Background: an optimization exercise with open tools, aiming at small area. Do not read the settings as production practice. RTL that was checked went through simulation tests only; none was proved equivalent to the original. Not every run is shown, and edits may drop behaviour that the tests do not exercise. Function not checked in run 2: the RTL went through the layout flow alone.

--- flow/design.v: outline only ---
// module TCDECON_31_0: 37 lines
// module UB1BPPG_0_0: 6 lines
// module UB1BPPG_1_0: 6 lines
// module UB1BPPG_2_0: 6 lines
// module UB1BPPG_3_0: 6 lines
// module UB1BPPG_4_0: 6 lines
// module UB1BPPG_5_0: 6 lines
// module UB1BPPG_6_0: 6 lines
// module UB1BPPG_7_0: 6 lines
// module UB1BPPG_8_0: 6 lines
// module UB1BPPG_9_0: 6 lines
// module UB1BPPG_10_0: 6 lines
// module UB1BPPG_11_0: 6 lines
// module UB1BPPG_12_0: 6 lines
// module UB1BPPG_13_0: 6 lines
// module UB1BPPG_14_0: 6 lines
// module UB1BPPG_15_0: 6 lines
// module UB1BPPG_16_0: 6 lines
// module UB1BPPG_17_0: 6 lines
// module UB1BPPG_18_0: 6 lines
// module UB1BPPG_19_0: 6 lines
// module UB1BPPG_20_0: 6 lines
// module UB1BPPG_21_0: 6 lines
// module UB1BPPG_22_0: 6 lines
// module UB1BPPG_23_0: 6 lines
// module UB1BPPG_24_0: 6 lines
// module UB1BPPG_25_0: 6 lines
// module UB1BPPG_26_0: 6 lines
// module UB1BPPG_27_0: 6 lines
// module UB1BPPG_28_0: 6 lines
// module UB1BPPG_29_0: 6 lines
// module UB1BPPG_30_0: 6 lines
// module NU1BPPG_31_0: 6 lines
// module NUBUB1CON_31: 5 lines
// module UB1BPPG_0_1: 6 lines
// module UB1BPPG_1_1: 6 lines
// module UB1BPPG_2_1: 6 lines
// module UB1BPPG_3_1: 6 lines
// module UB1BPPG_4_1: 6 lines
// module UB1BPPG_5_1: 6 lines
// module UB1BPPG_6_1: 6 lines
// module UB1BPPG_7_1: 6 lines
// module UB1BPPG_8_1: 6 lines
// module UB1BPPG_9_1: 6 lines
// module UB1BPPG_10_1: 6 lines
// module UB1BPPG_11_1: 6 lines
// module UB1BPPG_12_1: 6 lines
// module UB1BPPG_13_1: 6 lines
// module UB1BPPG_14_1: 6 lines
// module UB1BPPG_15_1: 6 lines
// module UB1BPPG_16_1: 6 lines
// module UB1BPPG_17_1: 6 lines
// module UB1BPPG_18_1: 6 lines
// module UB1BPPG_19_1: 6 lines
// module UB1BPPG_20_1: 6 lines
// module UB1BPPG_21_1: 6 lines
// module UB1BPPG_22_1: 6 lines
// module UB1BPPG_23_1: 6 lines
// module UB1BPPG_24_1: 6 lines
// module UB1BPPG_25_1: 6 lines
// ... 1418 more modules
module inv_kin(x, y, theta1, theta2, clock, rst);
  // ...
==> flow/run.sh <==
#!/bin/bash
# synth_recipe.tcl (not shown) runs the flow's synth.tcl, then flattens the netlist and writes it again
# the make line also repeats each setting of config.mk as NAME=value (left out here)
make -C /OpenROAD-flow-scripts/flow DESIGN_CONFIG=/design/flow/config.mk WORK_HOME=/design/flow/orfs CLKGATE_MAP_FILE= SYNTH_SCRIPT=/design/flow/synth_recipe.tcl finish
==> flow/config.mk <==
export PLATFORM = sky130hd
export DESIGN_NAME = inv_kin
export DESIGN_NICKNAME = inv_kin
export VERILOG_FILES = /design/flow/design.v
export SDC_FILE = /design/flow/constraint.sdc
export NUM_CORES = 8
export LEC_CHECK = 0
export CAP_MARGIN = 20
export CORE_MARGIN = 2
export CORE_UTILIZATION = 22
export SLEW_MARGIN = 20
export SYNTH_MEMORY_MAX_BITS = 131072
==> flow/constraint.sdc <==
create_clock -name core_clock -period 20.0 [get_ports {clock}]
set_input_delay 4.0000 -clock core_clock [delete_from_list [all_inputs] [get_ports {clock}]]
set_output_delay 4.0000 -clock core_clock [all_outputs]
set_load 0.01 [all_outputs]
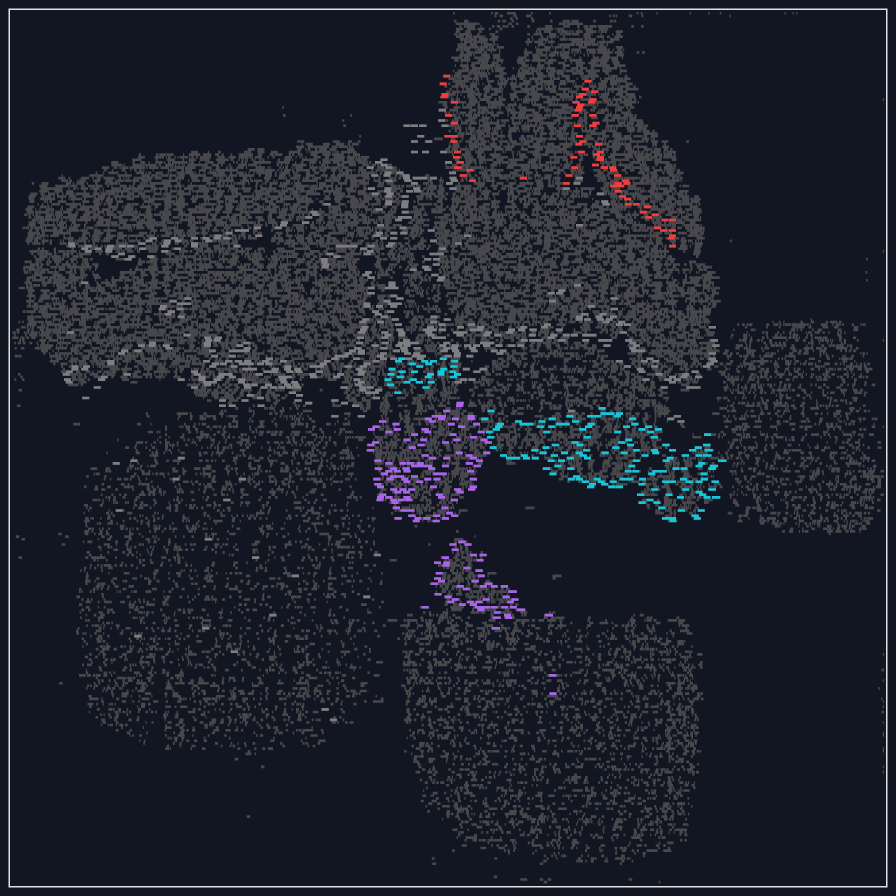
(run_1/hierarchy.png)
[`m_divider`] cyan | sequential cells: 177
[`my_divider`] purple | sequential cells: 170 | where: middle
[`y_multiplier`] red | sequential cells: 74

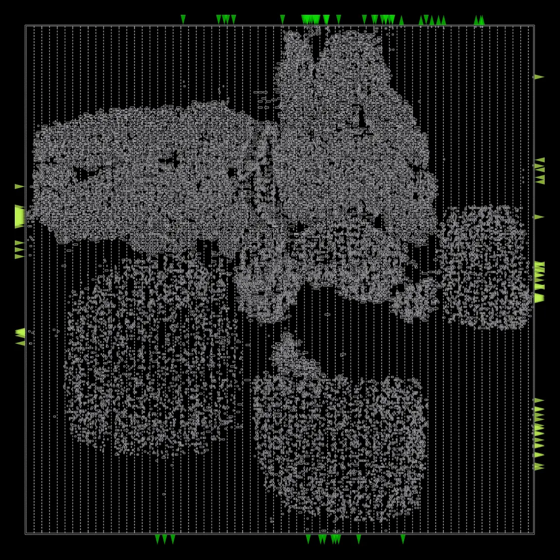
(run_1/final_placement.png)
Cell Count, Final, Fillers Out: 33,100
row count: 333
TAP cells: 10,900

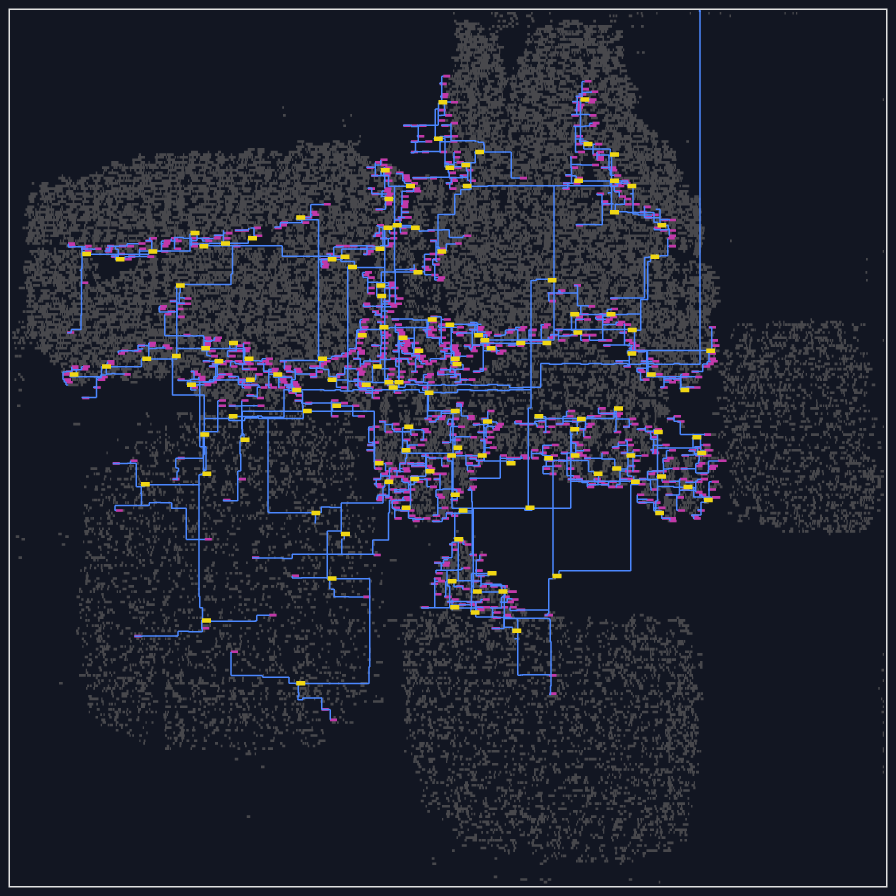
(run_1/clock_map.png)
[flip-flops] magenta | count: 948
[cells driving clock nets] yellow | count: 134
[clock wires] blue | length: 19,100 microns
routed clock nets: 135

==> summary.txt, run 1 <==
Min path
  – Hold Path Stages: 0
  – Hold WC Path Type: reg -> reg

Drt
  – Routed wire length: 1,040,000 microns
  – Number of remaining DRC errors: 0
  – Post-DRT Antenna Nets: 0
  – Router iterations before antenna repair: 8

Critical path
  – Crit-path slowest cell: buf_4
  – Slack of the worst reg-to-reg path: between 8000 and 9000 ps
  – WP data required: 16,000 ps
  – Worst reg2reg path depth: 23
  – Worst stage delay on the critical path: 770 ps
  – CP startpoint kind: register

STA
  – Max Clk Rate: 86.0 MHz
  – RSZ-0062 raised after global routing: no
  – Final Max Slew Viols: 0
  – Final setup viols: 0

Global routing
  – Initial antenna violation count: 190
  – Met3 GRT Util: approximately 10%
  – Vias in the first global route: 179,000
  – Busiest grt layer: met2

Yosys
  – Asr flop ratio synth: 0%
  – Cells after Synth: 22,600
  – Synth top area cells: fa_1 30%, dfxtp_1 10%, ha_1 7.2%
  – Cell variety after synth: about 130
  – Mean Syn Cell Area: 8.00 sq um

Layout
  – Commonest non-fill, non-tap cell in the layout: inv_1
  – Most frequent cells in the layout: 3,086 x inv_1, 2,680 x fa_1, 1,884 x and2_1
  – Largest register FFs: 77

Place
  – DP HPWL: between 700,000 and 800,000 microns
  – GP Congestion: roughly 1.1

Clock tree
  – Postcts setup bufs: 0
  – Clock Sinks: between 900 and 1,000
  – CTS buffer count: roughly 130
  – Cts repair resizes: 0
  – TritonCTS clock tree: yes
  – Clock Pin Slew Worst Setup and Hold Paths: 60 ps

Status
  – Run status: complete, no violations
-- run 1: metrics by stage --
step / setup WS, ps / instance area (sq um) / util [%] / hold slack, ps
final: 8370 / 200000 / 24.4 / 324
after global routing: 8440 / 200000 / 24.4 / 331
after CTS: 8700 / 199000 / 24.3 / 324
after detailed placement: 9680 / 195000 / 23.7 / 314
after global placement: 9510 / 195000 / 23.7 / 310
after floorplan: 10210 / 181000 / - / 310
-- run 1: area by class of cell --
type	count	area, sq um	share of cell area, %
antenna	167	418	0.209
clock buffer	179	3810	1.90
clock inverter	60	843	0.421
inverter	3118	11700	5.86
multi-input combinational	16800	144000	71.8
sequential	948	19000	9.50
tap	10900	13600	6.80
timing repair buffer	889	7080	3.53
-- run 1: layer usage --
layer  part of all wire (%)  up-vias
met4                    8.2       88
met2                     41    12100
li1                       -    73400
met5                   0.10        -
met1                     39    91800
met3                     12     3793
-- run 1: cells by family after synthesis --
family / count (synthesis) / share of synthesized area, %
fa+ha+maj: 3722 / 36.9
buf+inv: 4854 / 10.5
mux: 153 / 1.11
xor+xnor: 522 / 2.54
other cells: 1 / 0.00207
flops: 948 / 10.5
simple gates: 7155 / 19.8
compound gates: 5232 / 18.6
-- run 1: cells in the mapped netlist, types with 289 or more instances --
cell type	number
a21oi_1	1436
nor2_1	1547
a211oi_1	291
nor3_1	385
clkbuf_1	1236
ha_1	1041
inv_1	3094
nand3_1	356
nand2_1	1828
a31oi_1	289
and2_1	1885
fa_1	2680
o21ai_0	1209
dfxtp_1	948
xnor2_1	388
nor2b_1	471
## Run 2: files that changed since run 1, shown whole
removed: flow/run.sh
==> flow/design.v <==
module coef_rom(ix, fsel, k, d, r);
  input [9:0] ix;
  input [1:0] fsel;
  input [2:0] k;
  output reg [33:0] d;
  output [6:0] r;
  reg [6:0] msk;
  reg [2:0] shl;
  reg [5:0] sg0;
  reg [6:0] mk0;
  reg [2:0] sh0;
  always @(*) begin
    casez (ix)
      10'b000???????: begin sg0 = 6'd0; mk0 = 7'd127; sh0 = 3'd0; end
      10'b001???????: begin sg0 = 6'd1; mk0 = 7'd127; sh0 = 3'd0; end
      10'b0100??????: begin sg0 = 6'd2; mk0 = 7'd63; sh0 = 3'd1; end
      10'b0101??????: begin sg0 = 6'd3; mk0 = 7'd63; sh0 = 3'd1; end
      10'b0110??????: begin sg0 = 6'd4; mk0 = 7'd63; sh0 = 3'd1; end
      10'b0111??????: begin sg0 = 6'd5; mk0 = 7'd63; sh0 = 3'd1; end
      10'b1000??????: begin sg0 = 6'd6; mk0 = 7'd63; sh0 = 3'd1; end
      10'b1001??????: begin sg0 = 6'd7; mk0 = 7'd63; sh0 = 3'd1; end
      10'b1010??????: begin sg0 = 6'd8; mk0 = 7'd63; sh0 = 3'd1; end
      10'b1011??????: begin sg0 = 6'd9; mk0 = 7'd63; sh0 = 3'd1; end
      10'b11000?????: begin sg0 = 6'd10; mk0 = 7'd31; sh0 = 3'd2; end
      10'b11001?????: begin sg0 = 6'd11; mk0 = 7'd31; sh0 = 3'd2; end
      10'b11010?????: begin sg0 = 6'd12; mk0 = 7'd31; sh0 = 3'd2; end
      10'b11011?????: begin sg0 = 6'd13; mk0 = 7'd31; sh0 = 3'd2; end
      10'b11100?????: begin sg0 = 6'd14; mk0 = 7'd31; sh0 = 3'd2; end
      10'b111010????: begin sg0 = 6'd15; mk0 = 7'd15; sh0 = 3'd3; end
      10'b111011????: begin sg0 = 6'd16; mk0 = 7'd15; sh0 = 3'd3; end
      10'b111100????: begin sg0 = 6'd17; mk0 = 7'd15; sh0 = 3'd3; end
      10'b111101????: begin sg0 = 6'd18; mk0 = 7'd15; sh0 = 3'd3; end
      10'b1111100???: begin sg0 = 6'd19; mk0 = 7'd7; sh0 = 3'd4; end
      10'b1111101???: begin sg0 = 6'd20; mk0 = 7'd7; sh0 = 3'd4; end
      10'b1111110???: begin sg0 = 6'd21; mk0 = 7'd7; sh0 = 3'd4; end
      10'b11111110??: begin sg0 = 6'd22; mk0 = 7'd3; sh0 = 3'd5; end
      10'b11111111??: begin sg0 = 6'd23; mk0 = 7'd3; sh0 = 3'd5; end
      default: begin sg0 = 6'd0; mk0 = 7'd0; sh0 = 3'd0; end
    endcase
  end
  reg [33:0] c0_0;
  always @(*) begin
    case (sg0)
      6'd0: c0_0 = 34'h108400;
      6'd1: c0_0 = 34'h101b6600;
      6'd2: c0_0 = 34'h2068cb00;
      6'd3: c0_0 = 34'h28bfd800;
      6'd4: c0_0 = 34'h3145cb00;
      6'd5: c0_0 = 34'h3a082b00;
      6'd6: c0_0 = 34'h43182e00;
      6'd7: c0_0 = 34'h4c8bab00;
      6'd8: c0_0 = 34'h567fb000;
      6'd9: c0_0 = 34'h611e0000;
      6'd10: c0_0 = 34'h6ca5ff00;
      6'd11: c0_0 = 34'h72e01d00;
      6'd12: c0_0 = 34'h79821800;
      6'd13: c0_0 = 34'h80a90700;
      6'd14: c0_0 = 34'h88819e00;
      6'd15: c0_0 = 34'h91580900;
      6'd16: c0_0 = 34'h964b3000;
      6'd17: c0_0 = 34'h9bbfeb00;
      6'd18: c0_0 = 34'ha1ec3500;
      6'd19: c0_0 = 34'ha93bb900;
      6'd20: c0_0 = 34'had967d00;
      6'd21: c0_0 = 34'hb2c33c00;
      6'd22: c0_0 = 34'hb98fec00;
      6'd23: c0_0 = 34'hbe7a8000;
      default: c0_0 = 34'h0;
    endcase
  end
  reg [33:0] c0_1;
  always @(*) begin
    case (sg0)
      6'd0: c0_1 = 34'h1fffe100;
      6'd1: c0_1 = 34'h2040e000;
      6'd2: c0_1 = 34'h10875c00;
      6'd3: c0_1 = 34'h10d81800;
      6'd4: c0_1 = 34'h11418000;
      6'd5: c0_1 = 34'h11cc4000;
      6'd6: c0_1 = 34'h127c5f00;
      6'd7: c0_1 = 34'h135bdb00;
      6'd8: c0_1 = 34'h1482ac00;
      6'd9: c0_1 = 34'h160cd600;
      6'd10: c0_1 = 34'hc1aeb00;
      6'd11: c0_1 = 34'hcd44b00;
      6'd12: c0_1 = 34'hdbc4700;
      6'd13: c0_1 = 34'heed8500;
      6'd14: c0_1 = 34'h1091c600;
      6'd15: c0_1 = 34'h97cad00;
      6'd16: c0_1 = 34'ha598200;
      6'd17: c0_1 = 34'hb8b5000;
      6'd18: c0_1 = 34'hd510000;
      6'd19: c0_1 = 34'h820a200;
      6'd20: c0_1 = 34'h9617b00;
      6'd21: c0_1 = 34'hb9c6900;
      6'd22: c0_1 = 34'h850a100;
      6'd23: c0_1 = 34'hd100000;
      default: c0_1 = 34'h0;
    endcase
  end
  reg [33:0] c0_2;
  always @(*) begin
    case (sg0)
      6'd0: c0_2 = 34'hab00;
      6'd1: c0_2 = 34'h83ed00;
      6'd2: c0_2 = 34'h459700;
      6'd3: c0_2 = 34'h5f5900;
      6'd4: c0_2 = 34'h7fa700;
      6'd5: c0_2 = 34'h9b6900;
      6'd6: c0_2 = 34'hc02300;
      6'd7: c0_2 = 34'hff6300;
      6'd8: c0_2 = 34'h14b2700;
      6'd9: c0_2 = 34'h1c3f200;
      6'd10: c0_2 = 34'ha5f600;
      6'd11: c0_2 = 34'hc9f000;
      6'd12: c0_2 = 34'h109c800;
      6'd13: c0_2 = 34'h159ec00;
      6'd14: c0_2 = 34'h1d85c00;
      6'd15: c0_2 = 34'hbc7900;
      6'd16: c0_2 = 34'h1048100;
      6'd17: c0_2 = 34'h15b8700;
      6'd18: c0_2 = 34'h2014f00;
      6'd19: c0_2 = 34'hfc5800;
      6'd20: c0_2 = 34'h19cfd00;
      6'd21: c0_2 = 34'h258ab00;
      6'd22: c0_2 = 34'h1bb0000;
      6'd23: c0_2 = 34'h3fac00000;
      default: c0_2 = 34'h0;
    endcase
  end
  reg [33:0] c0_3;
  always @(*) begin
    case (sg0)
      6'd0: c0_3 = 34'h55cf;
      6'd1: c0_3 = 34'h6009;
      6'd2: c0_3 = 34'hf23;
      6'd3: c0_3 = 34'hfa1;
      6'd4: c0_3 = 34'he22;
      6'd5: c0_3 = 34'h17fa;
      6'd6: c0_3 = 34'h2a1e;
      6'd7: c0_3 = 34'h3203;
      6'd8: c0_3 = 34'h5109;
      6'd9: c0_3 = 34'h8416;
      6'd10: c0_3 = 34'h1863;
      6'd11: c0_3 = 34'h2ac3;
      6'd12: c0_3 = 34'h323b;
      6'd13: c0_3 = 34'h5b69;
      6'd14: c0_3 = 34'hbb1b;
      6'd15: c0_3 = 34'h2e1f;
      6'd16: c0_3 = 34'h36d6;
      6'd17: c0_3 = 34'h80ee;
      6'd18: c0_3 = 34'h12fef;
      6'd19: c0_3 = 34'h5b06;
      6'd20: c0_3 = 34'ha417;
      6'd21: c0_3 = 34'h33333;
      6'd22: c0_3 = 34'h29dab;
      6'd23: c0_3 = 34'h2e0000;
      default: c0_3 = 34'h0;
    endcase
  end
  reg [5:0] sg1;
  reg [6:0] mk1;
  reg [2:0] sh1;
  always @(*) begin
    casez (ix)
      10'b000???????: begin sg1 = 6'd0; mk1 = 7'd127; sh1 = 3'd0; end
      10'b001???????: begin sg1 = 6'd1; mk1 = 7'd127; sh1 = 3'd0; end
      10'b010???????: begin sg1 = 6'd2; mk1 = 7'd127; sh1 = 3'd0; end
      10'b011000????: begin sg1 = 6'd3; mk1 = 7'd15; sh1 = 3'd3; end
      10'b011001????: begin sg1 = 6'd4; mk1 = 7'd15; sh1 = 3'd3; end
      10'b01101?????: begin sg1 = 6'd5; mk1 = 7'd31; sh1 = 3'd2; end
      10'b0111??????: begin sg1 = 6'd6; mk1 = 7'd63; sh1 = 3'd1; end
      10'b1000??????: begin sg1 = 6'd7; mk1 = 7'd63; sh1 = 3'd1; end
      10'b1001??????: begin sg1 = 6'd8; mk1 = 7'd63; sh1 = 3'd1; end
      10'b10100?????: begin sg1 = 6'd9; mk1 = 7'd31; sh1 = 3'd2; end
      10'b10101?????: begin sg1 = 6'd10; mk1 = 7'd31; sh1 = 3'd2; end
      10'b1011??????: begin sg1 = 6'd11; mk1 = 7'd63; sh1 = 3'd1; end
      10'b110???????: begin sg1 = 6'd12; mk1 = 7'd127; sh1 = 3'd0; end
      default: begin sg1 = 6'd0; mk1 = 7'd0; sh1 = 3'd0; end
    endcase
  end
  reg [33:0] c1_0;
  always @(*) begin
    case (sg1)
      6'd0: c1_0 = 34'h10100;
      6'd1: c1_0 = 34'hf65900;
      6'd2: c1_0 = 34'h1af6100;
      6'd3: c1_0 = 34'h1fecb00;
      6'd4: c1_0 = 34'h1fffc00;
      6'd5: c1_0 = 34'h1ff3300;
      6'd6: c1_0 = 34'h1f7a100;
      6'd7: c1_0 = 34'h1d12700;
      6'd8: c1_0 = 34'h18dc100;
      6'd9: c1_0 = 34'h1319f00;
      6'd10: c1_0 = 34'hfc0600;
      6'd11: c1_0 = 34'hc27e00;
      6'd12: c1_0 = 34'h474600;
      default: c1_0 = 34'h0;
    endcase
  end
  reg [33:0] c1_1;
  always @(*) begin
    case (sg1)
      6'd0: c1_1 = 34'h1fff700;
      6'd1: c1_1 = 34'h1c0e700;
      6'd2: c1_1 = 34'h113d900;
      6'd3: c1_1 = 34'h46c00;
      6'd4: c1_1 = 34'h7a00;
      6'd5: c1_1 = 34'h3fff8d800;
      6'd6: c1_1 = 34'h3ffd1e300;
      6'd7: c1_1 = 34'h3ff94ef00;
      6'd8: c1_1 = 34'h3ff5ec700;
      6'd9: c1_1 = 34'h3ff996b00;
      6'd10: c1_1 = 34'h3ff90a100;
      6'd11: c1_1 = 34'h3ff133700;
      6'd12: c1_1 = 34'h3fe044a00;
      default: c1_1 = 34'h0;
    endcase
  end
  reg [33:0] c1_2;
  always @(*) begin
    case (sg1)
      6'd0: c1_2 = 34'h3200;
      6'd1: c1_2 = 34'h3ff849100;
      6'd2: c1_2 = 34'h3ff280200;
      6'd3: c1_2 = 34'h3fffbf700;
      6'd4: c1_2 = 34'h3fffc8f00;
      6'd5: c1_2 = 34'h3ffefe300;
      6'd6: c1_2 = 34'h3ffc0da00;
      6'd7: c1_2 = 34'h3ffc6b300;
      6'd8: c1_2 = 34'h3ffce5000;
      6'd9: c1_2 = 34'h3fff54d00;
      6'd10: c1_2 = 34'h3fff7d500;
      6'd11: c1_2 = 34'h3ffe77f00;
      6'd12: c1_2 = 34'h3ffebc400;
      default: c1_2 = 34'h0;
    endcase
  end
  reg [33:0] c1_3;
  always @(*) begin
    case (sg1)
      6'd0: c1_3 = 34'h3ffa76500;
      6'd1: c1_3 = 34'h3ffb51400;
      6'd2: c1_3 = 34'h3ffd24900;
      6'd4: c1_3 = 34'h3fffc7d00;
      6'd5: c1_3 = 34'h4e00;
      6'd6: c1_3 = 34'h2eb00;
      6'd7: c1_3 = 34'h18300;
      6'd8: c1_3 = 34'h72d00;
      6'd9: c1_3 = 34'h4e700;
      6'd10: c1_3 = 34'h19c00;
      6'd11: c1_3 = 34'ha6600;
      default: c1_3 = 34'h0;
    endcase
  end
  reg [33:0] c1_4;
  always @(*) begin
    case (sg1)
      6'd0: c1_4 = 34'h64e;
      6'd1: c1_4 = 34'hcdd;
      6'd2: c1_4 = 34'h1353;
      6'd4: c1_4 = 34'h4a0;
      6'd7: c1_4 = 34'h479;
      6'd9: c1_4 = 34'h3fffffc0a;
      default: c1_4 = 34'h0;
    endcase
  end
  reg [5:0] sg2;
  reg [6:0] mk2;
  reg [2:0] sh2;
  always @(*) begin
    casez (ix)
      10'b000???????: begin sg2 = 6'd0; mk2 = 7'd127; sh2 = 3'd0; end
      10'b0010??????: begin sg2 = 6'd1; mk2 = 7'd63; sh2 = 3'd1; end
      10'b0011??????: begin sg2 = 6'd2; mk2 = 7'd63; sh2 = 3'd1; end
      10'b01000?????: begin sg2 = 6'd3; mk2 = 7'd31; sh2 = 3'd2; end
      10'b01001?????: begin sg2 = 6'd4; mk2 = 7'd31; sh2 = 3'd2; end
      10'b0101??????: begin sg2 = 6'd5; mk2 = 7'd63; sh2 = 3'd1; end
      10'b011???????: begin sg2 = 6'd6; mk2 = 7'd127; sh2 = 3'd0; end
      10'b1000??????: begin sg2 = 6'd7; mk2 = 7'd63; sh2 = 3'd1; end
      10'b10010?????: begin sg2 = 6'd8; mk2 = 7'd31; sh2 = 3'd2; end
      10'b10011?????: begin sg2 = 6'd9; mk2 = 7'd31; sh2 = 3'd2; end
      10'b1010??????: begin sg2 = 6'd10; mk2 = 7'd63; sh2 = 3'd1; end
      10'b1011??????: begin sg2 = 6'd11; mk2 = 7'd63; sh2 = 3'd1; end
      10'b110???????: begin sg2 = 6'd12; mk2 = 7'd127; sh2 = 3'd0; end
      default: begin sg2 = 6'd0; mk2 = 7'd0; sh2 = 3'd0; end
    endcase
  end
  reg [33:0] c2_0;
  always @(*) begin
    case (sg2)
      6'd0: c2_0 = 34'h2000100;
      6'd1: c2_0 = 34'h1c0d900;
      6'd2: c2_0 = 34'h175f300;
      6'd3: c2_0 = 34'h113cd00;
      6'd4: c2_0 = 34'hdbdd00;
      6'd5: c2_0 = 34'ha08000;
      6'd6: c2_0 = 34'h233a00;
      6'd7: c2_0 = 34'h3ff2a0800;
      6'd8: c2_0 = 34'h3febd9900;
      6'd9: c2_0 = 34'h3fe8e8a00;
      6'd10: c2_0 = 34'h3fe653900;
      6'd11: c2_0 = 34'h3fe266200;
      6'd12: c2_0 = 34'h3fe04fd00;
      default: c2_0 = 34'h0;
    endcase
  end
  reg [33:0] c2_1;
  always @(*) begin
    case (sg2)
      6'd0: c2_1 = 34'h3ffff1100;
      6'd1: c2_1 = 34'h3ff84e500;
      6'd2: c2_1 = 34'h3ff512c00;
      6'd3: c2_1 = 34'h3ff942b00;
      6'd4: c2_1 = 34'h3ff8c7700;
      6'd5: c2_1 = 34'h3ff0cfd00;
      6'd6: c2_1 = 34'h3fe014400;
      6'd7: c2_1 = 34'h3ff176900;
      6'd8: c2_1 = 34'h3ff9ca800;
      6'd9: c2_1 = 34'h3ffa74300;
      6'd10: c2_1 = 34'h3ff673500;
      6'd11: c2_1 = 34'h3ff9ec200;
      6'd12: c2_1 = 34'h3ffb8c700;
      default: c2_1 = 34'h0;
    endcase
  end
  reg [33:0] c2_2;
  always @(*) begin
    case (sg2)
      6'd0: c2_2 = 34'h3feffa800;
      6'd1: c2_2 = 34'h3ffc76f00;
      6'd2: c2_2 = 34'h3ffd0f200;
      6'd3: c2_2 = 34'h3fff74f00;
      6'd4: c2_2 = 34'h3fff8d600;
      6'd5: c2_2 = 34'h3ffeb6100;
      6'd6: c2_2 = 34'h3ffedc700;
      6'd7: c2_2 = 34'h1af700;
      6'd8: c2_2 = 34'h9c300;
      6'd9: c2_2 = 34'hc2f00;
      6'd10: c2_2 = 34'h337000;
      6'd11: c2_2 = 34'h3b6400;
      6'd12: c2_2 = 34'hfe7300;
      default: c2_2 = 34'h0;
    endcase
  end
  reg [33:0] c2_3;
  always @(*) begin
    case (sg2)
      6'd0: c2_3 = 34'he100;
      6'd1: c2_3 = 34'h66300;
      6'd2: c2_3 = 34'h83f00;
      6'd3: c2_3 = 34'h14200;
      6'd4: c2_3 = 34'h19e00;
      6'd5: c2_3 = 34'hb9000;
      6'd6: c2_3 = 34'h580300;
      6'd7: c2_3 = 34'h90a00;
      6'd8: c2_3 = 34'h15c00;
      6'd10: c2_3 = 34'h5a200;
      6'd11: c2_3 = 34'h31c00;
      default: c2_3 = 34'h0;
    endcase
  end
  reg [33:0] c2_4;
  always @(*) begin
    case (sg2)
      6'd0: c2_4 = 34'h14ac;
      6'd5: c2_4 = 34'h3ffffff23;
      6'd6: c2_4 = 34'h3fffffbad;
      default: c2_4 = 34'h0;
    endcase
  end
  always @(*) begin
    case (fsel)
      2'd0: begin msk = mk0; shl = sh0; end
      2'd1: begin msk = mk1; shl = sh1; end
      default: begin msk = mk2; shl = sh2; end
    endcase
  end
  wire [6:0] rm = ix[6:0] & msk;
  assign r = rm << shl;
  always @(*) begin
    case ({fsel, k})
      {2'd0, 3'd0}: d = c0_0;
      {2'd0, 3'd1}: d = c0_1;
      {2'd0, 3'd2}: d = c0_2;
      {2'd0, 3'd3}: d = c0_3;
      {2'd1, 3'd0}: d = c1_0;
      {2'd1, 3'd1}: d = c1_1;
      {2'd1, 3'd2}: d = c1_2;
      {2'd1, 3'd3}: d = c1_3;
      {2'd1, 3'd4}: d = c1_4;
      {2'd2, 3'd0}: d = c2_0;
      {2'd2, 3'd1}: d = c2_1;
      {2'd2, 3'd2}: d = c2_2;
      {2'd2, 3'd3}: d = c2_3;
      {2'd2, 3'd4}: d = c2_4;
      default: d = 34'h0;
    endcase
  end
endmodule
module inv_kin(x, y, theta1, theta2, clock, rst);
  input  [31:0] x, y;
  output [31:0] theta1, theta2;
  input  clock;
  input  rst;
  localparam FA = 8;                        
  localparam [33:0] K265  = 34'd265 << 15;  
  localparam [33:0] K11   = 34'd11 << 15;
  localparam [33:0] MAGIC = 34'd4067204;    
  localparam [33:0] KAC1  = 34'd13177048;   
  localparam [33:0] KAC2  = 34'd13176792;   
  localparam [7:0] T_X2   = 8'd1;     
  localparam [7:0] T_SX   = 8'd17;
  localparam [7:0] T_Y2   = 8'd18;    
  localparam [7:0] T_SUM  = 8'd34;
  localparam [7:0] T_SUBK = 8'd35;
  localparam [7:0] T_ABSM = 8'd36;
  localparam [7:0] T_MG   = 8'd37;    
  localparam [7:0] T_E1   = 8'd48;    
  localparam [7:0] T_AC   = 8'd63;
  localparam [7:0] T_E2   = 8'd64;    
  localparam [7:0] T_S12  = 8'd84;    
  localparam [7:0] T_PX   = 8'd87;    
  localparam [7:0] T_E3   = 8'd103;   
  localparam [7:0] T_P1   = 8'd123;   
  localparam [7:0] T_PY   = 8'd126;   
  localparam [7:0] T_N    = 8'd142;   
  localparam [7:0] T_DIV  = 8'd144;   
  localparam [7:0] T_E4   = 8'd183;   
  localparam [7:0] T_END  = 8'd198;
  reg [31:0] xd, yd;
  reg [7:0]  t;
  reg [33:0] acc;
  reg [31:0] mq;
  reg        bc;
  reg [1:0]  bs;
  reg [30:0] s, py;
  reg [9:0]  ix;
  reg [16:0] th2;
  reg        sgn2, ssg, pxs, pys, nsg;
  wire chg = (x != xd) | (y != yd);
  assign theta2 = {15'd0, th2};
  assign theta1 = {nsg, 15'd0, acc[FA+15:FA]};
  wire [30:0] e16 = {acc[13:0], mq[31:15]};
  localparam A_ACC = 3'd0, A_ZERO = 3'd1, A_ACC31 = 3'd2, A_E16 = 3'd3,
             A_TDIV = 3'd4, A_KAC1 = 3'd5, A_KAC2 = 3'd6, A_K11 = 3'd7;
  localparam X_ZERO = 4'd0, X_X = 4'd1, X_Y = 4'd2, X_MAGIC = 4'd3, X_ROM = 4'd4,
             X_MQ = 4'd5, X_MQM = 4'd6, X_PY = 4'd7, X_S = 4'd8, X_ACC = 4'd9,
             X_ACCM = 4'd10, X_K265 = 4'd11;
  localparam C_HOLD = 3'd0, C_SUM = 3'd1, C_BOOTH = 3'd2, C_DIV = 3'd3, C_CLR = 3'd4;
  localparam M_HOLD = 3'd0, M_BOOTH = 3'd1, M_SUM = 3'd2, M_SUM10 = 3'd3, M_ACC = 3'd4, M_SHL = 3'd5;
  reg [2:0] a_sel;
  reg [3:0] x_sel;
  reg       two_c, inv_c;      
  reg       booth;             
  reg       use_r;             
  reg [2:0] acc_op, mq_op;
  reg [1:0] fsel;
  reg [2:0] kc;
  reg       ld_s_e16, ld_s_acc, ld_py, ld_ix_mg, ld_ix_ac, div_step, ld_th2;
  reg       bc_clr;
  function [4:0] evs;
    input [7:0] tt, t0;
    reg [7:0] d;
    begin
      d = tt - t0;
      evs = d[4:0];
    end
  endfunction
  wire in_e1 = (t >= T_E1) && (t < T_E1 + 8'd15);
  wire in_e2 = (t >= T_E2) && (t < T_E2 + 8'd20);
  wire in_e3 = (t >= T_E3) && (t < T_E3 + 8'd20);
  wire in_e4 = (t >= T_E4) && (t < T_E4 + 8'd15);
  wire [7:0] ev0 = in_e1 ? T_E1 : in_e2 ? T_E2 : in_e3 ? T_E3 : T_E4;
  wire [4:0] ev = evs(t, ev0);
  wire in_ev = in_e1 | in_e2 | in_e3 | in_e4;
  wire quart = in_e2 | in_e3;
  wire [1:0] est = (ev < 5'd5) ? 2'd0 : (ev < 5'd10) ? 2'd1 : (ev < 5'd15) ? 2'd2 : 2'd3;
  wire [4:0] est5 = {est, 2'b00} + {3'd0, est};
  wire [2:0] epos = ev - est5;
  wire sa = ~pxs;
  wire sb = pys;
  wire same = (sa == sb);
  always @(*) begin
    a_sel = A_ACC; x_sel = X_ZERO; two_c = 1'b0; inv_c = 1'b0;
    booth = 1'b0; use_r = 1'b0; acc_op = C_HOLD; mq_op = M_HOLD;
    fsel = in_e1 | in_e4 ? 2'd0 : in_e2 ? 2'd1 : 2'd2;
    kc = 2'd3;
    ld_s_e16 = 1'b0; ld_s_acc = 1'b0; ld_py = 1'b0; ld_ix_mg = 1'b0; ld_ix_ac = 1'b0;
    div_step = 1'b0; ld_th2 = 1'b0; bc_clr = 1'b0;
    if (t == 8'd0) begin
      a_sel = A_ZERO; x_sel = X_X; mq_op = M_SUM; acc_op = C_CLR; bc_clr = 1'b1;
    end else if (t >= T_X2 && t < T_X2 + 8'd16) begin
      booth = 1'b1; x_sel = X_X; acc_op = C_BOOTH; mq_op = M_BOOTH;
    end else if (t == T_SX) begin
      ld_s_e16 = 1'b1; a_sel = A_ZERO; x_sel = X_Y; mq_op = M_SUM; acc_op = C_CLR; bc_clr = 1'b1;
    end else if (t >= T_Y2 && t < T_Y2 + 8'd16) begin
      booth = 1'b1; x_sel = X_Y; acc_op = C_BOOTH; mq_op = M_BOOTH;
    end else if (t == T_SUM) begin
      a_sel = A_E16; x_sel = X_S; acc_op = C_SUM;
    end else if (t == T_SUBK) begin
      ld_s_acc = 1'b1; a_sel = A_ACC31; x_sel = X_K265; inv_c = 1'b1; acc_op = C_SUM;
    end else if (t == T_ABSM) begin
      if (acc[33]) begin a_sel = A_ZERO; x_sel = X_ACC; inv_c = 1'b1; end
      else begin a_sel = A_ACC; x_sel = X_ZERO; end
      mq_op = M_SUM10; acc_op = C_CLR; bc_clr = 1'b1;
    end else if (t >= T_MG && t < T_MG + 8'd11) begin
      booth = 1'b1; x_sel = X_MAGIC; acc_op = C_BOOTH; mq_op = M_BOOTH;
      if (t == T_MG + 8'd10) ld_ix_mg = 1'b1;
    end else if (in_ev) begin
      kc = (quart ? 3'd4 : 3'd3) - {1'b0, est} - ((epos == 3'd0) ? 3'd1 : 3'd0);
      if (epos == 3'd0) begin
        a_sel = A_ZERO; x_sel = X_ROM; acc_op = C_SUM;
        if (est != 2'd0) mq_op = M_ACC;
        if (in_e3 && est == 2'd0) ld_py = 1'b1;
      end else begin
        booth = 1'b1; use_r = 1'b1; acc_op = C_BOOTH;
        x_sel = (est == 2'd0) ? X_ROM : X_MQ;
      end
    end else if (t == T_AC) begin
      ld_th2 = 1'b1; ld_ix_ac = 1'b1;
      if (sgn2) begin a_sel = A_KAC2; x_sel = X_ACC; end
      else begin a_sel = A_KAC1; x_sel = X_ACC; inv_c = 1'b1; end
    end else if (t == T_S12) begin
      mq_op = M_ACC; a_sel = A_ZERO; x_sel = X_ACCM; inv_c = acc[33]; acc_op = C_SUM;
    end else if (t == T_S12 + 8'd1) begin
      a_sel = A_ACC; x_sel = X_MQM; two_c = 1'b1; inv_c = ssg; acc_op = C_SUM;
    end else if (t == T_S12 + 8'd2) begin
      a_sel = A_ACC; x_sel = X_ZERO; mq_op = M_SUM; acc_op = C_CLR; bc_clr = 1'b1;
    end else if (t >= T_PX && t < T_PX + 8'd16) begin
      booth = 1'b1; x_sel = X_X; acc_op = C_BOOTH; mq_op = M_BOOTH;
    end else if (t == T_P1) begin
      mq_op = M_ACC; a_sel = A_K11; x_sel = X_ACCM; acc_op = C_SUM;
    end else if (t == T_P1 + 8'd1) begin
      a_sel = A_ACC; x_sel = X_MQM; two_c = 1'b1; acc_op = C_SUM;
    end else if (t == T_P1 + 8'd2) begin
      if (acc[33]) begin a_sel = A_ZERO; x_sel = X_ACC; inv_c = 1'b1; end
      else begin a_sel = A_ACC; x_sel = X_ZERO; end
      mq_op = M_SUM; acc_op = C_CLR; bc_clr = 1'b1;
    end else if (t >= T_PY && t < T_PY + 8'd16) begin
      booth = 1'b1; x_sel = X_Y; acc_op = C_BOOTH; mq_op = M_BOOTH;
    end else if (t == T_N) begin
      a_sel = A_E16; x_sel = X_PY; inv_c = ~same; acc_op = C_SUM;
    end else if (t == T_N + 8'd1) begin
      if (same) begin a_sel = A_ACC31; x_sel = X_ZERO; end
      else if (acc[33]) begin a_sel = A_ZERO; x_sel = X_ACC; inv_c = 1'b1; end
      else begin a_sel = A_ACC; x_sel = X_ZERO; end
      mq_op = M_SUM; acc_op = C_CLR;
    end else if (t >= T_DIV && t < T_DIV + 8'd39) begin
      a_sel = A_TDIV; x_sel = X_S; inv_c = 1'b1; acc_op = C_DIV; mq_op = M_SHL; div_step = 1'b1;
    end
  end
  wire [33:0] rom_d;
  wire [6:0]  rom_r;
  coef_rom u_rom(.ix(ix), .fsel(fsel), .k(kc), .d(rom_d), .r(rom_r));
  wire [7:0] rr = {1'b0, rom_r};
  reg  [2:0] rw;
  always @(*) begin
    case (bs)
      2'd0: rw = {rr[1:0], 1'b0};
      2'd1: rw = rr[3:1];
      2'd2: rw = rr[5:3];
      default: rw = rr[7:5];
    endcase
  end
  wire [2:0] bw = use_r ? rw : {mq[1], mq[0], bc};
  wire b_zero = (bw == 3'b000) | (bw == 3'b111);
  wire b_two  = (bw == 3'b011) | (bw == 3'b100);
  wire b_neg  = bw[2];
  reg [33:0] xv;
  always @(*) begin
    case (x_sel)
      X_X:     xv = {3'd0, xd[30:0]};
      X_Y:     xv = {3'd0, yd[30:0]};
      X_MAGIC: xv = MAGIC;
      X_ROM:   xv = rom_d;
      X_MQ:    xv = {{2{mq[31]}}, mq};
      X_MQM:   xv = {{2{mq[31]}}, mq[31:2], 2'b00};
      X_PY:    xv = {3'd0, py};
      X_S:     xv = {3'd0, s};
      X_ACC:   xv = acc;
      X_ACCM:  xv = {acc[33:2], 2'b00};
      X_K265:  xv = K265;
      default: xv = 34'd0;
    endcase
  end
  reg [33:0] av;
  always @(*) begin
    case (a_sel)
      A_ACC:   av = acc;
      A_ZERO:  av = 34'd0;
      A_ACC31: av = {3'd0, acc[30:0]};
      A_E16:   av = {3'd0, e16};
      A_TDIV:  av = {acc[32:0], mq[30]};
      A_KAC1:  av = KAC1;
      A_KAC2:  av = KAC2;
      default: av = K11;
    endcase
  end
  wire zero = booth ? b_zero : 1'b0;
  wire two  = booth ? b_two  : two_c;
  wire inv  = booth ? (b_neg & ~b_zero) : inv_c;
  wire [33:0] bv0 = zero ? 34'd0 : (two ? {xv[32:0], 1'b0} : xv);
  wire [33:0] sum = av + (bv0 ^ {34{inv}}) + {33'd0, inv};
  always @(posedge clock) begin
    xd <= x;
    yd <= y;
    if (rst | chg) t <= 8'd0;
    else if (t != T_END) t <= t + 8'd1;
    case (acc_op)
      C_SUM:   acc <= sum;
      C_BOOTH: acc <= {{2{sum[33]}}, sum[33:2]};
      C_DIV:   acc <= sum[33] ? av : sum;
      C_CLR:   acc <= 34'd0;
      default: ;
    endcase
    case (mq_op)
      M_BOOTH: mq <= {sum[1:0], mq[31:2]};
      M_SUM:   mq <= sum[31:0];
      M_SUM10: mq <= {11'd0, sum[30:10]};
      M_ACC:   mq <= acc[31:0];
      M_SHL:   mq <= {mq[30:0], 1'b0};
      default: ;
    endcase
    if (booth & ~use_r) bc <= mq[1];
    else if (bc_clr) bc <= 1'b0;
    if (booth & use_r) bs <= bs + 2'd1;
    else bs <= 2'd0;
    if (ld_s_e16) s <= e16;
    else if (ld_s_acc) s <= acc[30:0];
    if (ld_py) py <= e16;
    if (t == T_ABSM) sgn2 <= acc[33];
    if (t == T_S12) ssg <= acc[33];
    if (t == T_S12 + 8'd2) pxs <= ssg ^ xd[31];
    if (t == T_P1 + 8'd2) pys <= acc[33] ^ yd[31];
    if (t == T_N + 8'd1) begin
      if (same) nsg <= sa;
      else if (acc[33]) nsg <= sa;
      else nsg <= sb & (acc[30:0] != 31'd0);
    end
    if (ld_ix_mg) ix <= sum[16:7];
    else if (ld_ix_ac) ix <= sum[FA+16:FA+7];
    else if (div_step) ix <= {ix[8:0], ~sum[33]};
    if (ld_th2) th2 <= sum[FA+16:FA];
  end
endmodule
==> flow/flow/run.sh <==
#!/bin/bash
# Own layout flow: the standard flow, except that synthesis maps the logic with an
# area-only ABC script (flow/abc_area.script) and the port buffers are buf_1 cells.
set -euo pipefail
here=$(pwd)
rm -rf scripts_own
cp -r "$FLOW_HOME/scripts" scripts_own
cp flow/abc_area.script scripts_own/abc_area.script
bash standard.sh SCRIPTS_DIR="$here/scripts_own" synth > synth.log 2>&1
bash standard.sh "BUFFER_PORTS_ARGS=-buffer_cell sky130_fd_sc_hd__buf_1" finish > layout.log 2>&1
==> flow/flow/abc_area.script <==
strash
dch
map -a
strash
dch
map -a
topo
==> flow/standard.sh <==
#!/bin/bash
# synth_recipe.tcl (not shown) runs the flow's synth.tcl, then flattens the netlist and writes it again
# the make line also repeats each setting of config.mk as NAME=value (left out here)
make -C /OpenROAD-flow-scripts/flow DESIGN_CONFIG=/design/flow/config.mk WORK_HOME=/design/flow/orfs CLKGATE_MAP_FILE= SYNTH_SCRIPT=/design/flow/synth_recipe.tcl "${@:-finish}"
==> flow/config.mk <==
export PLATFORM = sky130hd
export DESIGN_NAME = inv_kin
export DESIGN_NICKNAME = inv_kin
export VERILOG_FILES = /design/flow/design.v
export SDC_FILE = /design/flow/constraint.sdc
export NUM_CORES = 8
export LEC_CHECK = 0
export ABC_AREA = 1
export CAP_MARGIN = 20
export CORE_MARGIN = 2
export CORE_UTILIZATION = 22
export SLEW_MARGIN = 20
export SYNTH_MEMORY_MAX_BITS = 131072
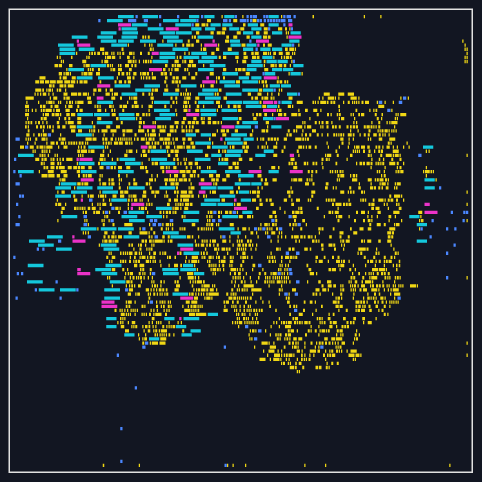
(run_2/cell_classes.png)
(1.5 px per micron)
[clock drivers and dummy loads] magenta | cells: 54
[all other logic] yellow | cells: 2,553
[flip-flops] cyan | cells: 235
[other buffers and delay cells] blue | cells: 156

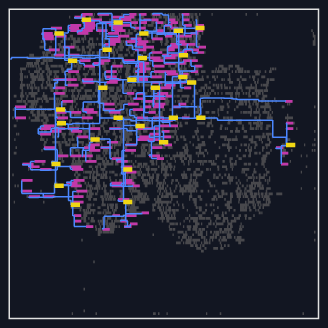
(run_2/clock_map.png)
(1 px per micron)
[clock wires] blue | length: 3,930 microns
[cells driving clock nets] yellow | count: 29
[flip-flops] magenta | count: 235
routed clock nets: 30

==> summary.txt, run 2 <==
Yosys
  – Count leader, synth: nor2_1
  – Synth top area cells: edfxtp_1 24%, nor2_1 8.4%, clkinv_1 8.3%
  – Mean Syn Cell Area: 7.23 sq um
  – Cells after Synth: 2,807
  – Top cells by count, synth: 452 x nor2_1, 448 x clkinv_1, 313 x nand2_1

Clock tree
  – TritonCTS clock tree: yes
  – Clock Sinks: 235

Layout
  – Area occupied by multi-input gates: 0.0121 sq mm
  – Register area: 0.00632 sq mm
  – Most frequent cells in the layout: 449 x clkinv_1, 444 x nor2_1, 312 x nand2_1
  – Largest register FFs: 34
  – Commonest non-fill, non-tap cell in the layout: clkinv_1

STA
  – Max Clk Rate: 68.5 MHz
  – Final Max Slew Viols: 0
  – Minimum hold slack: about 460 ps
  – Final setup viols: 0

Critical path
  – Slack of the worst reg-to-reg path: roughly 5400 ps
  – Worst reg2reg path depth: 79
  – Crit-path slowest cell: o311ai_0
  – CP startpoint kind: register
  – Worst stage delay on the critical path: 590 ps

Min path
  – Hold Path Stages: 0
  – Hold WC Path Type: reg -> reg

Drt
  – Routed wire length: 112,000 microns
  – Number of remaining DRC errors: 0
  – Router iterations before antenna repair: 6

Global routing
  – Initial antenna violation count: 6

Floorplan
  – Row count: 111

Status
  – Run status: complete, no violations

Place
  – DP HPWL: 88,000 microns
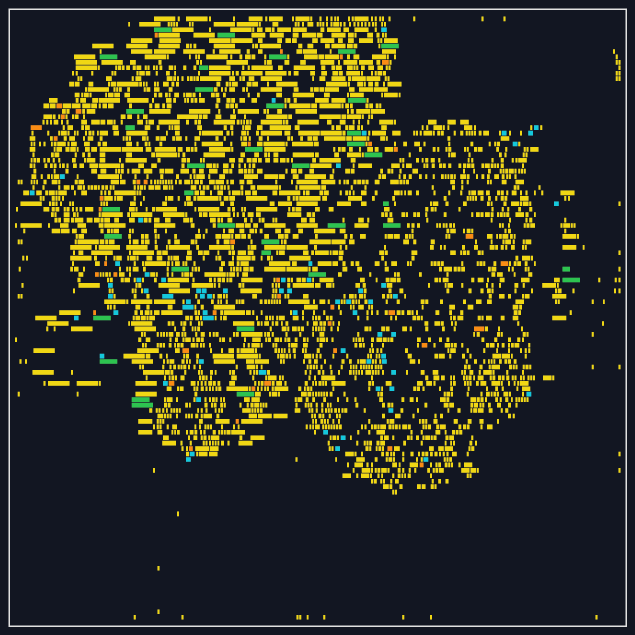
(run_2/drive_strength.png)
(2 px per micron)
[drive 2] orange | cells: 40 | share: 1.3% | most used: or2_2
[drive 3 to 4] cyan | cells: 66 | share: 2.2% | most used: buf_4
[drive 1 or less] yellow | cells: 2,855 | share: 95% | most used: clkinv_1
[drive 6 and up] green | cells: 37 | share: 1.2% | most used: clkbuf_16

[run 2: cell count changes after synthesis, moves of 433 or more]
cell | previous run | this run
nor2_1 | 1547 | 452
nor2b_1 | 471 | 0
nand2_1 | 1828 | 313
dfxtp_1 | 948 | 74
a21oi_1 | 1436 | 205
clkinv_1 | 15 | 448
o21ai_0 | 1209 | 216
clkbuf_1 | 1236 | 0
fa_1 | 2680 | 5
and2_1 | 1885 | 0
ha_1 | 1041 | 85
inv_1 | 3094 | 0
[run 2: area by class of cell]
| class | instances | share of cell area [%] |
|---|---|---|
| clock buffer | 36 | 3.39 |
| inverter | 448 | 7.20 |
| timing repair buffer | 156 | 3.42 |
| clock inverter | 18 | 0.643 |
| sequential | 235 | 27.1 |
| multi-input combinational | 2105 | 51.9 |
| antenna | 1 | 0.0107 |
| tap | 1186 | 6.36 |
[run 2: routing by layer]
layer / part of all wire, % / up-vias / global-route usage, % / wire (microns)
met2: 42 / 1842 / 34.0 / 47100
met3: 12 / 385 / 5.15 / 13500
met5: 0.037 / - / 0 / 41
li1: - / 10400 / - / -
met1: 39 / 11400 / 30.3 / 44000
met4: 6.7 / 6 / 12.1 / 7490
[run 2: per-stage QoR]
| stage | setup WS [ps] | instance area (sq um) | instances | utilization, % |
|---|---|---|---|---|
| floorplan | 7260 | 20400 | 2836 | - |
| global placement | 5900 | 22400 | 4130 | 24.5 |
| detailed placement | 5680 | 22400 | 4130 | 24.5 |
| CTS | 5620 | 23300 | 4184 | 25.5 |
| global route | 4120 | 23300 | 4185 | 25.5 |
| finish | 5400 | 23300 | 4185 | 25.5 |
[run 2: kinds of logic after synthesis]
kind of cell / after synthesis / synth area share [%]
buffers and inverters: 496 / 10.0
flip-flops: 235 / 31.1
adder cells (fa/ha/maj): 90 / 5.73
AND/OR/NAND/NOR: 1007 / 20.7
XOR/XNOR: 105 / 4.53
other: 1 / 0.0185
multiplexers: 1 / 0.0493
AO/OA/AOI/OAI: 872 / 27.8
## Run 3: files that changed since run 2, shown whole
==> flow/design.v <==
module coef_rom(ix, fsel, k, d, r);
  input [9:0] ix;
  input [1:0] fsel;
  input [2:0] k;
  output reg [33:0] d;
  output [6:0] r;
  reg [5:0] seg;
  reg [6:0] msk;
  reg [2:0] shl;
  wire [6:0] rm = ix[6:0] & msk;
  assign r = rm << shl;
  always @(*) begin
    seg = 6'd0; msk = 7'd0; shl = 3'd0;
    case (fsel)
      2'd0: begin
        casez (ix)
          10'b000???????: begin seg = 6'd0; msk = 7'd127; shl = 3'd0; end
          10'b001???????: begin seg = 6'd1; msk = 7'd127; shl = 3'd0; end
          10'b0100??????: begin seg = 6'd2; msk = 7'd63; shl = 3'd1; end
          10'b0101??????: begin seg = 6'd3; msk = 7'd63; shl = 3'd1; end
          10'b0110??????: begin seg = 6'd4; msk = 7'd63; shl = 3'd1; end
          10'b0111??????: begin seg = 6'd5; msk = 7'd63; shl = 3'd1; end
          10'b1000??????: begin seg = 6'd6; msk = 7'd63; shl = 3'd1; end
          10'b1001??????: begin seg = 6'd7; msk = 7'd63; shl = 3'd1; end
          10'b1010??????: begin seg = 6'd8; msk = 7'd63; shl = 3'd1; end
          10'b1011??????: begin seg = 6'd9; msk = 7'd63; shl = 3'd1; end
          10'b11000?????: begin seg = 6'd10; msk = 7'd31; shl = 3'd2; end
          10'b11001?????: begin seg = 6'd11; msk = 7'd31; shl = 3'd2; end
          10'b11010?????: begin seg = 6'd12; msk = 7'd31; shl = 3'd2; end
          10'b11011?????: begin seg = 6'd13; msk = 7'd31; shl = 3'd2; end
          10'b11100?????: begin seg = 6'd14; msk = 7'd31; shl = 3'd2; end
          10'b111010????: begin seg = 6'd15; msk = 7'd15; shl = 3'd3; end
          10'b111011????: begin seg = 6'd16; msk = 7'd15; shl = 3'd3; end
          10'b111100????: begin seg = 6'd17; msk = 7'd15; shl = 3'd3; end
          10'b111101????: begin seg = 6'd18; msk = 7'd15; shl = 3'd3; end
          10'b1111100???: begin seg = 6'd19; msk = 7'd7; shl = 3'd4; end
          10'b1111101???: begin seg = 6'd20; msk = 7'd7; shl = 3'd4; end
          10'b1111110???: begin seg = 6'd21; msk = 7'd7; shl = 3'd4; end
          10'b11111110??: begin seg = 6'd22; msk = 7'd3; shl = 3'd5; end
          10'b11111111??: begin seg = 6'd23; msk = 7'd3; shl = 3'd5; end
          default: begin seg = 6'd0; msk = 7'd0; end
        endcase
      end
      2'd1: begin
        casez (ix)
          10'b000???????: begin seg = 6'd0; msk = 7'd127; shl = 3'd0; end
          10'b001???????: begin seg = 6'd1; msk = 7'd127; shl = 3'd0; end
          10'b010???????: begin seg = 6'd2; msk = 7'd127; shl = 3'd0; end
          10'b011000????: begin seg = 6'd3; msk = 7'd15; shl = 3'd3; end
          10'b011001????: begin seg = 6'd4; msk = 7'd15; shl = 3'd3; end
          10'b01101?????: begin seg = 6'd5; msk = 7'd31; shl = 3'd2; end
          10'b0111??????: begin seg = 6'd6; msk = 7'd63; shl = 3'd1; end
          10'b1000??????: begin seg = 6'd7; msk = 7'd63; shl = 3'd1; end
          10'b1001??????: begin seg = 6'd8; msk = 7'd63; shl = 3'd1; end
          10'b10100?????: begin seg = 6'd9; msk = 7'd31; shl = 3'd2; end
          10'b10101?????: begin seg = 6'd10; msk = 7'd31; shl = 3'd2; end
          10'b1011??????: begin seg = 6'd11; msk = 7'd63; shl = 3'd1; end
          10'b110???????: begin seg = 6'd12; msk = 7'd127; shl = 3'd0; end
          default: begin seg = 6'd0; msk = 7'd0; end
        endcase
      end
      2'd2: begin
        casez (ix)
          10'b000???????: begin seg = 6'd0; msk = 7'd127; shl = 3'd0; end
          10'b0010??????: begin seg = 6'd1; msk = 7'd63; shl = 3'd1; end
          10'b0011??????: begin seg = 6'd2; msk = 7'd63; shl = 3'd1; end
          10'b01000?????: begin seg = 6'd3; msk = 7'd31; shl = 3'd2; end
          10'b01001?????: begin seg = 6'd4; msk = 7'd31; shl = 3'd2; end
          10'b0101??????: begin seg = 6'd5; msk = 7'd63; shl = 3'd1; end
          10'b011???????: begin seg = 6'd6; msk = 7'd127; shl = 3'd0; end
          10'b1000??????: begin seg = 6'd7; msk = 7'd63; shl = 3'd1; end
          10'b10010?????: begin seg = 6'd8; msk = 7'd31; shl = 3'd2; end
          10'b10011?????: begin seg = 6'd9; msk = 7'd31; shl = 3'd2; end
          10'b1010??????: begin seg = 6'd10; msk = 7'd63; shl = 3'd1; end
          10'b1011??????: begin seg = 6'd11; msk = 7'd63; shl = 3'd1; end
          10'b110???????: begin seg = 6'd12; msk = 7'd127; shl = 3'd0; end
          default: begin seg = 6'd0; msk = 7'd0; end
        endcase
      end
      default: ;
    endcase
  end
  reg [33:0] ck0;
  always @(*) begin
    case ({fsel, seg})
      {2'd0, 6'd0}: ck0 = 34'h108300;
      {2'd0, 6'd1}: ck0 = 34'h101b6600;
      {2'd0, 6'd2}: ck0 = 34'h2068ca00;
      {2'd0, 6'd3}: ck0 = 34'h28bfd600;
      {2'd0, 6'd4}: ck0 = 34'h3145c700;
      {2'd0, 6'd5}: ck0 = 34'h3a082c00;
      {2'd0, 6'd6}: ck0 = 34'h43185300;
      {2'd0, 6'd7}: ck0 = 34'h4c8bb000;
      {2'd0, 6'd8}: ck0 = 34'h567fb000;
      {2'd0, 6'd9}: ck0 = 34'h611e0000;
      {2'd0, 6'd10}: ck0 = 34'h6ca5ff00;
      {2'd0, 6'd11}: ck0 = 34'h72e00000;
      {2'd0, 6'd12}: ck0 = 34'h79820400;
      {2'd0, 6'd13}: ck0 = 34'h80a90000;
      {2'd0, 6'd14}: ck0 = 34'h8881a000;
      {2'd0, 6'd15}: ck0 = 34'h91580000;
      {2'd0, 6'd16}: ck0 = 34'h964b2800;
      {2'd0, 6'd17}: ck0 = 34'h9bbfee00;
      {2'd0, 6'd18}: ck0 = 34'ha1ecd800;
      {2'd0, 6'd19}: ck0 = 34'ha93b5000;
      {2'd0, 6'd20}: ck0 = 34'had963000;
      {2'd0, 6'd21}: ck0 = 34'hb2c3d000;
      {2'd0, 6'd22}: ck0 = 34'hb98fe000;
      {2'd0, 6'd23}: ck0 = 34'hbe7a8000;
      {2'd1, 6'd0}: ck0 = 34'h10100;
      {2'd1, 6'd1}: ck0 = 34'hf65900;
      {2'd1, 6'd2}: ck0 = 34'h1af6100;
      {2'd1, 6'd3}: ck0 = 34'h1fecb00;
      {2'd1, 6'd4}: ck0 = 34'h1fffc00;
      {2'd1, 6'd5}: ck0 = 34'h1ff3300;
      {2'd1, 6'd6}: ck0 = 34'h1f7a100;
      {2'd1, 6'd7}: ck0 = 34'h1d12700;
      {2'd1, 6'd8}: ck0 = 34'h18dc100;
      {2'd1, 6'd9}: ck0 = 34'h1319f00;
      {2'd1, 6'd10}: ck0 = 34'hfc0600;
      {2'd1, 6'd11}: ck0 = 34'hc27e00;
      {2'd1, 6'd12}: ck0 = 34'h474800;
      {2'd2, 6'd0}: ck0 = 34'h2000100;
      {2'd2, 6'd1}: ck0 = 34'h1c0d900;
      {2'd2, 6'd2}: ck0 = 34'h175f300;
      {2'd2, 6'd3}: ck0 = 34'h113cd00;
      {2'd2, 6'd4}: ck0 = 34'hdbdc00;
      {2'd2, 6'd5}: ck0 = 34'ha08000;
      {2'd2, 6'd6}: ck0 = 34'h233a00;
      {2'd2, 6'd7}: ck0 = 34'h3ff2a0800;
      {2'd2, 6'd8}: ck0 = 34'h3febd9a00;
      {2'd2, 6'd9}: ck0 = 34'h3fe8e8a00;
      {2'd2, 6'd10}: ck0 = 34'h3fe653900;
      {2'd2, 6'd11}: ck0 = 34'h3fe266200;
      {2'd2, 6'd12}: ck0 = 34'h3fe04fe00;
      default: ck0 = 34'h0;
    endcase
  end
  reg [33:0] ck1;
  always @(*) begin
    case ({fsel, seg})
      {2'd0, 6'd0}: ck1 = 34'h1fffed00;
      {2'd0, 6'd1}: ck1 = 34'h2040da00;
      {2'd0, 6'd2}: ck1 = 34'h10877800;
      {2'd0, 6'd3}: ck1 = 34'h10d83000;
      {2'd0, 6'd4}: ck1 = 34'h1141e000;
      {2'd0, 6'd5}: ck1 = 34'h11ccc000;
      {2'd0, 6'd6}: ck1 = 34'h127a4f00;
      {2'd0, 6'd7}: ck1 = 34'h135b8000;
      {2'd0, 6'd8}: ck1 = 34'h14828000;
      {2'd0, 6'd9}: ck1 = 34'h160cd500;
      {2'd0, 6'd10}: ck1 = 34'hc1ae800;
      {2'd0, 6'd11}: ck1 = 34'hcd62000;
      {2'd0, 6'd12}: ck1 = 34'hdbe2000;
      {2'd0, 6'd13}: ck1 = 34'heee6000;
      {2'd0, 6'd14}: ck1 = 34'h10920000;
      {2'd0, 6'd15}: ck1 = 34'h97ee000;
      {2'd0, 6'd16}: ck1 = 34'ha5ac000;
      {2'd0, 6'd17}: ck1 = 34'hb8b4000;
      {2'd0, 6'd18}: ck1 = 34'hd46e000;
      {2'd0, 6'd19}: ck1 = 34'h8270000;
      {2'd0, 6'd20}: ck1 = 34'h96e0000;
      {2'd0, 6'd21}: ck1 = 34'hb938000;
      {2'd0, 6'd22}: ck1 = 34'h84b8000;
      {2'd0, 6'd23}: ck1 = 34'hd100000;
      {2'd1, 6'd0}: ck1 = 34'h1fffc00;
      {2'd1, 6'd1}: ck1 = 34'h1c0e700;
      {2'd1, 6'd2}: ck1 = 34'h113e000;
      {2'd1, 6'd3}: ck1 = 34'h46c00;
      {2'd1, 6'd4}: ck1 = 34'h7900;
      {2'd1, 6'd5}: ck1 = 34'h3fff8da00;
      {2'd1, 6'd6}: ck1 = 34'h3ffd1e300;
      {2'd1, 6'd7}: ck1 = 34'h3ff94f100;
      {2'd1, 6'd8}: ck1 = 34'h3ff5ec800;
      {2'd1, 6'd9}: ck1 = 34'h3ff996b00;
      {2'd1, 6'd10}: ck1 = 34'h3ff90a100;
      {2'd1, 6'd11}: ck1 = 34'h3ff133700;
      {2'd1, 6'd12}: ck1 = 34'h3fe03e000;
      {2'd2, 6'd0}: ck1 = 34'h3ffff0f00;
      {2'd2, 6'd1}: ck1 = 34'h3ff84e500;
      {2'd2, 6'd2}: ck1 = 34'h3ff512b00;
      {2'd2, 6'd3}: ck1 = 34'h3ff942f00;
      {2'd2, 6'd4}: ck1 = 34'h3ff8c8600;
      {2'd2, 6'd5}: ck1 = 34'h3ff0cfb00;
      {2'd2, 6'd6}: ck1 = 34'h3fe014100;
      {2'd2, 6'd7}: ck1 = 34'h3ff176900;
      {2'd2, 6'd8}: ck1 = 34'h3ff9ca400;
      {2'd2, 6'd9}: ck1 = 34'h3ffa74300;
      {2'd2, 6'd10}: ck1 = 34'h3ff673300;
      {2'd2, 6'd11}: ck1 = 34'h3ff9ec000;
      {2'd2, 6'd12}: ck1 = 34'h3ffb8a000;
      default: ck1 = 34'h0;
    endcase
  end
  reg [33:0] ck2;
  always @(*) begin
    case ({fsel, seg})
      {2'd0, 6'd0}: ck2 = 34'h8000;
      {2'd0, 6'd1}: ck2 = 34'h840000;
      {2'd0, 6'd2}: ck2 = 34'h450000;
      {2'd0, 6'd3}: ck2 = 34'h5f0000;
      {2'd0, 6'd4}: ck2 = 34'h7e0000;
      {2'd0, 6'd5}: ck2 = 34'h970000;
      {2'd0, 6'd6}: ck2 = 34'hc87800;
      {2'd0, 6'd7}: ck2 = 34'h1010000;
      {2'd0, 6'd8}: ck2 = 34'h14c0000;
      {2'd0, 6'd9}: ck2 = 34'h1c3fc00;
      {2'd0, 6'd10}: ck2 = 34'ha64000;
      {2'd0, 6'd11}: ck2 = 34'hc40000;
      {2'd0, 6'd12}: ck2 = 34'h1000000;
      {2'd0, 6'd13}: ck2 = 34'h1560000;
      {2'd0, 6'd14}: ck2 = 34'h1d60000;
      {2'd0, 6'd15}: ck2 = 34'hb00000;
      {2'd0, 6'd16}: ck2 = 34'hfe0000;
      {2'd0, 6'd17}: ck2 = 34'h15c0000;
      {2'd0, 6'd18}: ck2 = 34'h22a0000;
      {2'd0, 6'd19}: ck2 = 34'he00000;
      {2'd0, 6'd20}: ck2 = 34'h15a0000;
      {2'd0, 6'd21}: ck2 = 34'h2800000;
      {2'd0, 6'd22}: ck2 = 34'h2000000;
      {2'd0, 6'd23}: ck2 = 34'h3fac00000;
      {2'd1, 6'd0}: ck2 = 34'hc00;
      {2'd1, 6'd1}: ck2 = 34'h3ff849600;
      {2'd1, 6'd2}: ck2 = 34'h3ff27ac00;
      {2'd1, 6'd3}: ck2 = 34'h3fffbf800;
      {2'd1, 6'd4}: ck2 = 34'h3fffc9600;
      {2'd1, 6'd5}: ck2 = 34'h3ffefd000;
      {2'd1, 6'd6}: ck2 = 34'h3ffc0da00;
      {2'd1, 6'd7}: ck2 = 34'h3ffc69f00;
      {2'd1, 6'd8}: ck2 = 34'h3ffce4600;
      {2'd1, 6'd9}: ck2 = 34'h3fff55c00;
      {2'd1, 6'd10}: ck2 = 34'h3fff7d500;
      {2'd1, 6'd11}: ck2 = 34'h3ffe77c00;
      {2'd1, 6'd12}: ck2 = 34'h3fff00000;
      {2'd2, 6'd0}: ck2 = 34'h3feffb200;
      {2'd2, 6'd1}: ck2 = 34'h3ffc77000;
      {2'd2, 6'd2}: ck2 = 34'h3ffd10200;
      {2'd2, 6'd3}: ck2 = 34'h3fff72d00;
      {2'd2, 6'd4}: ck2 = 34'h3fff89000;
      {2'd2, 6'd5}: ck2 = 34'h3ffeb6b00;
      {2'd2, 6'd6}: ck2 = 34'h3ffede500;
      {2'd2, 6'd7}: ck2 = 34'h1af700;
      {2'd2, 6'd8}: ck2 = 34'h9c600;
      {2'd2, 6'd9}: ck2 = 34'hc3000;
      {2'd2, 6'd10}: ck2 = 34'h338200;
      {2'd2, 6'd11}: ck2 = 34'h3b7200;
      {2'd2, 6'd12}: ck2 = 34'h1000000;
      default: ck2 = 34'h0;
    endcase
  end
  reg [33:0] ck3;
  always @(*) begin
    case ({fsel, seg})
      {2'd0, 6'd0}: ck3 = 34'h5600;
      {2'd0, 6'd1}: ck3 = 34'h6000;
      {2'd0, 6'd2}: ck3 = 34'h1000;
      {2'd0, 6'd3}: ck3 = 34'h1000;
      {2'd0, 6'd4}: ck3 = 34'h1000;
      {2'd0, 6'd5}: ck3 = 34'h2000;
      {2'd0, 6'd6}: ck3 = 34'h2000;
      {2'd0, 6'd7}: ck3 = 34'h3000;
      {2'd0, 6'd8}: ck3 = 34'h5000;
      {2'd0, 6'd9}: ck3 = 34'h8400;
      {2'd0, 6'd10}: ck3 = 34'h1800;
      {2'd0, 6'd11}: ck3 = 34'h3000;
      {2'd0, 6'd12}: ck3 = 34'h4000;
      {2'd0, 6'd13}: ck3 = 34'h6000;
      {2'd0, 6'd14}: ck3 = 34'hc000;
      {2'd0, 6'd15}: ck3 = 34'h4000;
      {2'd0, 6'd16}: ck3 = 34'h4000;
      {2'd0, 6'd17}: ck3 = 34'h8000;
      {2'd0, 6'd18}: ck3 = 34'h10000;
      {2'd0, 6'd19}: ck3 = 34'h8000;
      {2'd0, 6'd20}: ck3 = 34'h10000;
      {2'd0, 6'd21}: ck3 = 34'h30000;
      {2'd0, 6'd22}: ck3 = 34'h20000;
      {2'd0, 6'd23}: ck3 = 34'h2e0000;
      {2'd1, 6'd0}: ck3 = 34'h3ffa7c400;
      {2'd1, 6'd1}: ck3 = 34'h3ffb4f900;
      {2'd1, 6'd2}: ck3 = 34'h3ffd37e00;
      {2'd1, 6'd4}: ck3 = 34'h3fffc8000;
      {2'd1, 6'd5}: ck3 = 34'h8000;
      {2'd1, 6'd6}: ck3 = 34'h2eb00;
      {2'd1, 6'd7}: ck3 = 34'h1c000;
      {2'd1, 6'd8}: ck3 = 34'h74000;
      {2'd1, 6'd9}: ck3 = 34'h4c000;
      {2'd1, 6'd10}: ck3 = 34'h19c00;
      {2'd1, 6'd11}: ck3 = 34'ha7000;
      {2'd2, 6'd0}: ck3 = 34'he700;
      {2'd2, 6'd1}: ck3 = 34'h66000;
      {2'd2, 6'd2}: ck3 = 34'h82000;
      {2'd2, 6'd3}: ck3 = 34'h18000;
      {2'd2, 6'd4}: ck3 = 34'h20000;
      {2'd2, 6'd5}: ck3 = 34'hb9000;
      {2'd2, 6'd6}: ck3 = 34'h57a900;
      {2'd2, 6'd7}: ck3 = 34'h90a00;
      {2'd2, 6'd8}: ck3 = 34'h15c00;
      {2'd2, 6'd10}: ck3 = 34'h58000;
      {2'd2, 6'd11}: ck3 = 34'h30000;
      default: ck3 = 34'h0;
    endcase
  end
  reg [33:0] ck4;
  always @(*) begin
    case ({fsel, seg})
      {2'd1, 6'd0}: ck4 = 34'h600;
      {2'd1, 6'd1}: ck4 = 34'hd00;
      {2'd1, 6'd2}: ck4 = 34'h1200;
      {2'd1, 6'd4}: ck4 = 34'h480;
      {2'd1, 6'd7}: ck4 = 34'h440;
      {2'd1, 6'd9}: ck4 = 34'h3fffffc00;
      {2'd2, 6'd0}: ck4 = 34'h1480;
      {2'd2, 6'd5}: ck4 = 34'h3ffffff00;
      {2'd2, 6'd6}: ck4 = 34'h3fffffc00;
      default: ck4 = 34'h0;
    endcase
  end
  always @(*) begin
    case (k)
      3'd0: d = ck0;
      3'd1: d = ck1;
      3'd2: d = ck2;
      3'd3: d = ck3;
      3'd4: d = ck4;
      default: d = 34'h0;
    endcase
  end
endmodule
module inv_kin(x, y, theta1, theta2, clock, rst);
  input  [31:0] x, y;
  output [31:0] theta1, theta2;
  input  clock;
  input  rst;
  localparam FA = 8;                        
  localparam [33:0] K265  = 34'd265 << 15;  
  localparam [33:0] K11   = 34'd11 << 15;
  localparam [33:0] MAGIC = 34'd4067204;    
  localparam [33:0] KAC1  = 34'd13177048;   
  localparam [33:0] KAC2  = 34'd13176792;   
  localparam [7:0] T_X2   = 8'd1;     
  localparam [7:0] T_SX   = 8'd17;
  localparam [7:0] T_Y2   = 8'd18;    
  localparam [7:0] T_SUM  = 8'd34;
  localparam [7:0] T_SUBK = 8'd35;
  localparam [7:0] T_ABSM = 8'd36;
  localparam [7:0] T_MG   = 8'd37;    
  localparam [7:0] T_E1   = 8'd48;    
  localparam [7:0] T_AC   = 8'd63;
  localparam [7:0] T_E2   = 8'd64;    
  localparam [7:0] T_S12  = 8'd84;    
  localparam [7:0] T_PX   = 8'd87;    
  localparam [7:0] T_E3   = 8'd103;   
  localparam [7:0] T_P1   = 8'd123;   
  localparam [7:0] T_PY   = 8'd126;   
  localparam [7:0] T_N    = 8'd142;   
  localparam [7:0] T_DIV  = 8'd144;   
  localparam [7:0] T_E4   = 8'd183;   
  localparam [7:0] T_END  = 8'd198;
  reg [31:0] xd, yd;
  reg [7:0]  t;
  reg [33:0] acc;
  reg [31:0] mq;
  reg        bc;
  reg [30:0] s, py;
  reg [9:0]  ix;
  reg [16:0] th2;
  reg        sgn2, ssg, pxs, pys, nsg;
  wire chg = (x != xd) | (y != yd);
  assign theta2 = {15'd0, th2};
  assign theta1 = {nsg, 15'd0, acc[FA+15:FA]};
  wire [30:0] e16 = {acc[13:0], mq[31:15]};
  localparam A_ACC = 3'd0, A_ZERO = 3'd1, A_ACC31 = 3'd2, A_E16 = 3'd3,
             A_TDIV = 3'd4, A_KAC1 = 3'd5, A_KAC2 = 3'd6, A_K11 = 3'd7;
  localparam X_ZERO = 4'd0, X_X = 4'd1, X_Y = 4'd2, X_MAGIC = 4'd3, X_ROM = 4'd4,
             X_MQ = 4'd5, X_MQM = 4'd6, X_PY = 4'd7, X_S = 4'd8, X_ACC = 4'd9,
             X_ACCM = 4'd10, X_K265 = 4'd11;
  localparam C_HOLD = 3'd0, C_SUM = 3'd1, C_BOOTH = 3'd2, C_DIV = 3'd3, C_CLR = 3'd4;
  localparam M_HOLD = 3'd0, M_BOOTH = 3'd1, M_SUM = 3'd2, M_SUM10 = 3'd3, M_ACC = 3'd4, M_SHL = 3'd5;
  reg [2:0] a_sel;
  reg [3:0] x_sel;
  reg       two_c, inv_c;      
  reg       booth;             
  reg       use_r;             
  reg [2:0] acc_op, mq_op;
  reg [1:0] fsel;
  reg [2:0] kc;
  reg       ld_s_acc, ld_py, ld_ix_mg, ld_ix_ac, div_step, ld_th2;
  reg       bc_clr;
  wire in_e1 = (t >= T_E1) && (t < T_E1 + 8'd15);
  wire in_e2 = (t >= T_E2) && (t < T_E2 + 8'd20);
  wire in_e3 = (t >= T_E3) && (t < T_E3 + 8'd20);
  wire in_e4 = (t >= T_E4) && (t < T_E4 + 8'd15);
  wire in_ev = in_e1 | in_e2 | in_e3 | in_e4;
  wire quart = in_e2 | in_e3;
  reg [1:0] est;
  reg [2:0] epos;
  wire sa = ~pxs;
  wire sb = pys;
  wire same = (sa == sb);
  always @(*) begin
    a_sel = A_ACC; x_sel = X_ZERO; two_c = 1'b0; inv_c = 1'b0;
    booth = 1'b0; use_r = 1'b0; acc_op = C_SUM; mq_op = M_HOLD;
    fsel = in_e1 | in_e4 ? 2'd0 : in_e2 ? 2'd1 : 2'd2;
    kc = 2'd3;
    ld_s_acc = 1'b0; ld_py = 1'b0; ld_ix_mg = 1'b0; ld_ix_ac = 1'b0;
    div_step = 1'b0; ld_th2 = 1'b0; bc_clr = 1'b0;
    if (t == 8'd0) begin
      a_sel = A_ZERO; x_sel = X_X; mq_op = M_SUM; acc_op = C_CLR; bc_clr = 1'b1;
    end else if (t >= T_X2 && t < T_X2 + 8'd16) begin
      booth = 1'b1; x_sel = X_X; acc_op = C_BOOTH; mq_op = M_BOOTH;
    end else if (t == T_SX) begin
      ld_py = 1'b1; a_sel = A_ZERO; x_sel = X_Y; mq_op = M_SUM; acc_op = C_CLR; bc_clr = 1'b1;
    end else if (t >= T_Y2 && t < T_Y2 + 8'd16) begin
      booth = 1'b1; x_sel = X_Y; acc_op = C_BOOTH; mq_op = M_BOOTH;
    end else if (t == T_SUM) begin
      a_sel = A_E16; x_sel = X_PY; acc_op = C_SUM;
    end else if (t == T_SUBK) begin
      ld_s_acc = 1'b1; a_sel = A_ACC31; x_sel = X_K265; inv_c = 1'b1; acc_op = C_SUM;
    end else if (t == T_ABSM) begin
      if (acc[33]) begin a_sel = A_ZERO; x_sel = X_ACC; inv_c = 1'b1; end
      else begin a_sel = A_ACC; x_sel = X_ZERO; end
      mq_op = M_SUM10; acc_op = C_CLR; bc_clr = 1'b1;
    end else if (t >= T_MG && t < T_MG + 8'd11) begin
      booth = 1'b1; x_sel = X_MAGIC; acc_op = C_BOOTH; mq_op = M_BOOTH;
      if (t == T_MG + 8'd10) ld_ix_mg = 1'b1;
    end else if (in_ev) begin
      kc = (quart ? 3'd4 : 3'd3) - {1'b0, est} - ((epos == 3'd0) ? 3'd1 : 3'd0);
      if (epos == 3'd0) begin
        a_sel = A_ZERO; x_sel = X_ROM; acc_op = C_SUM;
        if (est != 2'd0) mq_op = M_ACC;
        if (in_e3 && est == 2'd0) ld_py = 1'b1;
      end else begin
        booth = 1'b1; use_r = 1'b1; acc_op = C_BOOTH;
        x_sel = (est == 2'd0) ? X_ROM : X_MQ;
      end
    end else if (t == T_AC) begin
      ld_th2 = 1'b1; ld_ix_ac = 1'b1;
      if (sgn2) begin a_sel = A_KAC2; x_sel = X_ACC; end
      else begin a_sel = A_KAC1; x_sel = X_ACC; inv_c = 1'b1; end
    end else if (t == T_S12) begin
      mq_op = M_ACC; a_sel = A_ZERO; x_sel = X_ACCM; inv_c = acc[33]; acc_op = C_SUM;
    end else if (t == T_S12 + 8'd1) begin
      a_sel = A_ACC; x_sel = X_MQM; two_c = 1'b1; inv_c = ssg; acc_op = C_SUM;
    end else if (t == T_S12 + 8'd2) begin
      a_sel = A_ACC; x_sel = X_ZERO; mq_op = M_SUM; acc_op = C_CLR; bc_clr = 1'b1;
    end else if (t >= T_PX && t < T_PX + 8'd16) begin
      booth = 1'b1; x_sel = X_X; acc_op = C_BOOTH; mq_op = M_BOOTH;
    end else if (t == T_P1) begin
      mq_op = M_ACC; a_sel = A_K11; x_sel = X_ACCM; acc_op = C_SUM;
    end else if (t == T_P1 + 8'd1) begin
      a_sel = A_ACC; x_sel = X_MQM; two_c = 1'b1; acc_op = C_SUM;
    end else if (t == T_P1 + 8'd2) begin
      if (acc[33]) begin a_sel = A_ZERO; x_sel = X_ACC; inv_c = 1'b1; end
      else begin a_sel = A_ACC; x_sel = X_ZERO; end
      mq_op = M_SUM; acc_op = C_CLR; bc_clr = 1'b1;
    end else if (t >= T_PY && t < T_PY + 8'd16) begin
      booth = 1'b1; x_sel = X_Y; acc_op = C_BOOTH; mq_op = M_BOOTH;
    end else if (t == T_N) begin
      a_sel = A_E16; x_sel = X_PY; inv_c = ~same; acc_op = C_SUM;
    end else if (t == T_N + 8'd1) begin
      if (same) begin a_sel = A_ACC31; x_sel = X_ZERO; end
      else if (acc[33]) begin a_sel = A_ZERO; x_sel = X_ACC; inv_c = 1'b1; end
      else begin a_sel = A_ACC; x_sel = X_ZERO; end
      mq_op = M_SUM; acc_op = C_CLR;
    end else if (t >= T_DIV && t < T_DIV + 8'd39) begin
      a_sel = A_TDIV; x_sel = X_S; inv_c = 1'b1; acc_op = C_DIV; mq_op = M_SHL; div_step = 1'b1;
    end
  end
  wire [33:0] rom_d;
  wire [6:0]  rom_r;
  coef_rom u_rom(.ix(ix), .fsel(fsel), .k(kc), .d(rom_d), .r(rom_r));
  wire [7:0] rr = {1'b0, rom_r};
  reg  [2:0] rw;
  always @(*) begin
    case (epos)
      3'd1: rw = {rr[1:0], 1'b0};
      3'd2: rw = rr[3:1];
      3'd3: rw = rr[5:3];
      default: rw = rr[7:5];
    endcase
  end
  wire [2:0] bw = use_r ? rw : {mq[1], mq[0], bc};
  wire b_zero = (bw == 3'b000) | (bw == 3'b111);
  wire b_two  = (bw == 3'b011) | (bw == 3'b100);
  wire b_neg  = bw[2];
  reg [33:0] xv;
  always @(*) begin
    case (x_sel)
      X_X:     xv = {3'd0, xd[30:0]};
      X_Y:     xv = {3'd0, yd[30:0]};
      X_MAGIC: xv = MAGIC;
      X_ROM:   xv = rom_d;
      X_MQ:    xv = {{2{mq[31]}}, mq};
      X_MQM:   xv = {{2{mq[31]}}, mq[31:2], 2'b00};
      X_PY:    xv = {3'd0, py};
      X_S:     xv = {3'd0, s};
      X_ACC:   xv = acc;
      X_ACCM:  xv = {acc[33:2], 2'b00};
      X_K265:  xv = K265;
      default: xv = 34'd0;
    endcase
  end
  reg [33:0] av;
  always @(*) begin
    case (a_sel)
      A_ACC:   av = acc;
      A_ZERO:  av = 34'd0;
      A_ACC31: av = {3'd0, acc[30:0]};
      A_E16:   av = {3'd0, e16};
      A_TDIV:  av = {acc[32:0], mq[30]};
      A_KAC1:  av = KAC1;
      A_KAC2:  av = KAC2;
      default: av = K11;
    endcase
  end
  wire zero = booth ? b_zero : 1'b0;
  wire two  = booth ? b_two  : two_c;
  wire inv  = booth ? (b_neg & ~b_zero) : inv_c;
  wire [33:0] bv0 = zero ? 34'd0 : (two ? {xv[32:0], 1'b0} : xv);
  wire [33:0] bvx = bv0 ^ {34{inv}};
  wire [34:0] cy;
  wire [33:0] sum;
  assign cy[0] = inv;
  genvar gi;
  generate
    for (gi = 0; gi < 34; gi = gi + 1) begin : rca
      assign sum[gi] = av[gi] ^ bvx[gi] ^ cy[gi];
      assign cy[gi+1] = (av[gi] & bvx[gi]) | (cy[gi] & (av[gi] ^ bvx[gi]));
    end
  endgenerate
  wire qbit = ~sum[33] | (s == 31'd0);
  always @(posedge clock) begin
    xd <= x;
    yd <= y;
    if (rst | chg) t <= 8'd0;
    else if (t != T_END) t <= t + 8'd1;
    case (acc_op)
      C_BOOTH: acc <= {{2{sum[33]}}, sum[33:2]};
      C_DIV:   acc <= qbit ? sum : av;
      C_CLR:   acc <= 34'd0;
      default: acc <= sum;
    endcase
    case (mq_op)
      M_BOOTH: mq <= {sum[1:0], mq[31:2]};
      M_SUM:   mq <= sum[31:0];
      M_SUM10: mq <= {11'd0, sum[30:10]};
      M_ACC:   mq <= acc[31:0];
      M_SHL:   mq <= {mq[30:0], 1'b0};
      default: ;
    endcase
    if (booth & ~use_r) bc <= mq[1];
    else if (bc_clr) bc <= 1'b0;
    if (in_ev) begin
      epos <= (epos == 3'd4) ? 3'd0 : epos + 3'd1;
      if (epos == 3'd4) est <= est + 2'd1;
    end else begin
      epos <= 3'd0;
      est <= 2'd0;
    end
    if (ld_s_acc) s <= acc[30:0];
    if (ld_py) py <= e16;
    if (t == T_ABSM) sgn2 <= acc[33];
    if (t == T_S12) ssg <= acc[33];
    if (t == T_S12 + 8'd2) pxs <= ssg ^ xd[31];
    if (t == T_P1 + 8'd2) pys <= acc[33] ^ yd[31];
    if (t == T_N + 8'd1) begin
      if (same) nsg <= sa;
      else if (acc[33]) nsg <= sa;
      else nsg <= sb & (acc[30:0] != 31'd0);
    end
    if (ld_ix_mg) ix <= sum[16:7];
    else if (ld_ix_ac) ix <= sum[FA+16:FA+7];
    else if (div_step) ix <= {ix[8:0], qbit};
    if (ld_th2) th2 <= sum[FA+16:FA];
  end
endmodule
==> flow/flow/abc_area.script <==
strash
dch
map -a
strash
dch
map -a
strash
dch
map -a
topo
==> flow/config.mk <==
export PLATFORM = sky130hd
export DESIGN_NAME = inv_kin
export DESIGN_NICKNAME = inv_kin
export VERILOG_FILES = /design/flow/design.v
export SDC_FILE = /design/flow/constraint.sdc
export NUM_CORES = 8
export LEC_CHECK = 0
export ABC_AREA = 1
export CAP_MARGIN = 20
export CORE_MARGIN = 2
export CORE_UTILIZATION = 22
export CTS_BUF_LIST = sky130_fd_sc_hd__clkbuf_16
export CTS_CLUSTER_DIAMETER = 100
export CTS_CLUSTER_SIZE = 16
export SLEW_MARGIN = 20
export SYNTH_MEMORY_MAX_BITS = 131072
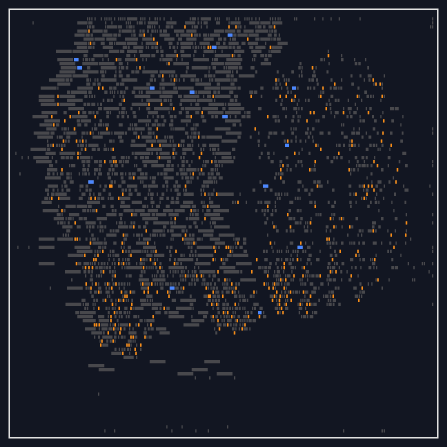
(run_3/gate_families.png)
(1.5 px per micron)
[inverters] orange | cells: 337 | most used: clkinv_1
[AND-OR and OR-AND gates] blue | cells: 14 | most used: a32o_1
Cell Count, Final, Fillers Out: 3,588
multi-input combinational area share: 48.8%
commonest non-fill, non-tap cell in the layout: nor2_1

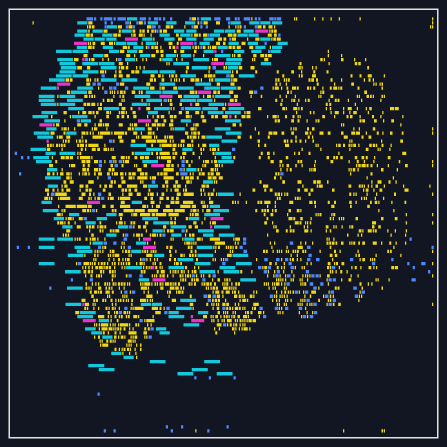
(run_3/cell_classes.png)
(1.5 px per micron)
[other buffers and delay cells] blue | cells: 221
[clock drivers and dummy loads] magenta | cells: 31
[all other logic] yellow | cells: 2,057
[flip-flops] cyan | cells: 238
Layout Utilization: 26.2%
core footprint: 0.0777 sq mm
row count: 102
sequential cell area share: 29.7%
final instance area: 0.0204 sq mm

==> summary.txt, run 3 <==
Status
  – Run status: complete, no violations

Clock tree
  – Clock Pin Slew Worst Setup and Hold Paths: 80 ps
  – TritonCTS clock tree: yes
  – Clock Sinks: 238
  – CTS buffer count: 18

Drt
  – Post-DRT Antenna Nets: 0
  – Met1 Wirelength: between 40,000 and 50,000 microns
  – Routed wire length: 105,000 microns
  – Metal3 WL: 10,500 microns
  – Met2 WL: approximately 46,000 microns

STA
  – Final Max Slew Viols: 0
  – Setup ws final: roughly 950 ps
  – Final setup viols: 0
  – Max Clk Rate: roughly 52 MHz

Yosys
  – Top cells by count, synth: 385 x nor2_1, 336 x clkinv_1, 293 x nand2_1
  – Synth top area cells: edfxtp_1 22%, dfxtp_1 13%, nor2_1 8.3%
  – Count leader, synth: nor2_1
  – Synth Area in Simple Gates: approximately a quarter
  – Cells after Synth: 2,311
  – Mux cell area share after synthesis: 0%
  – Cell variety after synth: 46
  – Asr flop ratio synth: 0%

Critical path
  – CP startpoint kind: register
  – Worst reg2reg path depth: 81
  – Crit-path slowest cell: edfxtp_1
  – WP data required: 20,380 ps

Place
  – DP HPWL: 81,600 microns
  – Pre-CTS WS: ~220 ps
  – GP Congestion: 1.06

Layout
  – Largest register FFs: 34

Global routing
  – Initial antenna violation count: 4
  – Vias in the first global route: 19,000

Min path
  – Hold WC Path Type: reg -> reg
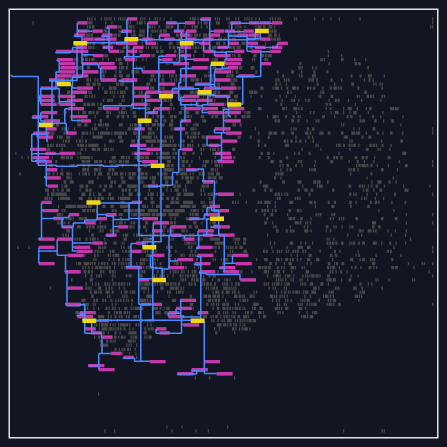
(run_3/clock_map.png)
(1.5 px per micron)
[cells driving clock nets] yellow | count: 18
[flip-flops] magenta | count: 238
[clock wires] blue | length: 3,290 microns
routed clock nets: 19

==> run 3: cell types whose count changed in the layout (fill, tap and decap cells not counted), moves of 70 or more <==
cell      delta
clkinv_1   -122
a21oi_1     -75
ha_1        -76
o21ai_0     -99
nor2_1      -70
==> run 3: what timing repair did <==
item / 4_1_cts / 5_1_grt
resized for setup: 0 / 34
setup buffers: 0 / 14
setup endpoints to repair: 0 / 35
hold buffers: 0 / 0
==> run 3: kinds of logic after synthesis <==
logic type,after synthesis
other cells,1
xor+xnor,86
flops,238
fa+ha+maj,44
simple gates,983
compound gates,576
buf+inv,383
==> run 3: final cells by class <==
cell class,instances,area [sq um]
diodes,1,2.50
clock buffers,18,450
clock inverters,13,61.3
fillers,8676,57400
inverters,336,1270
multi-input cells,1720,9930
flip-flops and latches,238,6040
well taps,1040,1300
repair buffers,221,1290
repair inverters,1,5.00
==> run 3: through the flow <==
stage                     TNS, ps  hold WS (ps)  utilization [%]  std cells
after floorplan                 0           435                -       2340
after global placement          0           446             25.2       3539
after detailed placement        0           452             25.2       3540
after CTS                       0           473             25.9       3571
after global routing        -28.5           495             26.2       3587
final                           0           478             26.2       3588
==> run 3: metal layers <==
layer | global-route usage [%] | up-vias
li1 | - | 8740
met1 | 31.8 | 9780
met2 | 38.8 | 1478
met3 | 4.60 | 388
met4 | 15.1 | 6
met5 | 0 | -
==> run 3: worst max-delay path, delay by kind of cell (launching register included) <==
kind	cells	cell delay, ps
XOR/XNOR	4	830
AND/OR/NAND/NOR	14	2170
AO/OA/AOI/OAI	12	1490
adder cells (fa/ha/maj)	32	11410
flip-flops	1	470
buffers and inverters	19	2460
==> inputs of run 4 (changes only) <==
==> flow/flow/abc_area.script (replaced) <==
strash
dch -f
amap -F 4 -A 4
strash
dch -f
amap -F 4 -A 4
strash
dch -f
amap -F 4 -A 4
topo
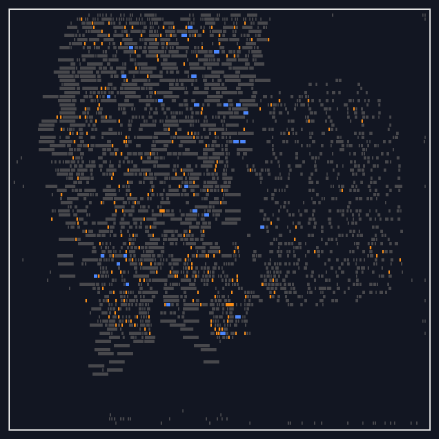
(run_4/gate_families.png)
(1.5 px per micron)
[inverters] orange | cells: 228 | most used: clkinv_1
[AND-OR and OR-AND gates] blue | cells: 26 | most used: o2111a_1
multi-input combinational area share: 49.9%
Cell Count, Final, Fillers Out: 3,226

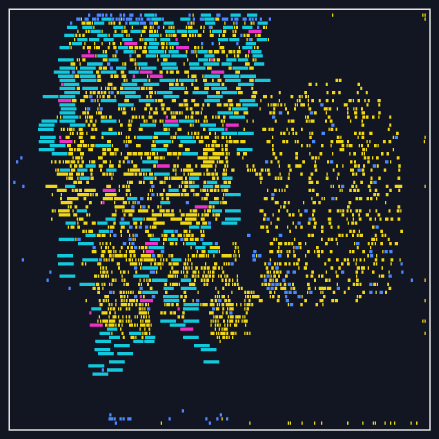
(run_4/cell_classes.png)
(1.5 px per micron)
[all other logic] yellow | cells: 1,765
[other buffers and delay cells] blue | cells: 210
[flip-flops] cyan | cells: 238
[clock drivers and dummy loads] magenta | cells: 32
core footprint: 0.0756 sq mm
sequential cell area share: 30.7%
Layout Utilization: 26.1%
final instance area: 0.0197 sq mm

==> summary.txt, run 4 <==
Status
  – Run status: complete, no violations

Critical path
  – Worst reg2reg path depth: 73
  – Crit-path slowest cell: o221ai_2
  – Crit. path cell count: 73
  – Most frequent CP cell: fa_2
  – WP data required: 20,420 ps
  – WS Path Type: reg -> reg
  – CP startpoint kind: register
  – Crit path max-delay family: adder cells
  – Worst stage delay on the critical path: 530 ps
  – CP bufs+invs: 13
  – Slack of the worst reg-to-reg path: approximately 950 ps

STA
  – RSZ-0062 raised after global routing: no
  – Setup TNS: 0 ps
  – Minimum hold slack: 484 ps
  – Tmin final: approximately 19,000 ps
  – Final Max Slew Viols: 0
  – Setup ws final: 951 ps
  – Final setup viols: 0
  – Max Clk Rate: 52.5 MHz

Clock tree
  – CTS buffer count: 18
  – Clock Pin Slew Worst Setup and Hold Paths: around 90 ps
  – # hold bufs at CTS: 0
  – Clock Sinks: 238

Drt
  – Number of remaining DRC errors: 0
  – Router iterations before antenna repair: 11
  – Post-DRT Antenna Nets: 0
  – Routed wire length: 101,000 microns

Layout
  – Commonest non-fill, non-tap cell in the layout: nor2_1
  – Most frequent cells in the layout: 261 x nor2_1, 224 x clkinv_1, 151 x o21ai_0
  – FILL cells: 8,326

Place
  – DP HPWL: 76,500 microns
  – GP Congestion: approximately 1.0
  – IO Port Bufs: 99
  – Pre-CTS WS: 590 ps

Min path
  – Hold Path Stages: 1
  – Hold WC Path Type: reg -> reg

Global routing
  – Initial antenna violation count: 3
  – Vias in the first global route: 18,800
  – Largest net degree at the start of global routing: 60

Yosys
  – Cell variety after synth: 52
  – Top cells by count, synth: 269 x nor2_1, 228 x clkinv_1, 157 x o21ai_0
  – Mean Syn Cell Area: 8.26 sq um
  – Synth top area cells: edfxtp_1 23%, dfxtp_1 13%, nor2_1 6.0%
  – Asr flop ratio synth: 0%
  – Cells after Synth: 2,021
  – Count leader, synth: nor2_1

Floorplan
  – Row count: just over 100
  – Die Span X: 279 microns
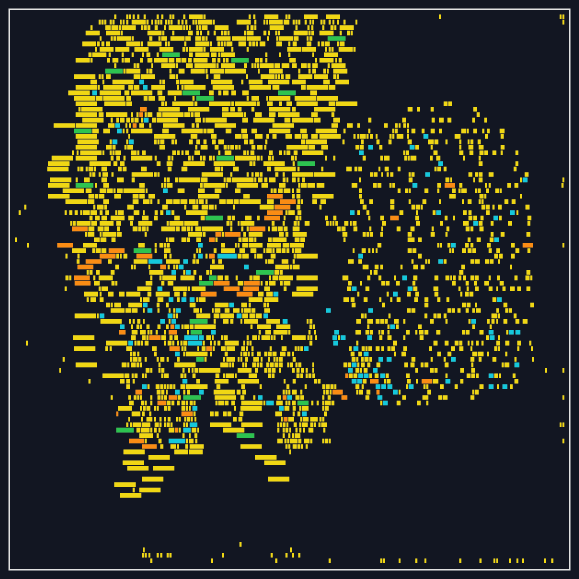
(run_4/drive_strength.png)
(2 px per micron)
[drive 6 and up] green | cells: 23 | share: 1.0% | most used: clkbuf_16
[drive 2] orange | cells: 54 | share: 2.4% | most used: fa_2
[drive 3 to 4] cyan | cells: 117 | share: 5.2% | most used: buf_4
[drive 1 or less] yellow | cells: 2,051 | share: 91% | most used: nor2_1

run 4: what timing repair did:
| action | CTS | global route |
|---|---|---|
| gates resized for setup | 0 | 5 |
| endpoints found under the setup margin | 0 | 35 |
| setup buffers | 0 | 1 |
run 4: kinds of logic after synthesis:
group	Yosys count	synth area share, %
AOI/OAI and AO/OA	732	30.7
and+or+nand+nor	728	20.9
buffers and inverters	275	7.24
DFF	238	36.2
adders and majority gates	44	4.83
xor gates and xnor gates	3	0.157
other	1	0.0225
run 4: final cells by class:
cell class / count / area, sq um / area share [%]
multi-input combinational: 1537 / 9840 / 49.9
sequential: 238 / 6040 / 30.7
tap: 978 / 1220 / 6.21
timing repair buffer: 210 / 1210 / 6.12
inverter: 228 / 878 / 4.46
clock buffer: 18 / 450 / 2.29
clock inverter: 14 / 65.1 / 0.330
antenna: 3 / 7.51 / 0.0381
run 4: worst reg2reg max path: cells and delay by family, from the launching register on:
family / cells / cell delay [ps]
adders and majority gates: 33 / 10900
and+or+nand+nor: 8 / 1730
AOI/OAI and AO/OA: 19 / 3920
buffers and inverters: 13 / 1920
DFF: 1 / 450
run 4: stage by stage:
| step | std cells | cell area [sq um] |
|---|---|---|
| floorplan | 2050 | 17000 |
| detailed placement | 3188 | 19100 |
| global placement | 3188 | 19100 |
| global route | 3223 | 19700 |
| CTS | 3220 | 19700 |
| finish | 3226 | 19700 |
run 4: metal layers:
metal | vias to the layer above | share of wire, % | global-route usage, %
met3 | 431 | 11 | 5.31
met1 | 9559 | 37 | 30.8
met4 | 6 | 8.8 | 17.4
li1 | 8445 | - | -
met5 | - | 0.085 | 0.563
met2 | 1559 | 44 | 39.0
==> inputs of run 5 (changes only) <==
--- a/flow/design.v
+++ b/flow/design.v
@@ -336,3 +336,3 @@
   localparam [33:0] K11   = 34'd11 << 15;
-  localparam [33:0] MAGIC = 34'd4067204;    
+  localparam [33:0] MAGIC = 34'd4067204 << 8;    
   localparam [33:0] KAC1  = 34'd13177048;   
@@ -366,3 +366,3 @@
   reg [16:0] th2;
-  reg        sgn2, ssg, pxs, pys, nsg;
+  reg        sgn2, pxs, pys, nsg;
   wire chg = (x != xd) | (y != yd);
@@ -399,2 +399,34 @@
   wire same = (sa == sb);
+  localparam [4:0] P_INIT = 5'd0, P_X2 = 5'd1, P_SX = 5'd2, P_Y2 = 5'd3, P_SUM = 5'd4, P_SUBK = 5'd5,
+                   P_ABSM = 5'd6, P_MG = 5'd7, P_EV = 5'd8, P_AC = 5'd9, P_S12A = 5'd10, P_S12B = 5'd11,
+                   P_S12C = 5'd12, P_PX = 5'd13, P_P1A = 5'd14, P_P1B = 5'd15, P_P1C = 5'd16, P_PY = 5'd17,
+                   P_N = 5'd18, P_N1 = 5'd19, P_DIV = 5'd20, P_IDLE = 5'd21;
+  reg [4:0] ph;
+  always @(*) begin
+    if (t == 8'd0) ph = P_INIT;
+    else if (t < T_SX) ph = P_X2;
+    else if (t == T_SX) ph = P_SX;
+    else if (t < T_SUM) ph = P_Y2;
+    else if (t == T_SUM) ph = P_SUM;
+    else if (t == T_SUBK) ph = P_SUBK;
+    else if (t == T_ABSM) ph = P_ABSM;
+    else if (t < T_E1) ph = P_MG;
+    else if (t < T_AC) ph = P_EV;
+    else if (t == T_AC) ph = P_AC;
+    else if (t < T_S12) ph = P_EV;
+    else if (t == T_S12) ph = P_S12A;
+    else if (t == T_S12 + 8'd1) ph = P_S12B;
+    else if (t == T_S12 + 8'd2) ph = P_S12C;
+    else if (t < T_E3) ph = P_PX;
+    else if (t < T_P1) ph = P_EV;
+    else if (t == T_P1) ph = P_P1A;
+    else if (t == T_P1 + 8'd1) ph = P_P1B;
+    else if (t == T_P1 + 8'd2) ph = P_P1C;
+    else if (t < T_N) ph = P_PY;
+    else if (t == T_N) ph = P_N;
+    else if (t == T_N + 8'd1) ph = P_N1;
+    else if (t < T_E4) ph = P_DIV;
+    else if (t < T_END) ph = P_EV;
+    else ph = P_IDLE;
+  end
   always @(*) begin
@@ -403,66 +435,78 @@
     fsel = in_e1 | in_e4 ? 2'd0 : in_e2 ? 2'd1 : 2'd2;
-    kc = 2'd3;
+    kc = 3'd3;
     ld_s_acc = 1'b0; ld_py = 1'b0; ld_ix_mg = 1'b0; ld_ix_ac = 1'b0;
     div_step = 1'b0; ld_th2 = 1'b0; bc_clr = 1'b0;
-    if (t == 8'd0) begin
-      a_sel = A_ZERO; x_sel = X_X; mq_op = M_SUM; acc_op = C_CLR; bc_clr = 1'b1;
-    end else if (t >= T_X2 && t < T_X2 + 8'd16) begin
-      booth = 1'b1; x_sel = X_X; acc_op = C_BOOTH; mq_op = M_BOOTH;
-    end else if (t == T_SX) begin
-      ld_py = 1'b1; a_sel = A_ZERO; x_sel = X_Y; mq_op = M_SUM; acc_op = C_CLR; bc_clr = 1'b1;
-    end else if (t >= T_Y2 && t < T_Y2 + 8'd16) begin
-      booth = 1'b1; x_sel = X_Y; acc_op = C_BOOTH; mq_op = M_BOOTH;
-    end else if (t == T_SUM) begin
-      a_sel = A_E16; x_sel = X_PY; acc_op = C_SUM;
-    end else if (t == T_SUBK) begin
-      ld_s_acc = 1'b1; a_sel = A_ACC31; x_sel = X_K265; inv_c = 1'b1; acc_op = C_SUM;
-    end else if (t == T_ABSM) begin
-      if (acc[33]) begin a_sel = A_ZERO; x_sel = X_ACC; inv_c = 1'b1; end
-      else begin a_sel = A_ACC; x_sel = X_ZERO; end
-      mq_op = M_SUM10; acc_op = C_CLR; bc_clr = 1'b1;
-    end else if (t >= T_MG && t < T_MG + 8'd11) begin
-      booth = 1'b1; x_sel = X_MAGIC; acc_op = C_BOOTH; mq_op = M_BOOTH;
-      if (t == T_MG + 8'd10) ld_ix_mg = 1'b1;
-    end else if (in_ev) begin
-      kc = (quart ? 3'd4 : 3'd3) - {1'b0, est} - ((epos == 3'd0) ? 3'd1 : 3'd0);
-      if (epos == 3'd0) begin
-        a_sel = A_ZERO; x_sel = X_ROM; acc_op = C_SUM;
-        if (est != 2'd0) mq_op = M_ACC;
-        if (in_e3 && est == 2'd0) ld_py = 1'b1;
-      end else begin
-        booth = 1'b1; use_r = 1'b1; acc_op = C_BOOTH;
-        x_sel = (est == 2'd0) ? X_ROM : X_MQ;
-      end
-    end else if (t == T_AC) begin
-      ld_th2 = 1'b1; ld_ix_ac = 1'b1;
-      if (sgn2) begin a_sel = A_KAC2; x_sel = X_ACC; end
-      else begin a_sel = A_KAC1; x_sel = X_ACC; inv_c = 1'b1; end
-    end else if (t == T_S12) begin
-      mq_op = M_ACC; a_sel = A_ZERO; x_sel = X_ACCM; inv_c = acc[33]; acc_op = C_SUM;
-    end else if (t == T_S12 + 8'd1) begin
-      a_sel = A_ACC; x_sel = X_MQM; two_c = 1'b1; inv_c = ssg; acc_op = C_SUM;
-    end else if (t == T_S12 + 8'd2) begin
-      a_sel = A_ACC; x_sel = X_ZERO; mq_op = M_SUM; acc_op = C_CLR; bc_clr = 1'b1;
-    end else if (t >= T_PX && t < T_PX + 8'd16) begin
-      booth = 1'b1; x_sel = X_X; acc_op = C_BOOTH; mq_op = M_BOOTH;
-    end else if (t == T_P1) begin
-      mq_op = M_ACC; a_sel = A_K11; x_sel = X_ACCM; acc_op = C_SUM;
-    end else if (t == T_P1 + 8'd1) begin
-      a_sel = A_ACC; x_sel = X_MQM; two_c = 1'b1; acc_op = C_SUM;
-    end else if (t == T_P1 + 8'd2) begin
-      if (acc[33]) begin a_sel = A_ZERO; x_sel = X_ACC; inv_c = 1'b1; end
-      else begin a_sel = A_ACC; x_sel = X_ZERO; end
-      mq_op = M_SUM; acc_op = C_CLR; bc_clr = 1'b1;
-    end else if (t >= T_PY && t < T_PY + 8'd16) begin
-      booth = 1'b1; x_sel = X_Y; acc_op = C_BOOTH; mq_op = M_BOOTH;
-    end else if (t == T_N) begin
-      a_sel = A_E16; x_sel = X_PY; inv_c = ~same; acc_op = C_SUM;
-    end else if (t == T_N + 8'd1) begin
-      if (same) begin a_sel = A_ACC31; x_sel = X_ZERO; end
-      else if (acc[33]) begin a_sel = A_ZERO; x_sel = X_ACC; inv_c = 1'b1; end
-      else begin a_sel = A_ACC; x_sel = X_ZERO; end
-      mq_op = M_SUM; acc_op = C_CLR;
-    end else if (t >= T_DIV && t < T_DIV + 8'd39) begin
-      a_sel = A_TDIV; x_sel = X_S; inv_c = 1'b1; acc_op = C_DIV; mq_op = M_SHL; div_step = 1'b1;
-    end
+    case (ph)
+      P_INIT: begin
+        a_sel = A_ZERO; x_sel = X_X; mq_op = M_SUM; acc_op = C_CLR; bc_clr = 1'b1;
+      end
+      P_X2, P_PX: begin
+        booth = 1'b1; x_sel = X_X; acc_op = C_BOOTH; mq_op = M_BOOTH;
+      end
+      P_SX: begin
+        ld_py = 1'b1; a_sel = A_ZERO; x_sel = X_Y; mq_op = M_SUM; acc_op = C_CLR; bc_clr = 1'b1;
+      end
+      P_Y2, P_PY: begin
+        booth = 1'b1; x_sel = X_Y; acc_op = C_BOOTH; mq_op = M_BOOTH;
+      end
+      P_SUM: begin
+        a_sel = A_E16; x_sel = X_PY;
+      end
+      P_SUBK: begin
+        ld_s_acc = 1'b1; a_sel = A_ACC31; x_sel = X_K265; inv_c = 1'b1;
+      end
+      P_ABSM, P_P1C: begin
+        if (acc[33]) begin a_sel = A_ZERO; x_sel = X_ACC; inv_c = 1'b1; end
+        else begin a_sel = A_ACC; x_sel = X_ZERO; end
+        mq_op = (ph == P_ABSM) ? M_SUM10 : M_SUM; acc_op = C_CLR; bc_clr = 1'b1;
+      end
+      P_MG: begin
+        booth = 1'b1; x_sel = X_MAGIC; acc_op = C_BOOTH; mq_op = M_BOOTH;
+        if (t == T_MG + 8'd10) ld_ix_mg = 1'b1;
+      end
+      P_EV: begin
+        kc = (quart ? 3'd4 : 3'd3) - {1'b0, est} - ((epos == 3'd0) ? 3'd1 : 3'd0);
+        if (epos == 3'd0) begin
+          a_sel = A_ZERO; x_sel = X_ROM;
+          if (est != 2'd0) mq_op = M_ACC;
+          if (in_e3 && est == 2'd0) ld_py = 1'b1;
+        end else begin
+          booth = 1'b1; use_r = 1'b1; acc_op = C_BOOTH;
+          x_sel = (est == 2'd0) ? X_ROM : X_MQ;
+        end
+      end
+      P_AC: begin
+        ld_th2 = 1'b1; ld_ix_ac = 1'b1;
+        if (sgn2) begin a_sel = A_KAC2; x_sel = X_ACC; end
+        else begin a_sel = A_KAC1; x_sel = X_ACC; inv_c = 1'b1; end
+      end
+      P_S12A: begin
+        mq_op = M_ACC; a_sel = A_ZERO; x_sel = X_ACCM; inv_c = acc[33];
+      end
+      P_S12B: begin
+        a_sel = A_ACC; x_sel = X_MQM; two_c = 1'b1; inv_c = mq[31];
+      end
+      P_S12C: begin
+        a_sel = A_ACC; x_sel = X_ZERO; mq_op = M_SUM; acc_op = C_CLR; bc_clr = 1'b1;
+      end
+      P_P1A: begin
+        mq_op = M_ACC; a_sel = A_K11; x_sel = X_ACCM;
+      end
+      P_P1B: begin
+        a_sel = A_ACC; x_sel = X_MQM; two_c = 1'b1;
+      end
+      P_N: begin
+        a_sel = A_E16; x_sel = X_PY; inv_c = ~same;
+      end
+      P_N1: begin
+        if (same) begin a_sel = A_ACC31; x_sel = X_ZERO; end
+        else if (acc[33]) begin a_sel = A_ZERO; x_sel = X_ACC; inv_c = 1'b1; end
+        else begin a_sel = A_ACC; x_sel = X_ZERO; end
+        mq_op = M_SUM; acc_op = C_CLR;
+      end
+      P_DIV: begin
+        a_sel = A_TDIV; x_sel = X_S; inv_c = 1'b1; acc_op = C_DIV; mq_op = M_SHL; div_step = 1'b1;
+      end
+      default: ;
+    endcase
   end
@@ -562,4 +606,3 @@
     if (t == T_ABSM) sgn2 <= acc[33];
-    if (t == T_S12) ssg <= acc[33];
-    if (t == T_S12 + 8'd2) pxs <= ssg ^ xd[31];
+    if (t == T_S12 + 8'd2) pxs <= mq[31] ^ xd[31];
     if (t == T_P1 + 8'd2) pys <= acc[33] ^ yd[31];
@@ -570,4 +613,3 @@
     end
-    if (ld_ix_mg) ix <= sum[16:7];
-    else if (ld_ix_ac) ix <= sum[FA+16:FA+7];
+    if (ld_ix_mg | ld_ix_ac) ix <= sum[FA+16:FA+7];
     else if (div_step) ix <= {ix[8:0], qbit};
==> flow/flow/abc_area.script (replaced) <==
strash
dch -f
amap -F 4 -A 4
strash
dc2
dch -f
amap -F 4 -A 4
strash
dc2
dch -f
amap -F 4 -A 4
strash
dch -f
amap -F 4 -A 4
topo
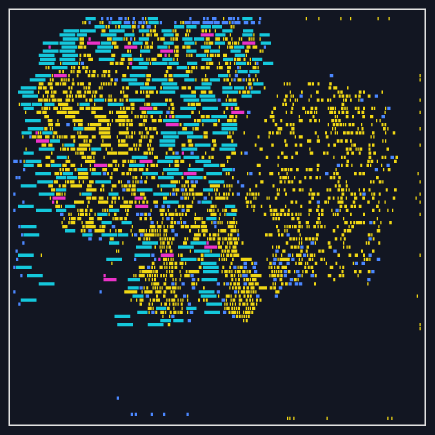
(run_5/cell_classes.png)
(1.5 px per micron)
[other buffers and delay cells] blue | cells: 221
[flip-flops] cyan | cells: 237
[clock drivers and dummy loads] magenta | cells: 31
[all other logic] yellow | cells: 1,729
row count: 99
Layout Utilization: 26.7%
sequential cell area share: 30.7%
final instance area: 0.0196 sq mm

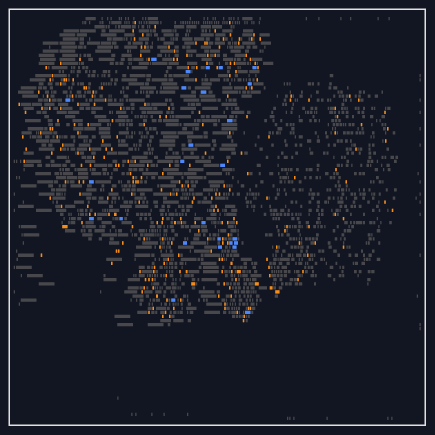
(run_5/gate_families.png)
(1.5 px per micron)
[inverters] orange | cells: 267 | most used: clkinv_1
[AND-OR and OR-AND gates] blue | cells: 26 | most used: a221o_1

==> summary.txt, run 5 <==
Place
  – Dpl cell area: 0.0187 sq mm
  – GP Congestion: 1.08
  – DP HPWL: 72,400 microns
  – IO Port Bufs: 99
  – Dpl cells: 3,125

Yosys
  – Top cells by count, synth: 278 x nor2_1, 267 x clkinv_1, 136 x o21ai_0
  – Mean Syn Cell Area: roughly 8.2 sq um
  – Cells after Synth: 1,982
  – Synth top area cells: edfxtp_1 23%, dfxtp_1 14%, nor2_1 6.4%
  – Asr flop ratio synth: 0%
  – Cell variety after synth: 52
  – Count leader, synth: nor2_1

Layout
  – Commonest non-fill, non-tap cell in the layout: nor2_1
  – Antenna fix cells: 0
  – Largest register FFs: 34
  – Most frequent cells in the layout: 261 x nor2_1, 251 x clkinv_1, 130 x o21ai_0

Global routing
  – Initial antenna violation count: 6
  – Largest net degree at the start of global routing: 51
  – Vias in the first global route: between 15,000 and 20,000

Critical path
  – WS Path Type: reg -> reg
  – CP startpoint kind: register
  – Most frequent CP cell: fa_1
  – Worst reg2reg path depth: 79
  – Slack of the worst reg-to-reg path: between 600 and 700 ps
  – Crit-path slowest cell: fa_1
  – WP data required: 20,420 ps

Drt
  – Post-DRT Antenna Nets: 0
  – Router iterations before antenna repair: 12
  – Met1 Wirelength: 35,200 microns
  – Met2 WL: 40,200 microns
  – Number of remaining DRC errors: 0

STA
  – Final Max Slew Viols: 0
  – Setup ws final: 635 ps
  – Max Clk Rate: 51.6 MHz
  – Final setup viols: 0
  – Tmin final: between 15,000 and 20,000 ps

Clock tree
  – CTS buffer count: 18
  – TritonCTS clock tree: yes
  – Clock Pin Slew Worst Setup and Hold Paths: 80 ps
  – Clock Sinks: between 200 and 250

Min path
  – Hold Path Stages: 1
  – Hold WC Path Type: reg -> reg

Status
  – Run status: complete, no violations
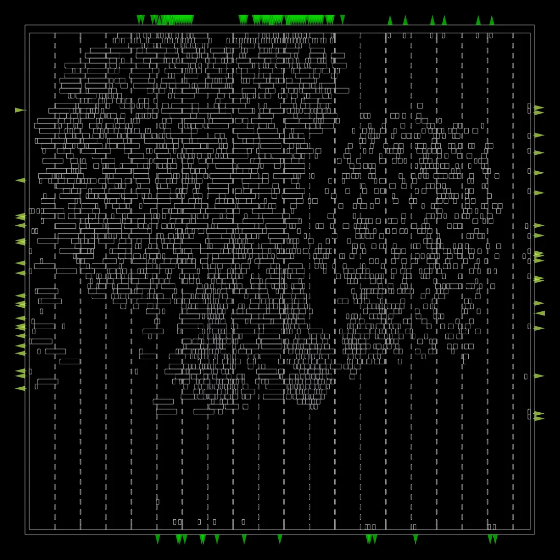
(run_5/final_placement.png)
core footprint: 0.0732 sq mm
TAP cells: 959
FFs & Latches: 237

## run 5: cell types whose count changed after synthesis, moves of 7 or more
| cell | change |
|---|---|
| a22oi_1 | -17 |
| o22ai_1 | -37 |
| a21oi_1 | +15 |
| a211oi_1 | +7 |
| or3_1 | +12 |
| clkinv_1 | +39 |
| a222oi_1 | +17 |
| nor3_1 | -14 |
| nor2_1 | +9 |
| a31oi_1 | +7 |
| a2111oi_0 | -8 |
| o21ai_0 | -21 |
| o221ai_1 | -15 |
| nand4_1 | -17 |
## run 5: through the flow
step	TNS, ps	hold slack, ps
4_1_cts	0	476
2_1_floorplan	0	433
3_3_place_gp	0	441
5_1_grt	-60.9	494
6_report	0	481
3_5_place_dp	-2260	444
## run 5: cells by family after synthesis
kind of cell    count (synthesis)  synth area share [%]
simple gates                  704                  20.5
compound gates                680                  29.3
buf+inv                       314                  8.30
flops                         237                  36.8
fa+ha+maj                      44                  4.94
xor+xnor                        2                 0.107
other cells                     1                0.0230
## run 5: layout make-up
cell class,instances,area (sq um)
fill,7968,53600
multi-input combinational,1462,9500
sequential,237,6010
timing repair buffer,221,1290
tap,959,1200
inverter,267,1040
clock buffer,18,450
clock inverter,13,62.6
## run 5: layer usage
metal  global-route usage (%)  vias up
met5                        0        -
met3                     7.08      450
met2                     36.2     1825
li1                         -     8193
met4                     12.8        8
met1                     30.4     9154
## run 5: what timing repair did
action / in CTS / in global routing
pin swaps: 3 / 10
setup endpoints to repair: 33 / 35
gates resized for setup: 4 / 49
buffers inserted: 3 / 16
gates cloned: 1 / 1
hold endpoints to repair: 0 / 0
## run 5: critical path: cells and delay by family (launching register included)
kind	cells	cell delay [ps]
buffers and inverters	19	2110
adder cells (fa/ha/maj)	33	11990
AO/OA/AOI/OAI	14	2440
XOR/XNOR	1	260
AND/OR/NAND/NOR	12	2070
flip-flops	1	390
==> inputs of run 6 (changes only) <==
--- a/flow/design.v
+++ b/flow/design.v
@@ -376,3 +376,3 @@
              X_ACCM = 4'd10, X_K265 = 4'd11;
-  localparam C_HOLD = 3'd0, C_SUM = 3'd1, C_BOOTH = 3'd2, C_DIV = 3'd3, C_CLR = 3'd4;
+  localparam C_HOLD = 3'd0, C_SUM = 3'd1, C_BOOTH = 3'd2, C_CLR = 3'd4;
   localparam M_HOLD = 3'd0, M_BOOTH = 3'd1, M_SUM = 3'd2, M_SUM10 = 3'd3, M_ACC = 3'd4, M_SHL = 3'd5;
@@ -507,3 +507,3 @@
       P_DIV: begin
-        a_sel = A_TDIV; x_sel = X_S; inv_c = 1'b1; acc_op = C_DIV; mq_op = M_SHL; div_step = 1'b1;
+        a_sel = A_TDIV; x_sel = X_S; inv_c = ~acc[33]; mq_op = M_SHL; div_step = 1'b1;
       end
@@ -582,3 +582,2 @@
       C_BOOTH: acc <= {{2{sum[33]}}, sum[33:2]};
-      C_DIV:   acc <= qbit ? sum : av;
       C_CLR:   acc <= 34'd0;
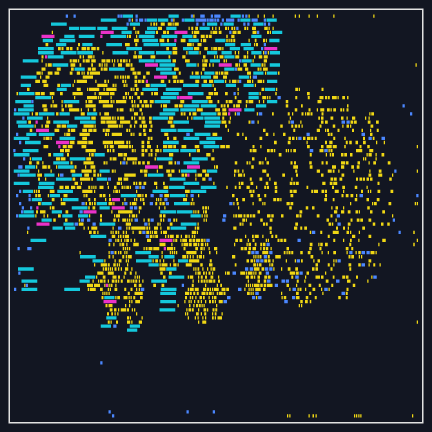
(run_6/cell_classes.png)
(1.5 px per micron)
[other buffers and delay cells] blue | cells: 195
[clock drivers and dummy loads] magenta | cells: 31
[flip-flops] cyan | cells: 237
[all other logic] yellow | cells: 1,698

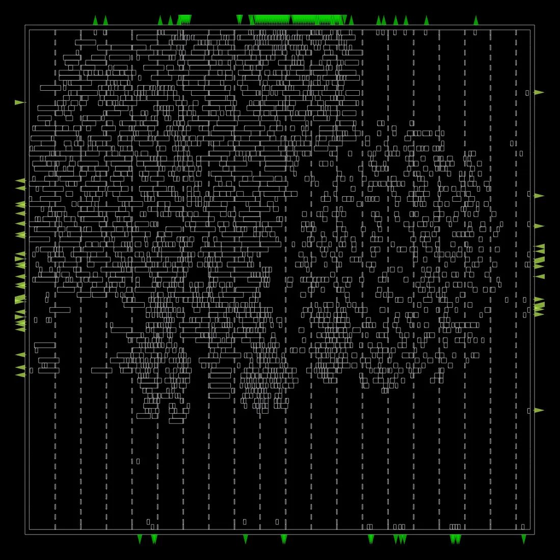
(run_6/final_placement.png)
Cell Count, Final, Fillers Out: 3,120
core footprint: 0.0727 sq mm
Layout Utilization: 26.0%

==> summary.txt, run 6 <==
Yosys
  – Mean Syn Cell Area: 8.25 sq um
  – Cells after Synth: around 2,000
  – Top cells by count, synth: 284 x nor2_1, 230 x clkinv_1, 147 x o21ai_0
  – Count leader, synth: nor2_1
  – Synth top area cells: edfxtp_1 23%, dfxtp_1 14%, nor2_1 6.6%

Clock tree
  – # hold bufs at CTS: 0
  – TritonCTS clock tree: yes
  – CTS buffer count: 18

Drt
  – Router iterations before antenna repair: 9
  – Routed wire length: ~95,000 microns

Floorplan
  – Die Span X: 275 microns
  – Row count: 99

Critical path
  – Most frequent CP cell: fa_1
  – Worst stage delay on the critical path: approximately 530 ps
  – Worst reg2reg path depth: 78
  – Slack of the worst reg-to-reg path: 1170 ps

Layout
  – Largest register FFs: 34
  – FILL cells: roughly 8,000
  – Commonest non-fill, non-tap cell in the layout: nor2_1
  – Most frequent cells in the layout: 271 x nor2_1, 225 x clkinv_1, 143 x o21ai_0, 143 x o22ai_1, 126 x edfxtp_1
  – Antenna fix cells: 0

Global routing
  – Largest net degree at the start of global routing: between 60 and 70
  – Vias in the first global route: 17,800
  – Initial antenna violation count: 10

Status
  – Run status: complete, no violations

Place
  – IO Port Bufs: a little under 100

STA
  – Setup TNS: 0 ps
  – Tmin final: 18,830 ps
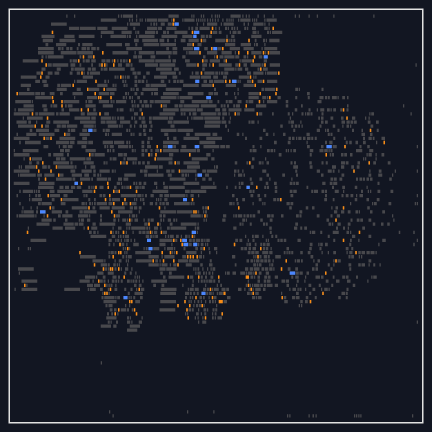
(run_6/gate_families.png)
(1.5 px per micron)
[inverters] orange | cells: 230 | most used: clkinv_1
[AND-OR and OR-AND gates] blue | cells: 27

run 6: per-layer routing:
metal,GRT usage (%),wire [microns]
met1,31.5,37000
met2,37.7,41200
met3,5.73,10900
met4,13.1,6210
met5,0,141
run 6: layout make-up:
| cell class | count | area [sq um] | area share [%] |
|---|---|---|---|
| Multi-Input combinational cell | 1468 | 9210 | 48.7 |
| Clock buffer | 18 | 450 | 2.38 |
| Clock inverter | 13 | 61.3 | 0.325 |
| Timing Repair Buffer | 195 | 1090 | 5.78 |
| Tap cell | 959 | 1200 | 6.35 |
| Inverter | 230 | 873 | 4.62 |
| Sequential cell | 237 | 6010 | 31.8 |
run 6: critical path: cells and delay by family, from the launching register on:
kind,cells,cell delay (ps)
adders and majority gates,32,11020
and+or+nand+nor,14,2940
AOI/OAI and AO/OA,17,2270
buffers and inverters,15,1940
DFF,1,400
run 6: timing repair:
| item | in CTS | in global routing |
|---|---|---|
| setup buffers | 0 | 0 |
| setup endpoints to repair | 0 | 6 |
| resized for setup | 0 | 17 |
run 6: stage by stage:
stage                     worst slack (ps)  hold slack, ps  cells
after floorplan                       34.3             437   1982
after global placement                1090             462   3089
after detailed placement               873             472   3089
after CTS                              883             489   3120
after global routing                  16.2             515   3120
final                                 1170             490   3120
run 6: kinds of logic (layout without fill, tap and decap cells):
family,after synthesis,count (layout),share of synthesized area (%)
AO/OA/AOI/OAI,649,649,27.9
XOR/XNOR,3,3,0.163
adder cells (fa/ha/maj),45,45,5.08
buffers and inverters,277,456,7.55
flip-flops,237,237,37.3
other,1,30,0.0233
AND/OR/NAND/NOR,741,741,22.0

==> notes/layouts.md <==
Pictures saved along the way, in no particular order.

Cell placement.
image #1
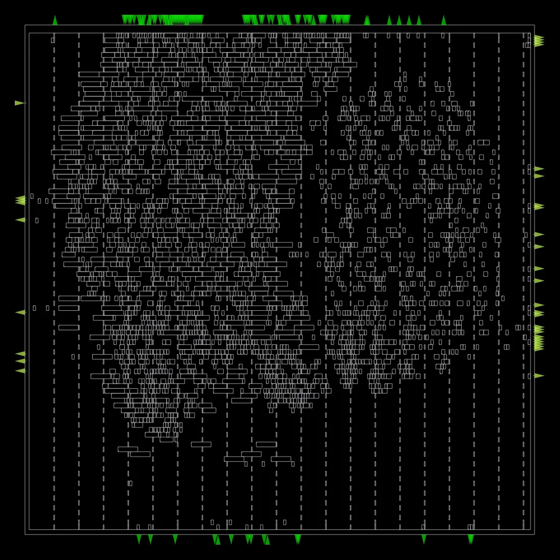
image #2
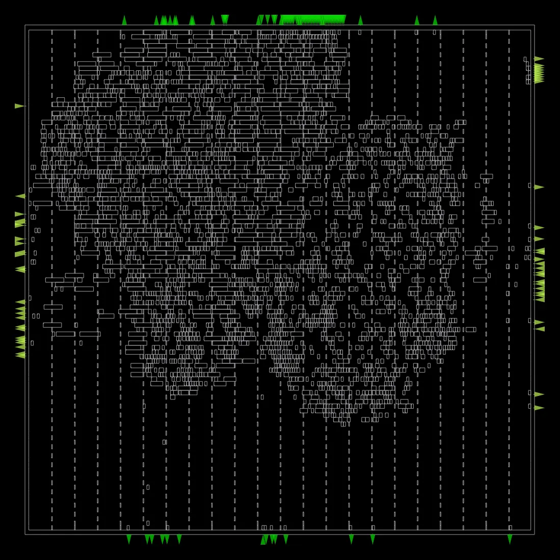
Image #1 is run 3.
Image #2 is run 2.
- most cells: image #2

==> afterwards: timing with drivers on the ports <==
The flow's constraints put no driver on any port. The routed layouts listed below were extracted and timed again, unchanged, in two steps. Step 1 sets driving cells, clkbuf_16 on the clock port and buf_2 on the other inputs (assumed; they add their load-dependent delay and slew). Step 2 also shifts input and output timing later by t, the mid clock arrival at the registers, as if the neighbouring blocks saw the same clock. Three values: no drivers, after step 1, after step 2; two values: the first two.
| run | t, ns | slack for setup (ns) | worst data-port slew with drivers (ns) |
|---|---|---|---|
| run 1 | 0.986 | 8.370 / 8.237 / 8.832 | 0.31 |
| run 2 | 0.661 | 5.398 / 5.398 / 5.398 | 0.08 |
| run 3 | 0.577 | 0.952 / 0.952 / 0.952 | 0.05 |
| run 4 | 0.581 | 0.951 / 0.951 / 0.951 | 0.04 |
| run 5 | 0.572 | 0.635 / 0.635 / 0.635 | 0.15 |
| run 6 | 0.575 | 1.174 / 1.174 / 1.174 | 0.07 |
After both steps every run listed still meets setup and hold.
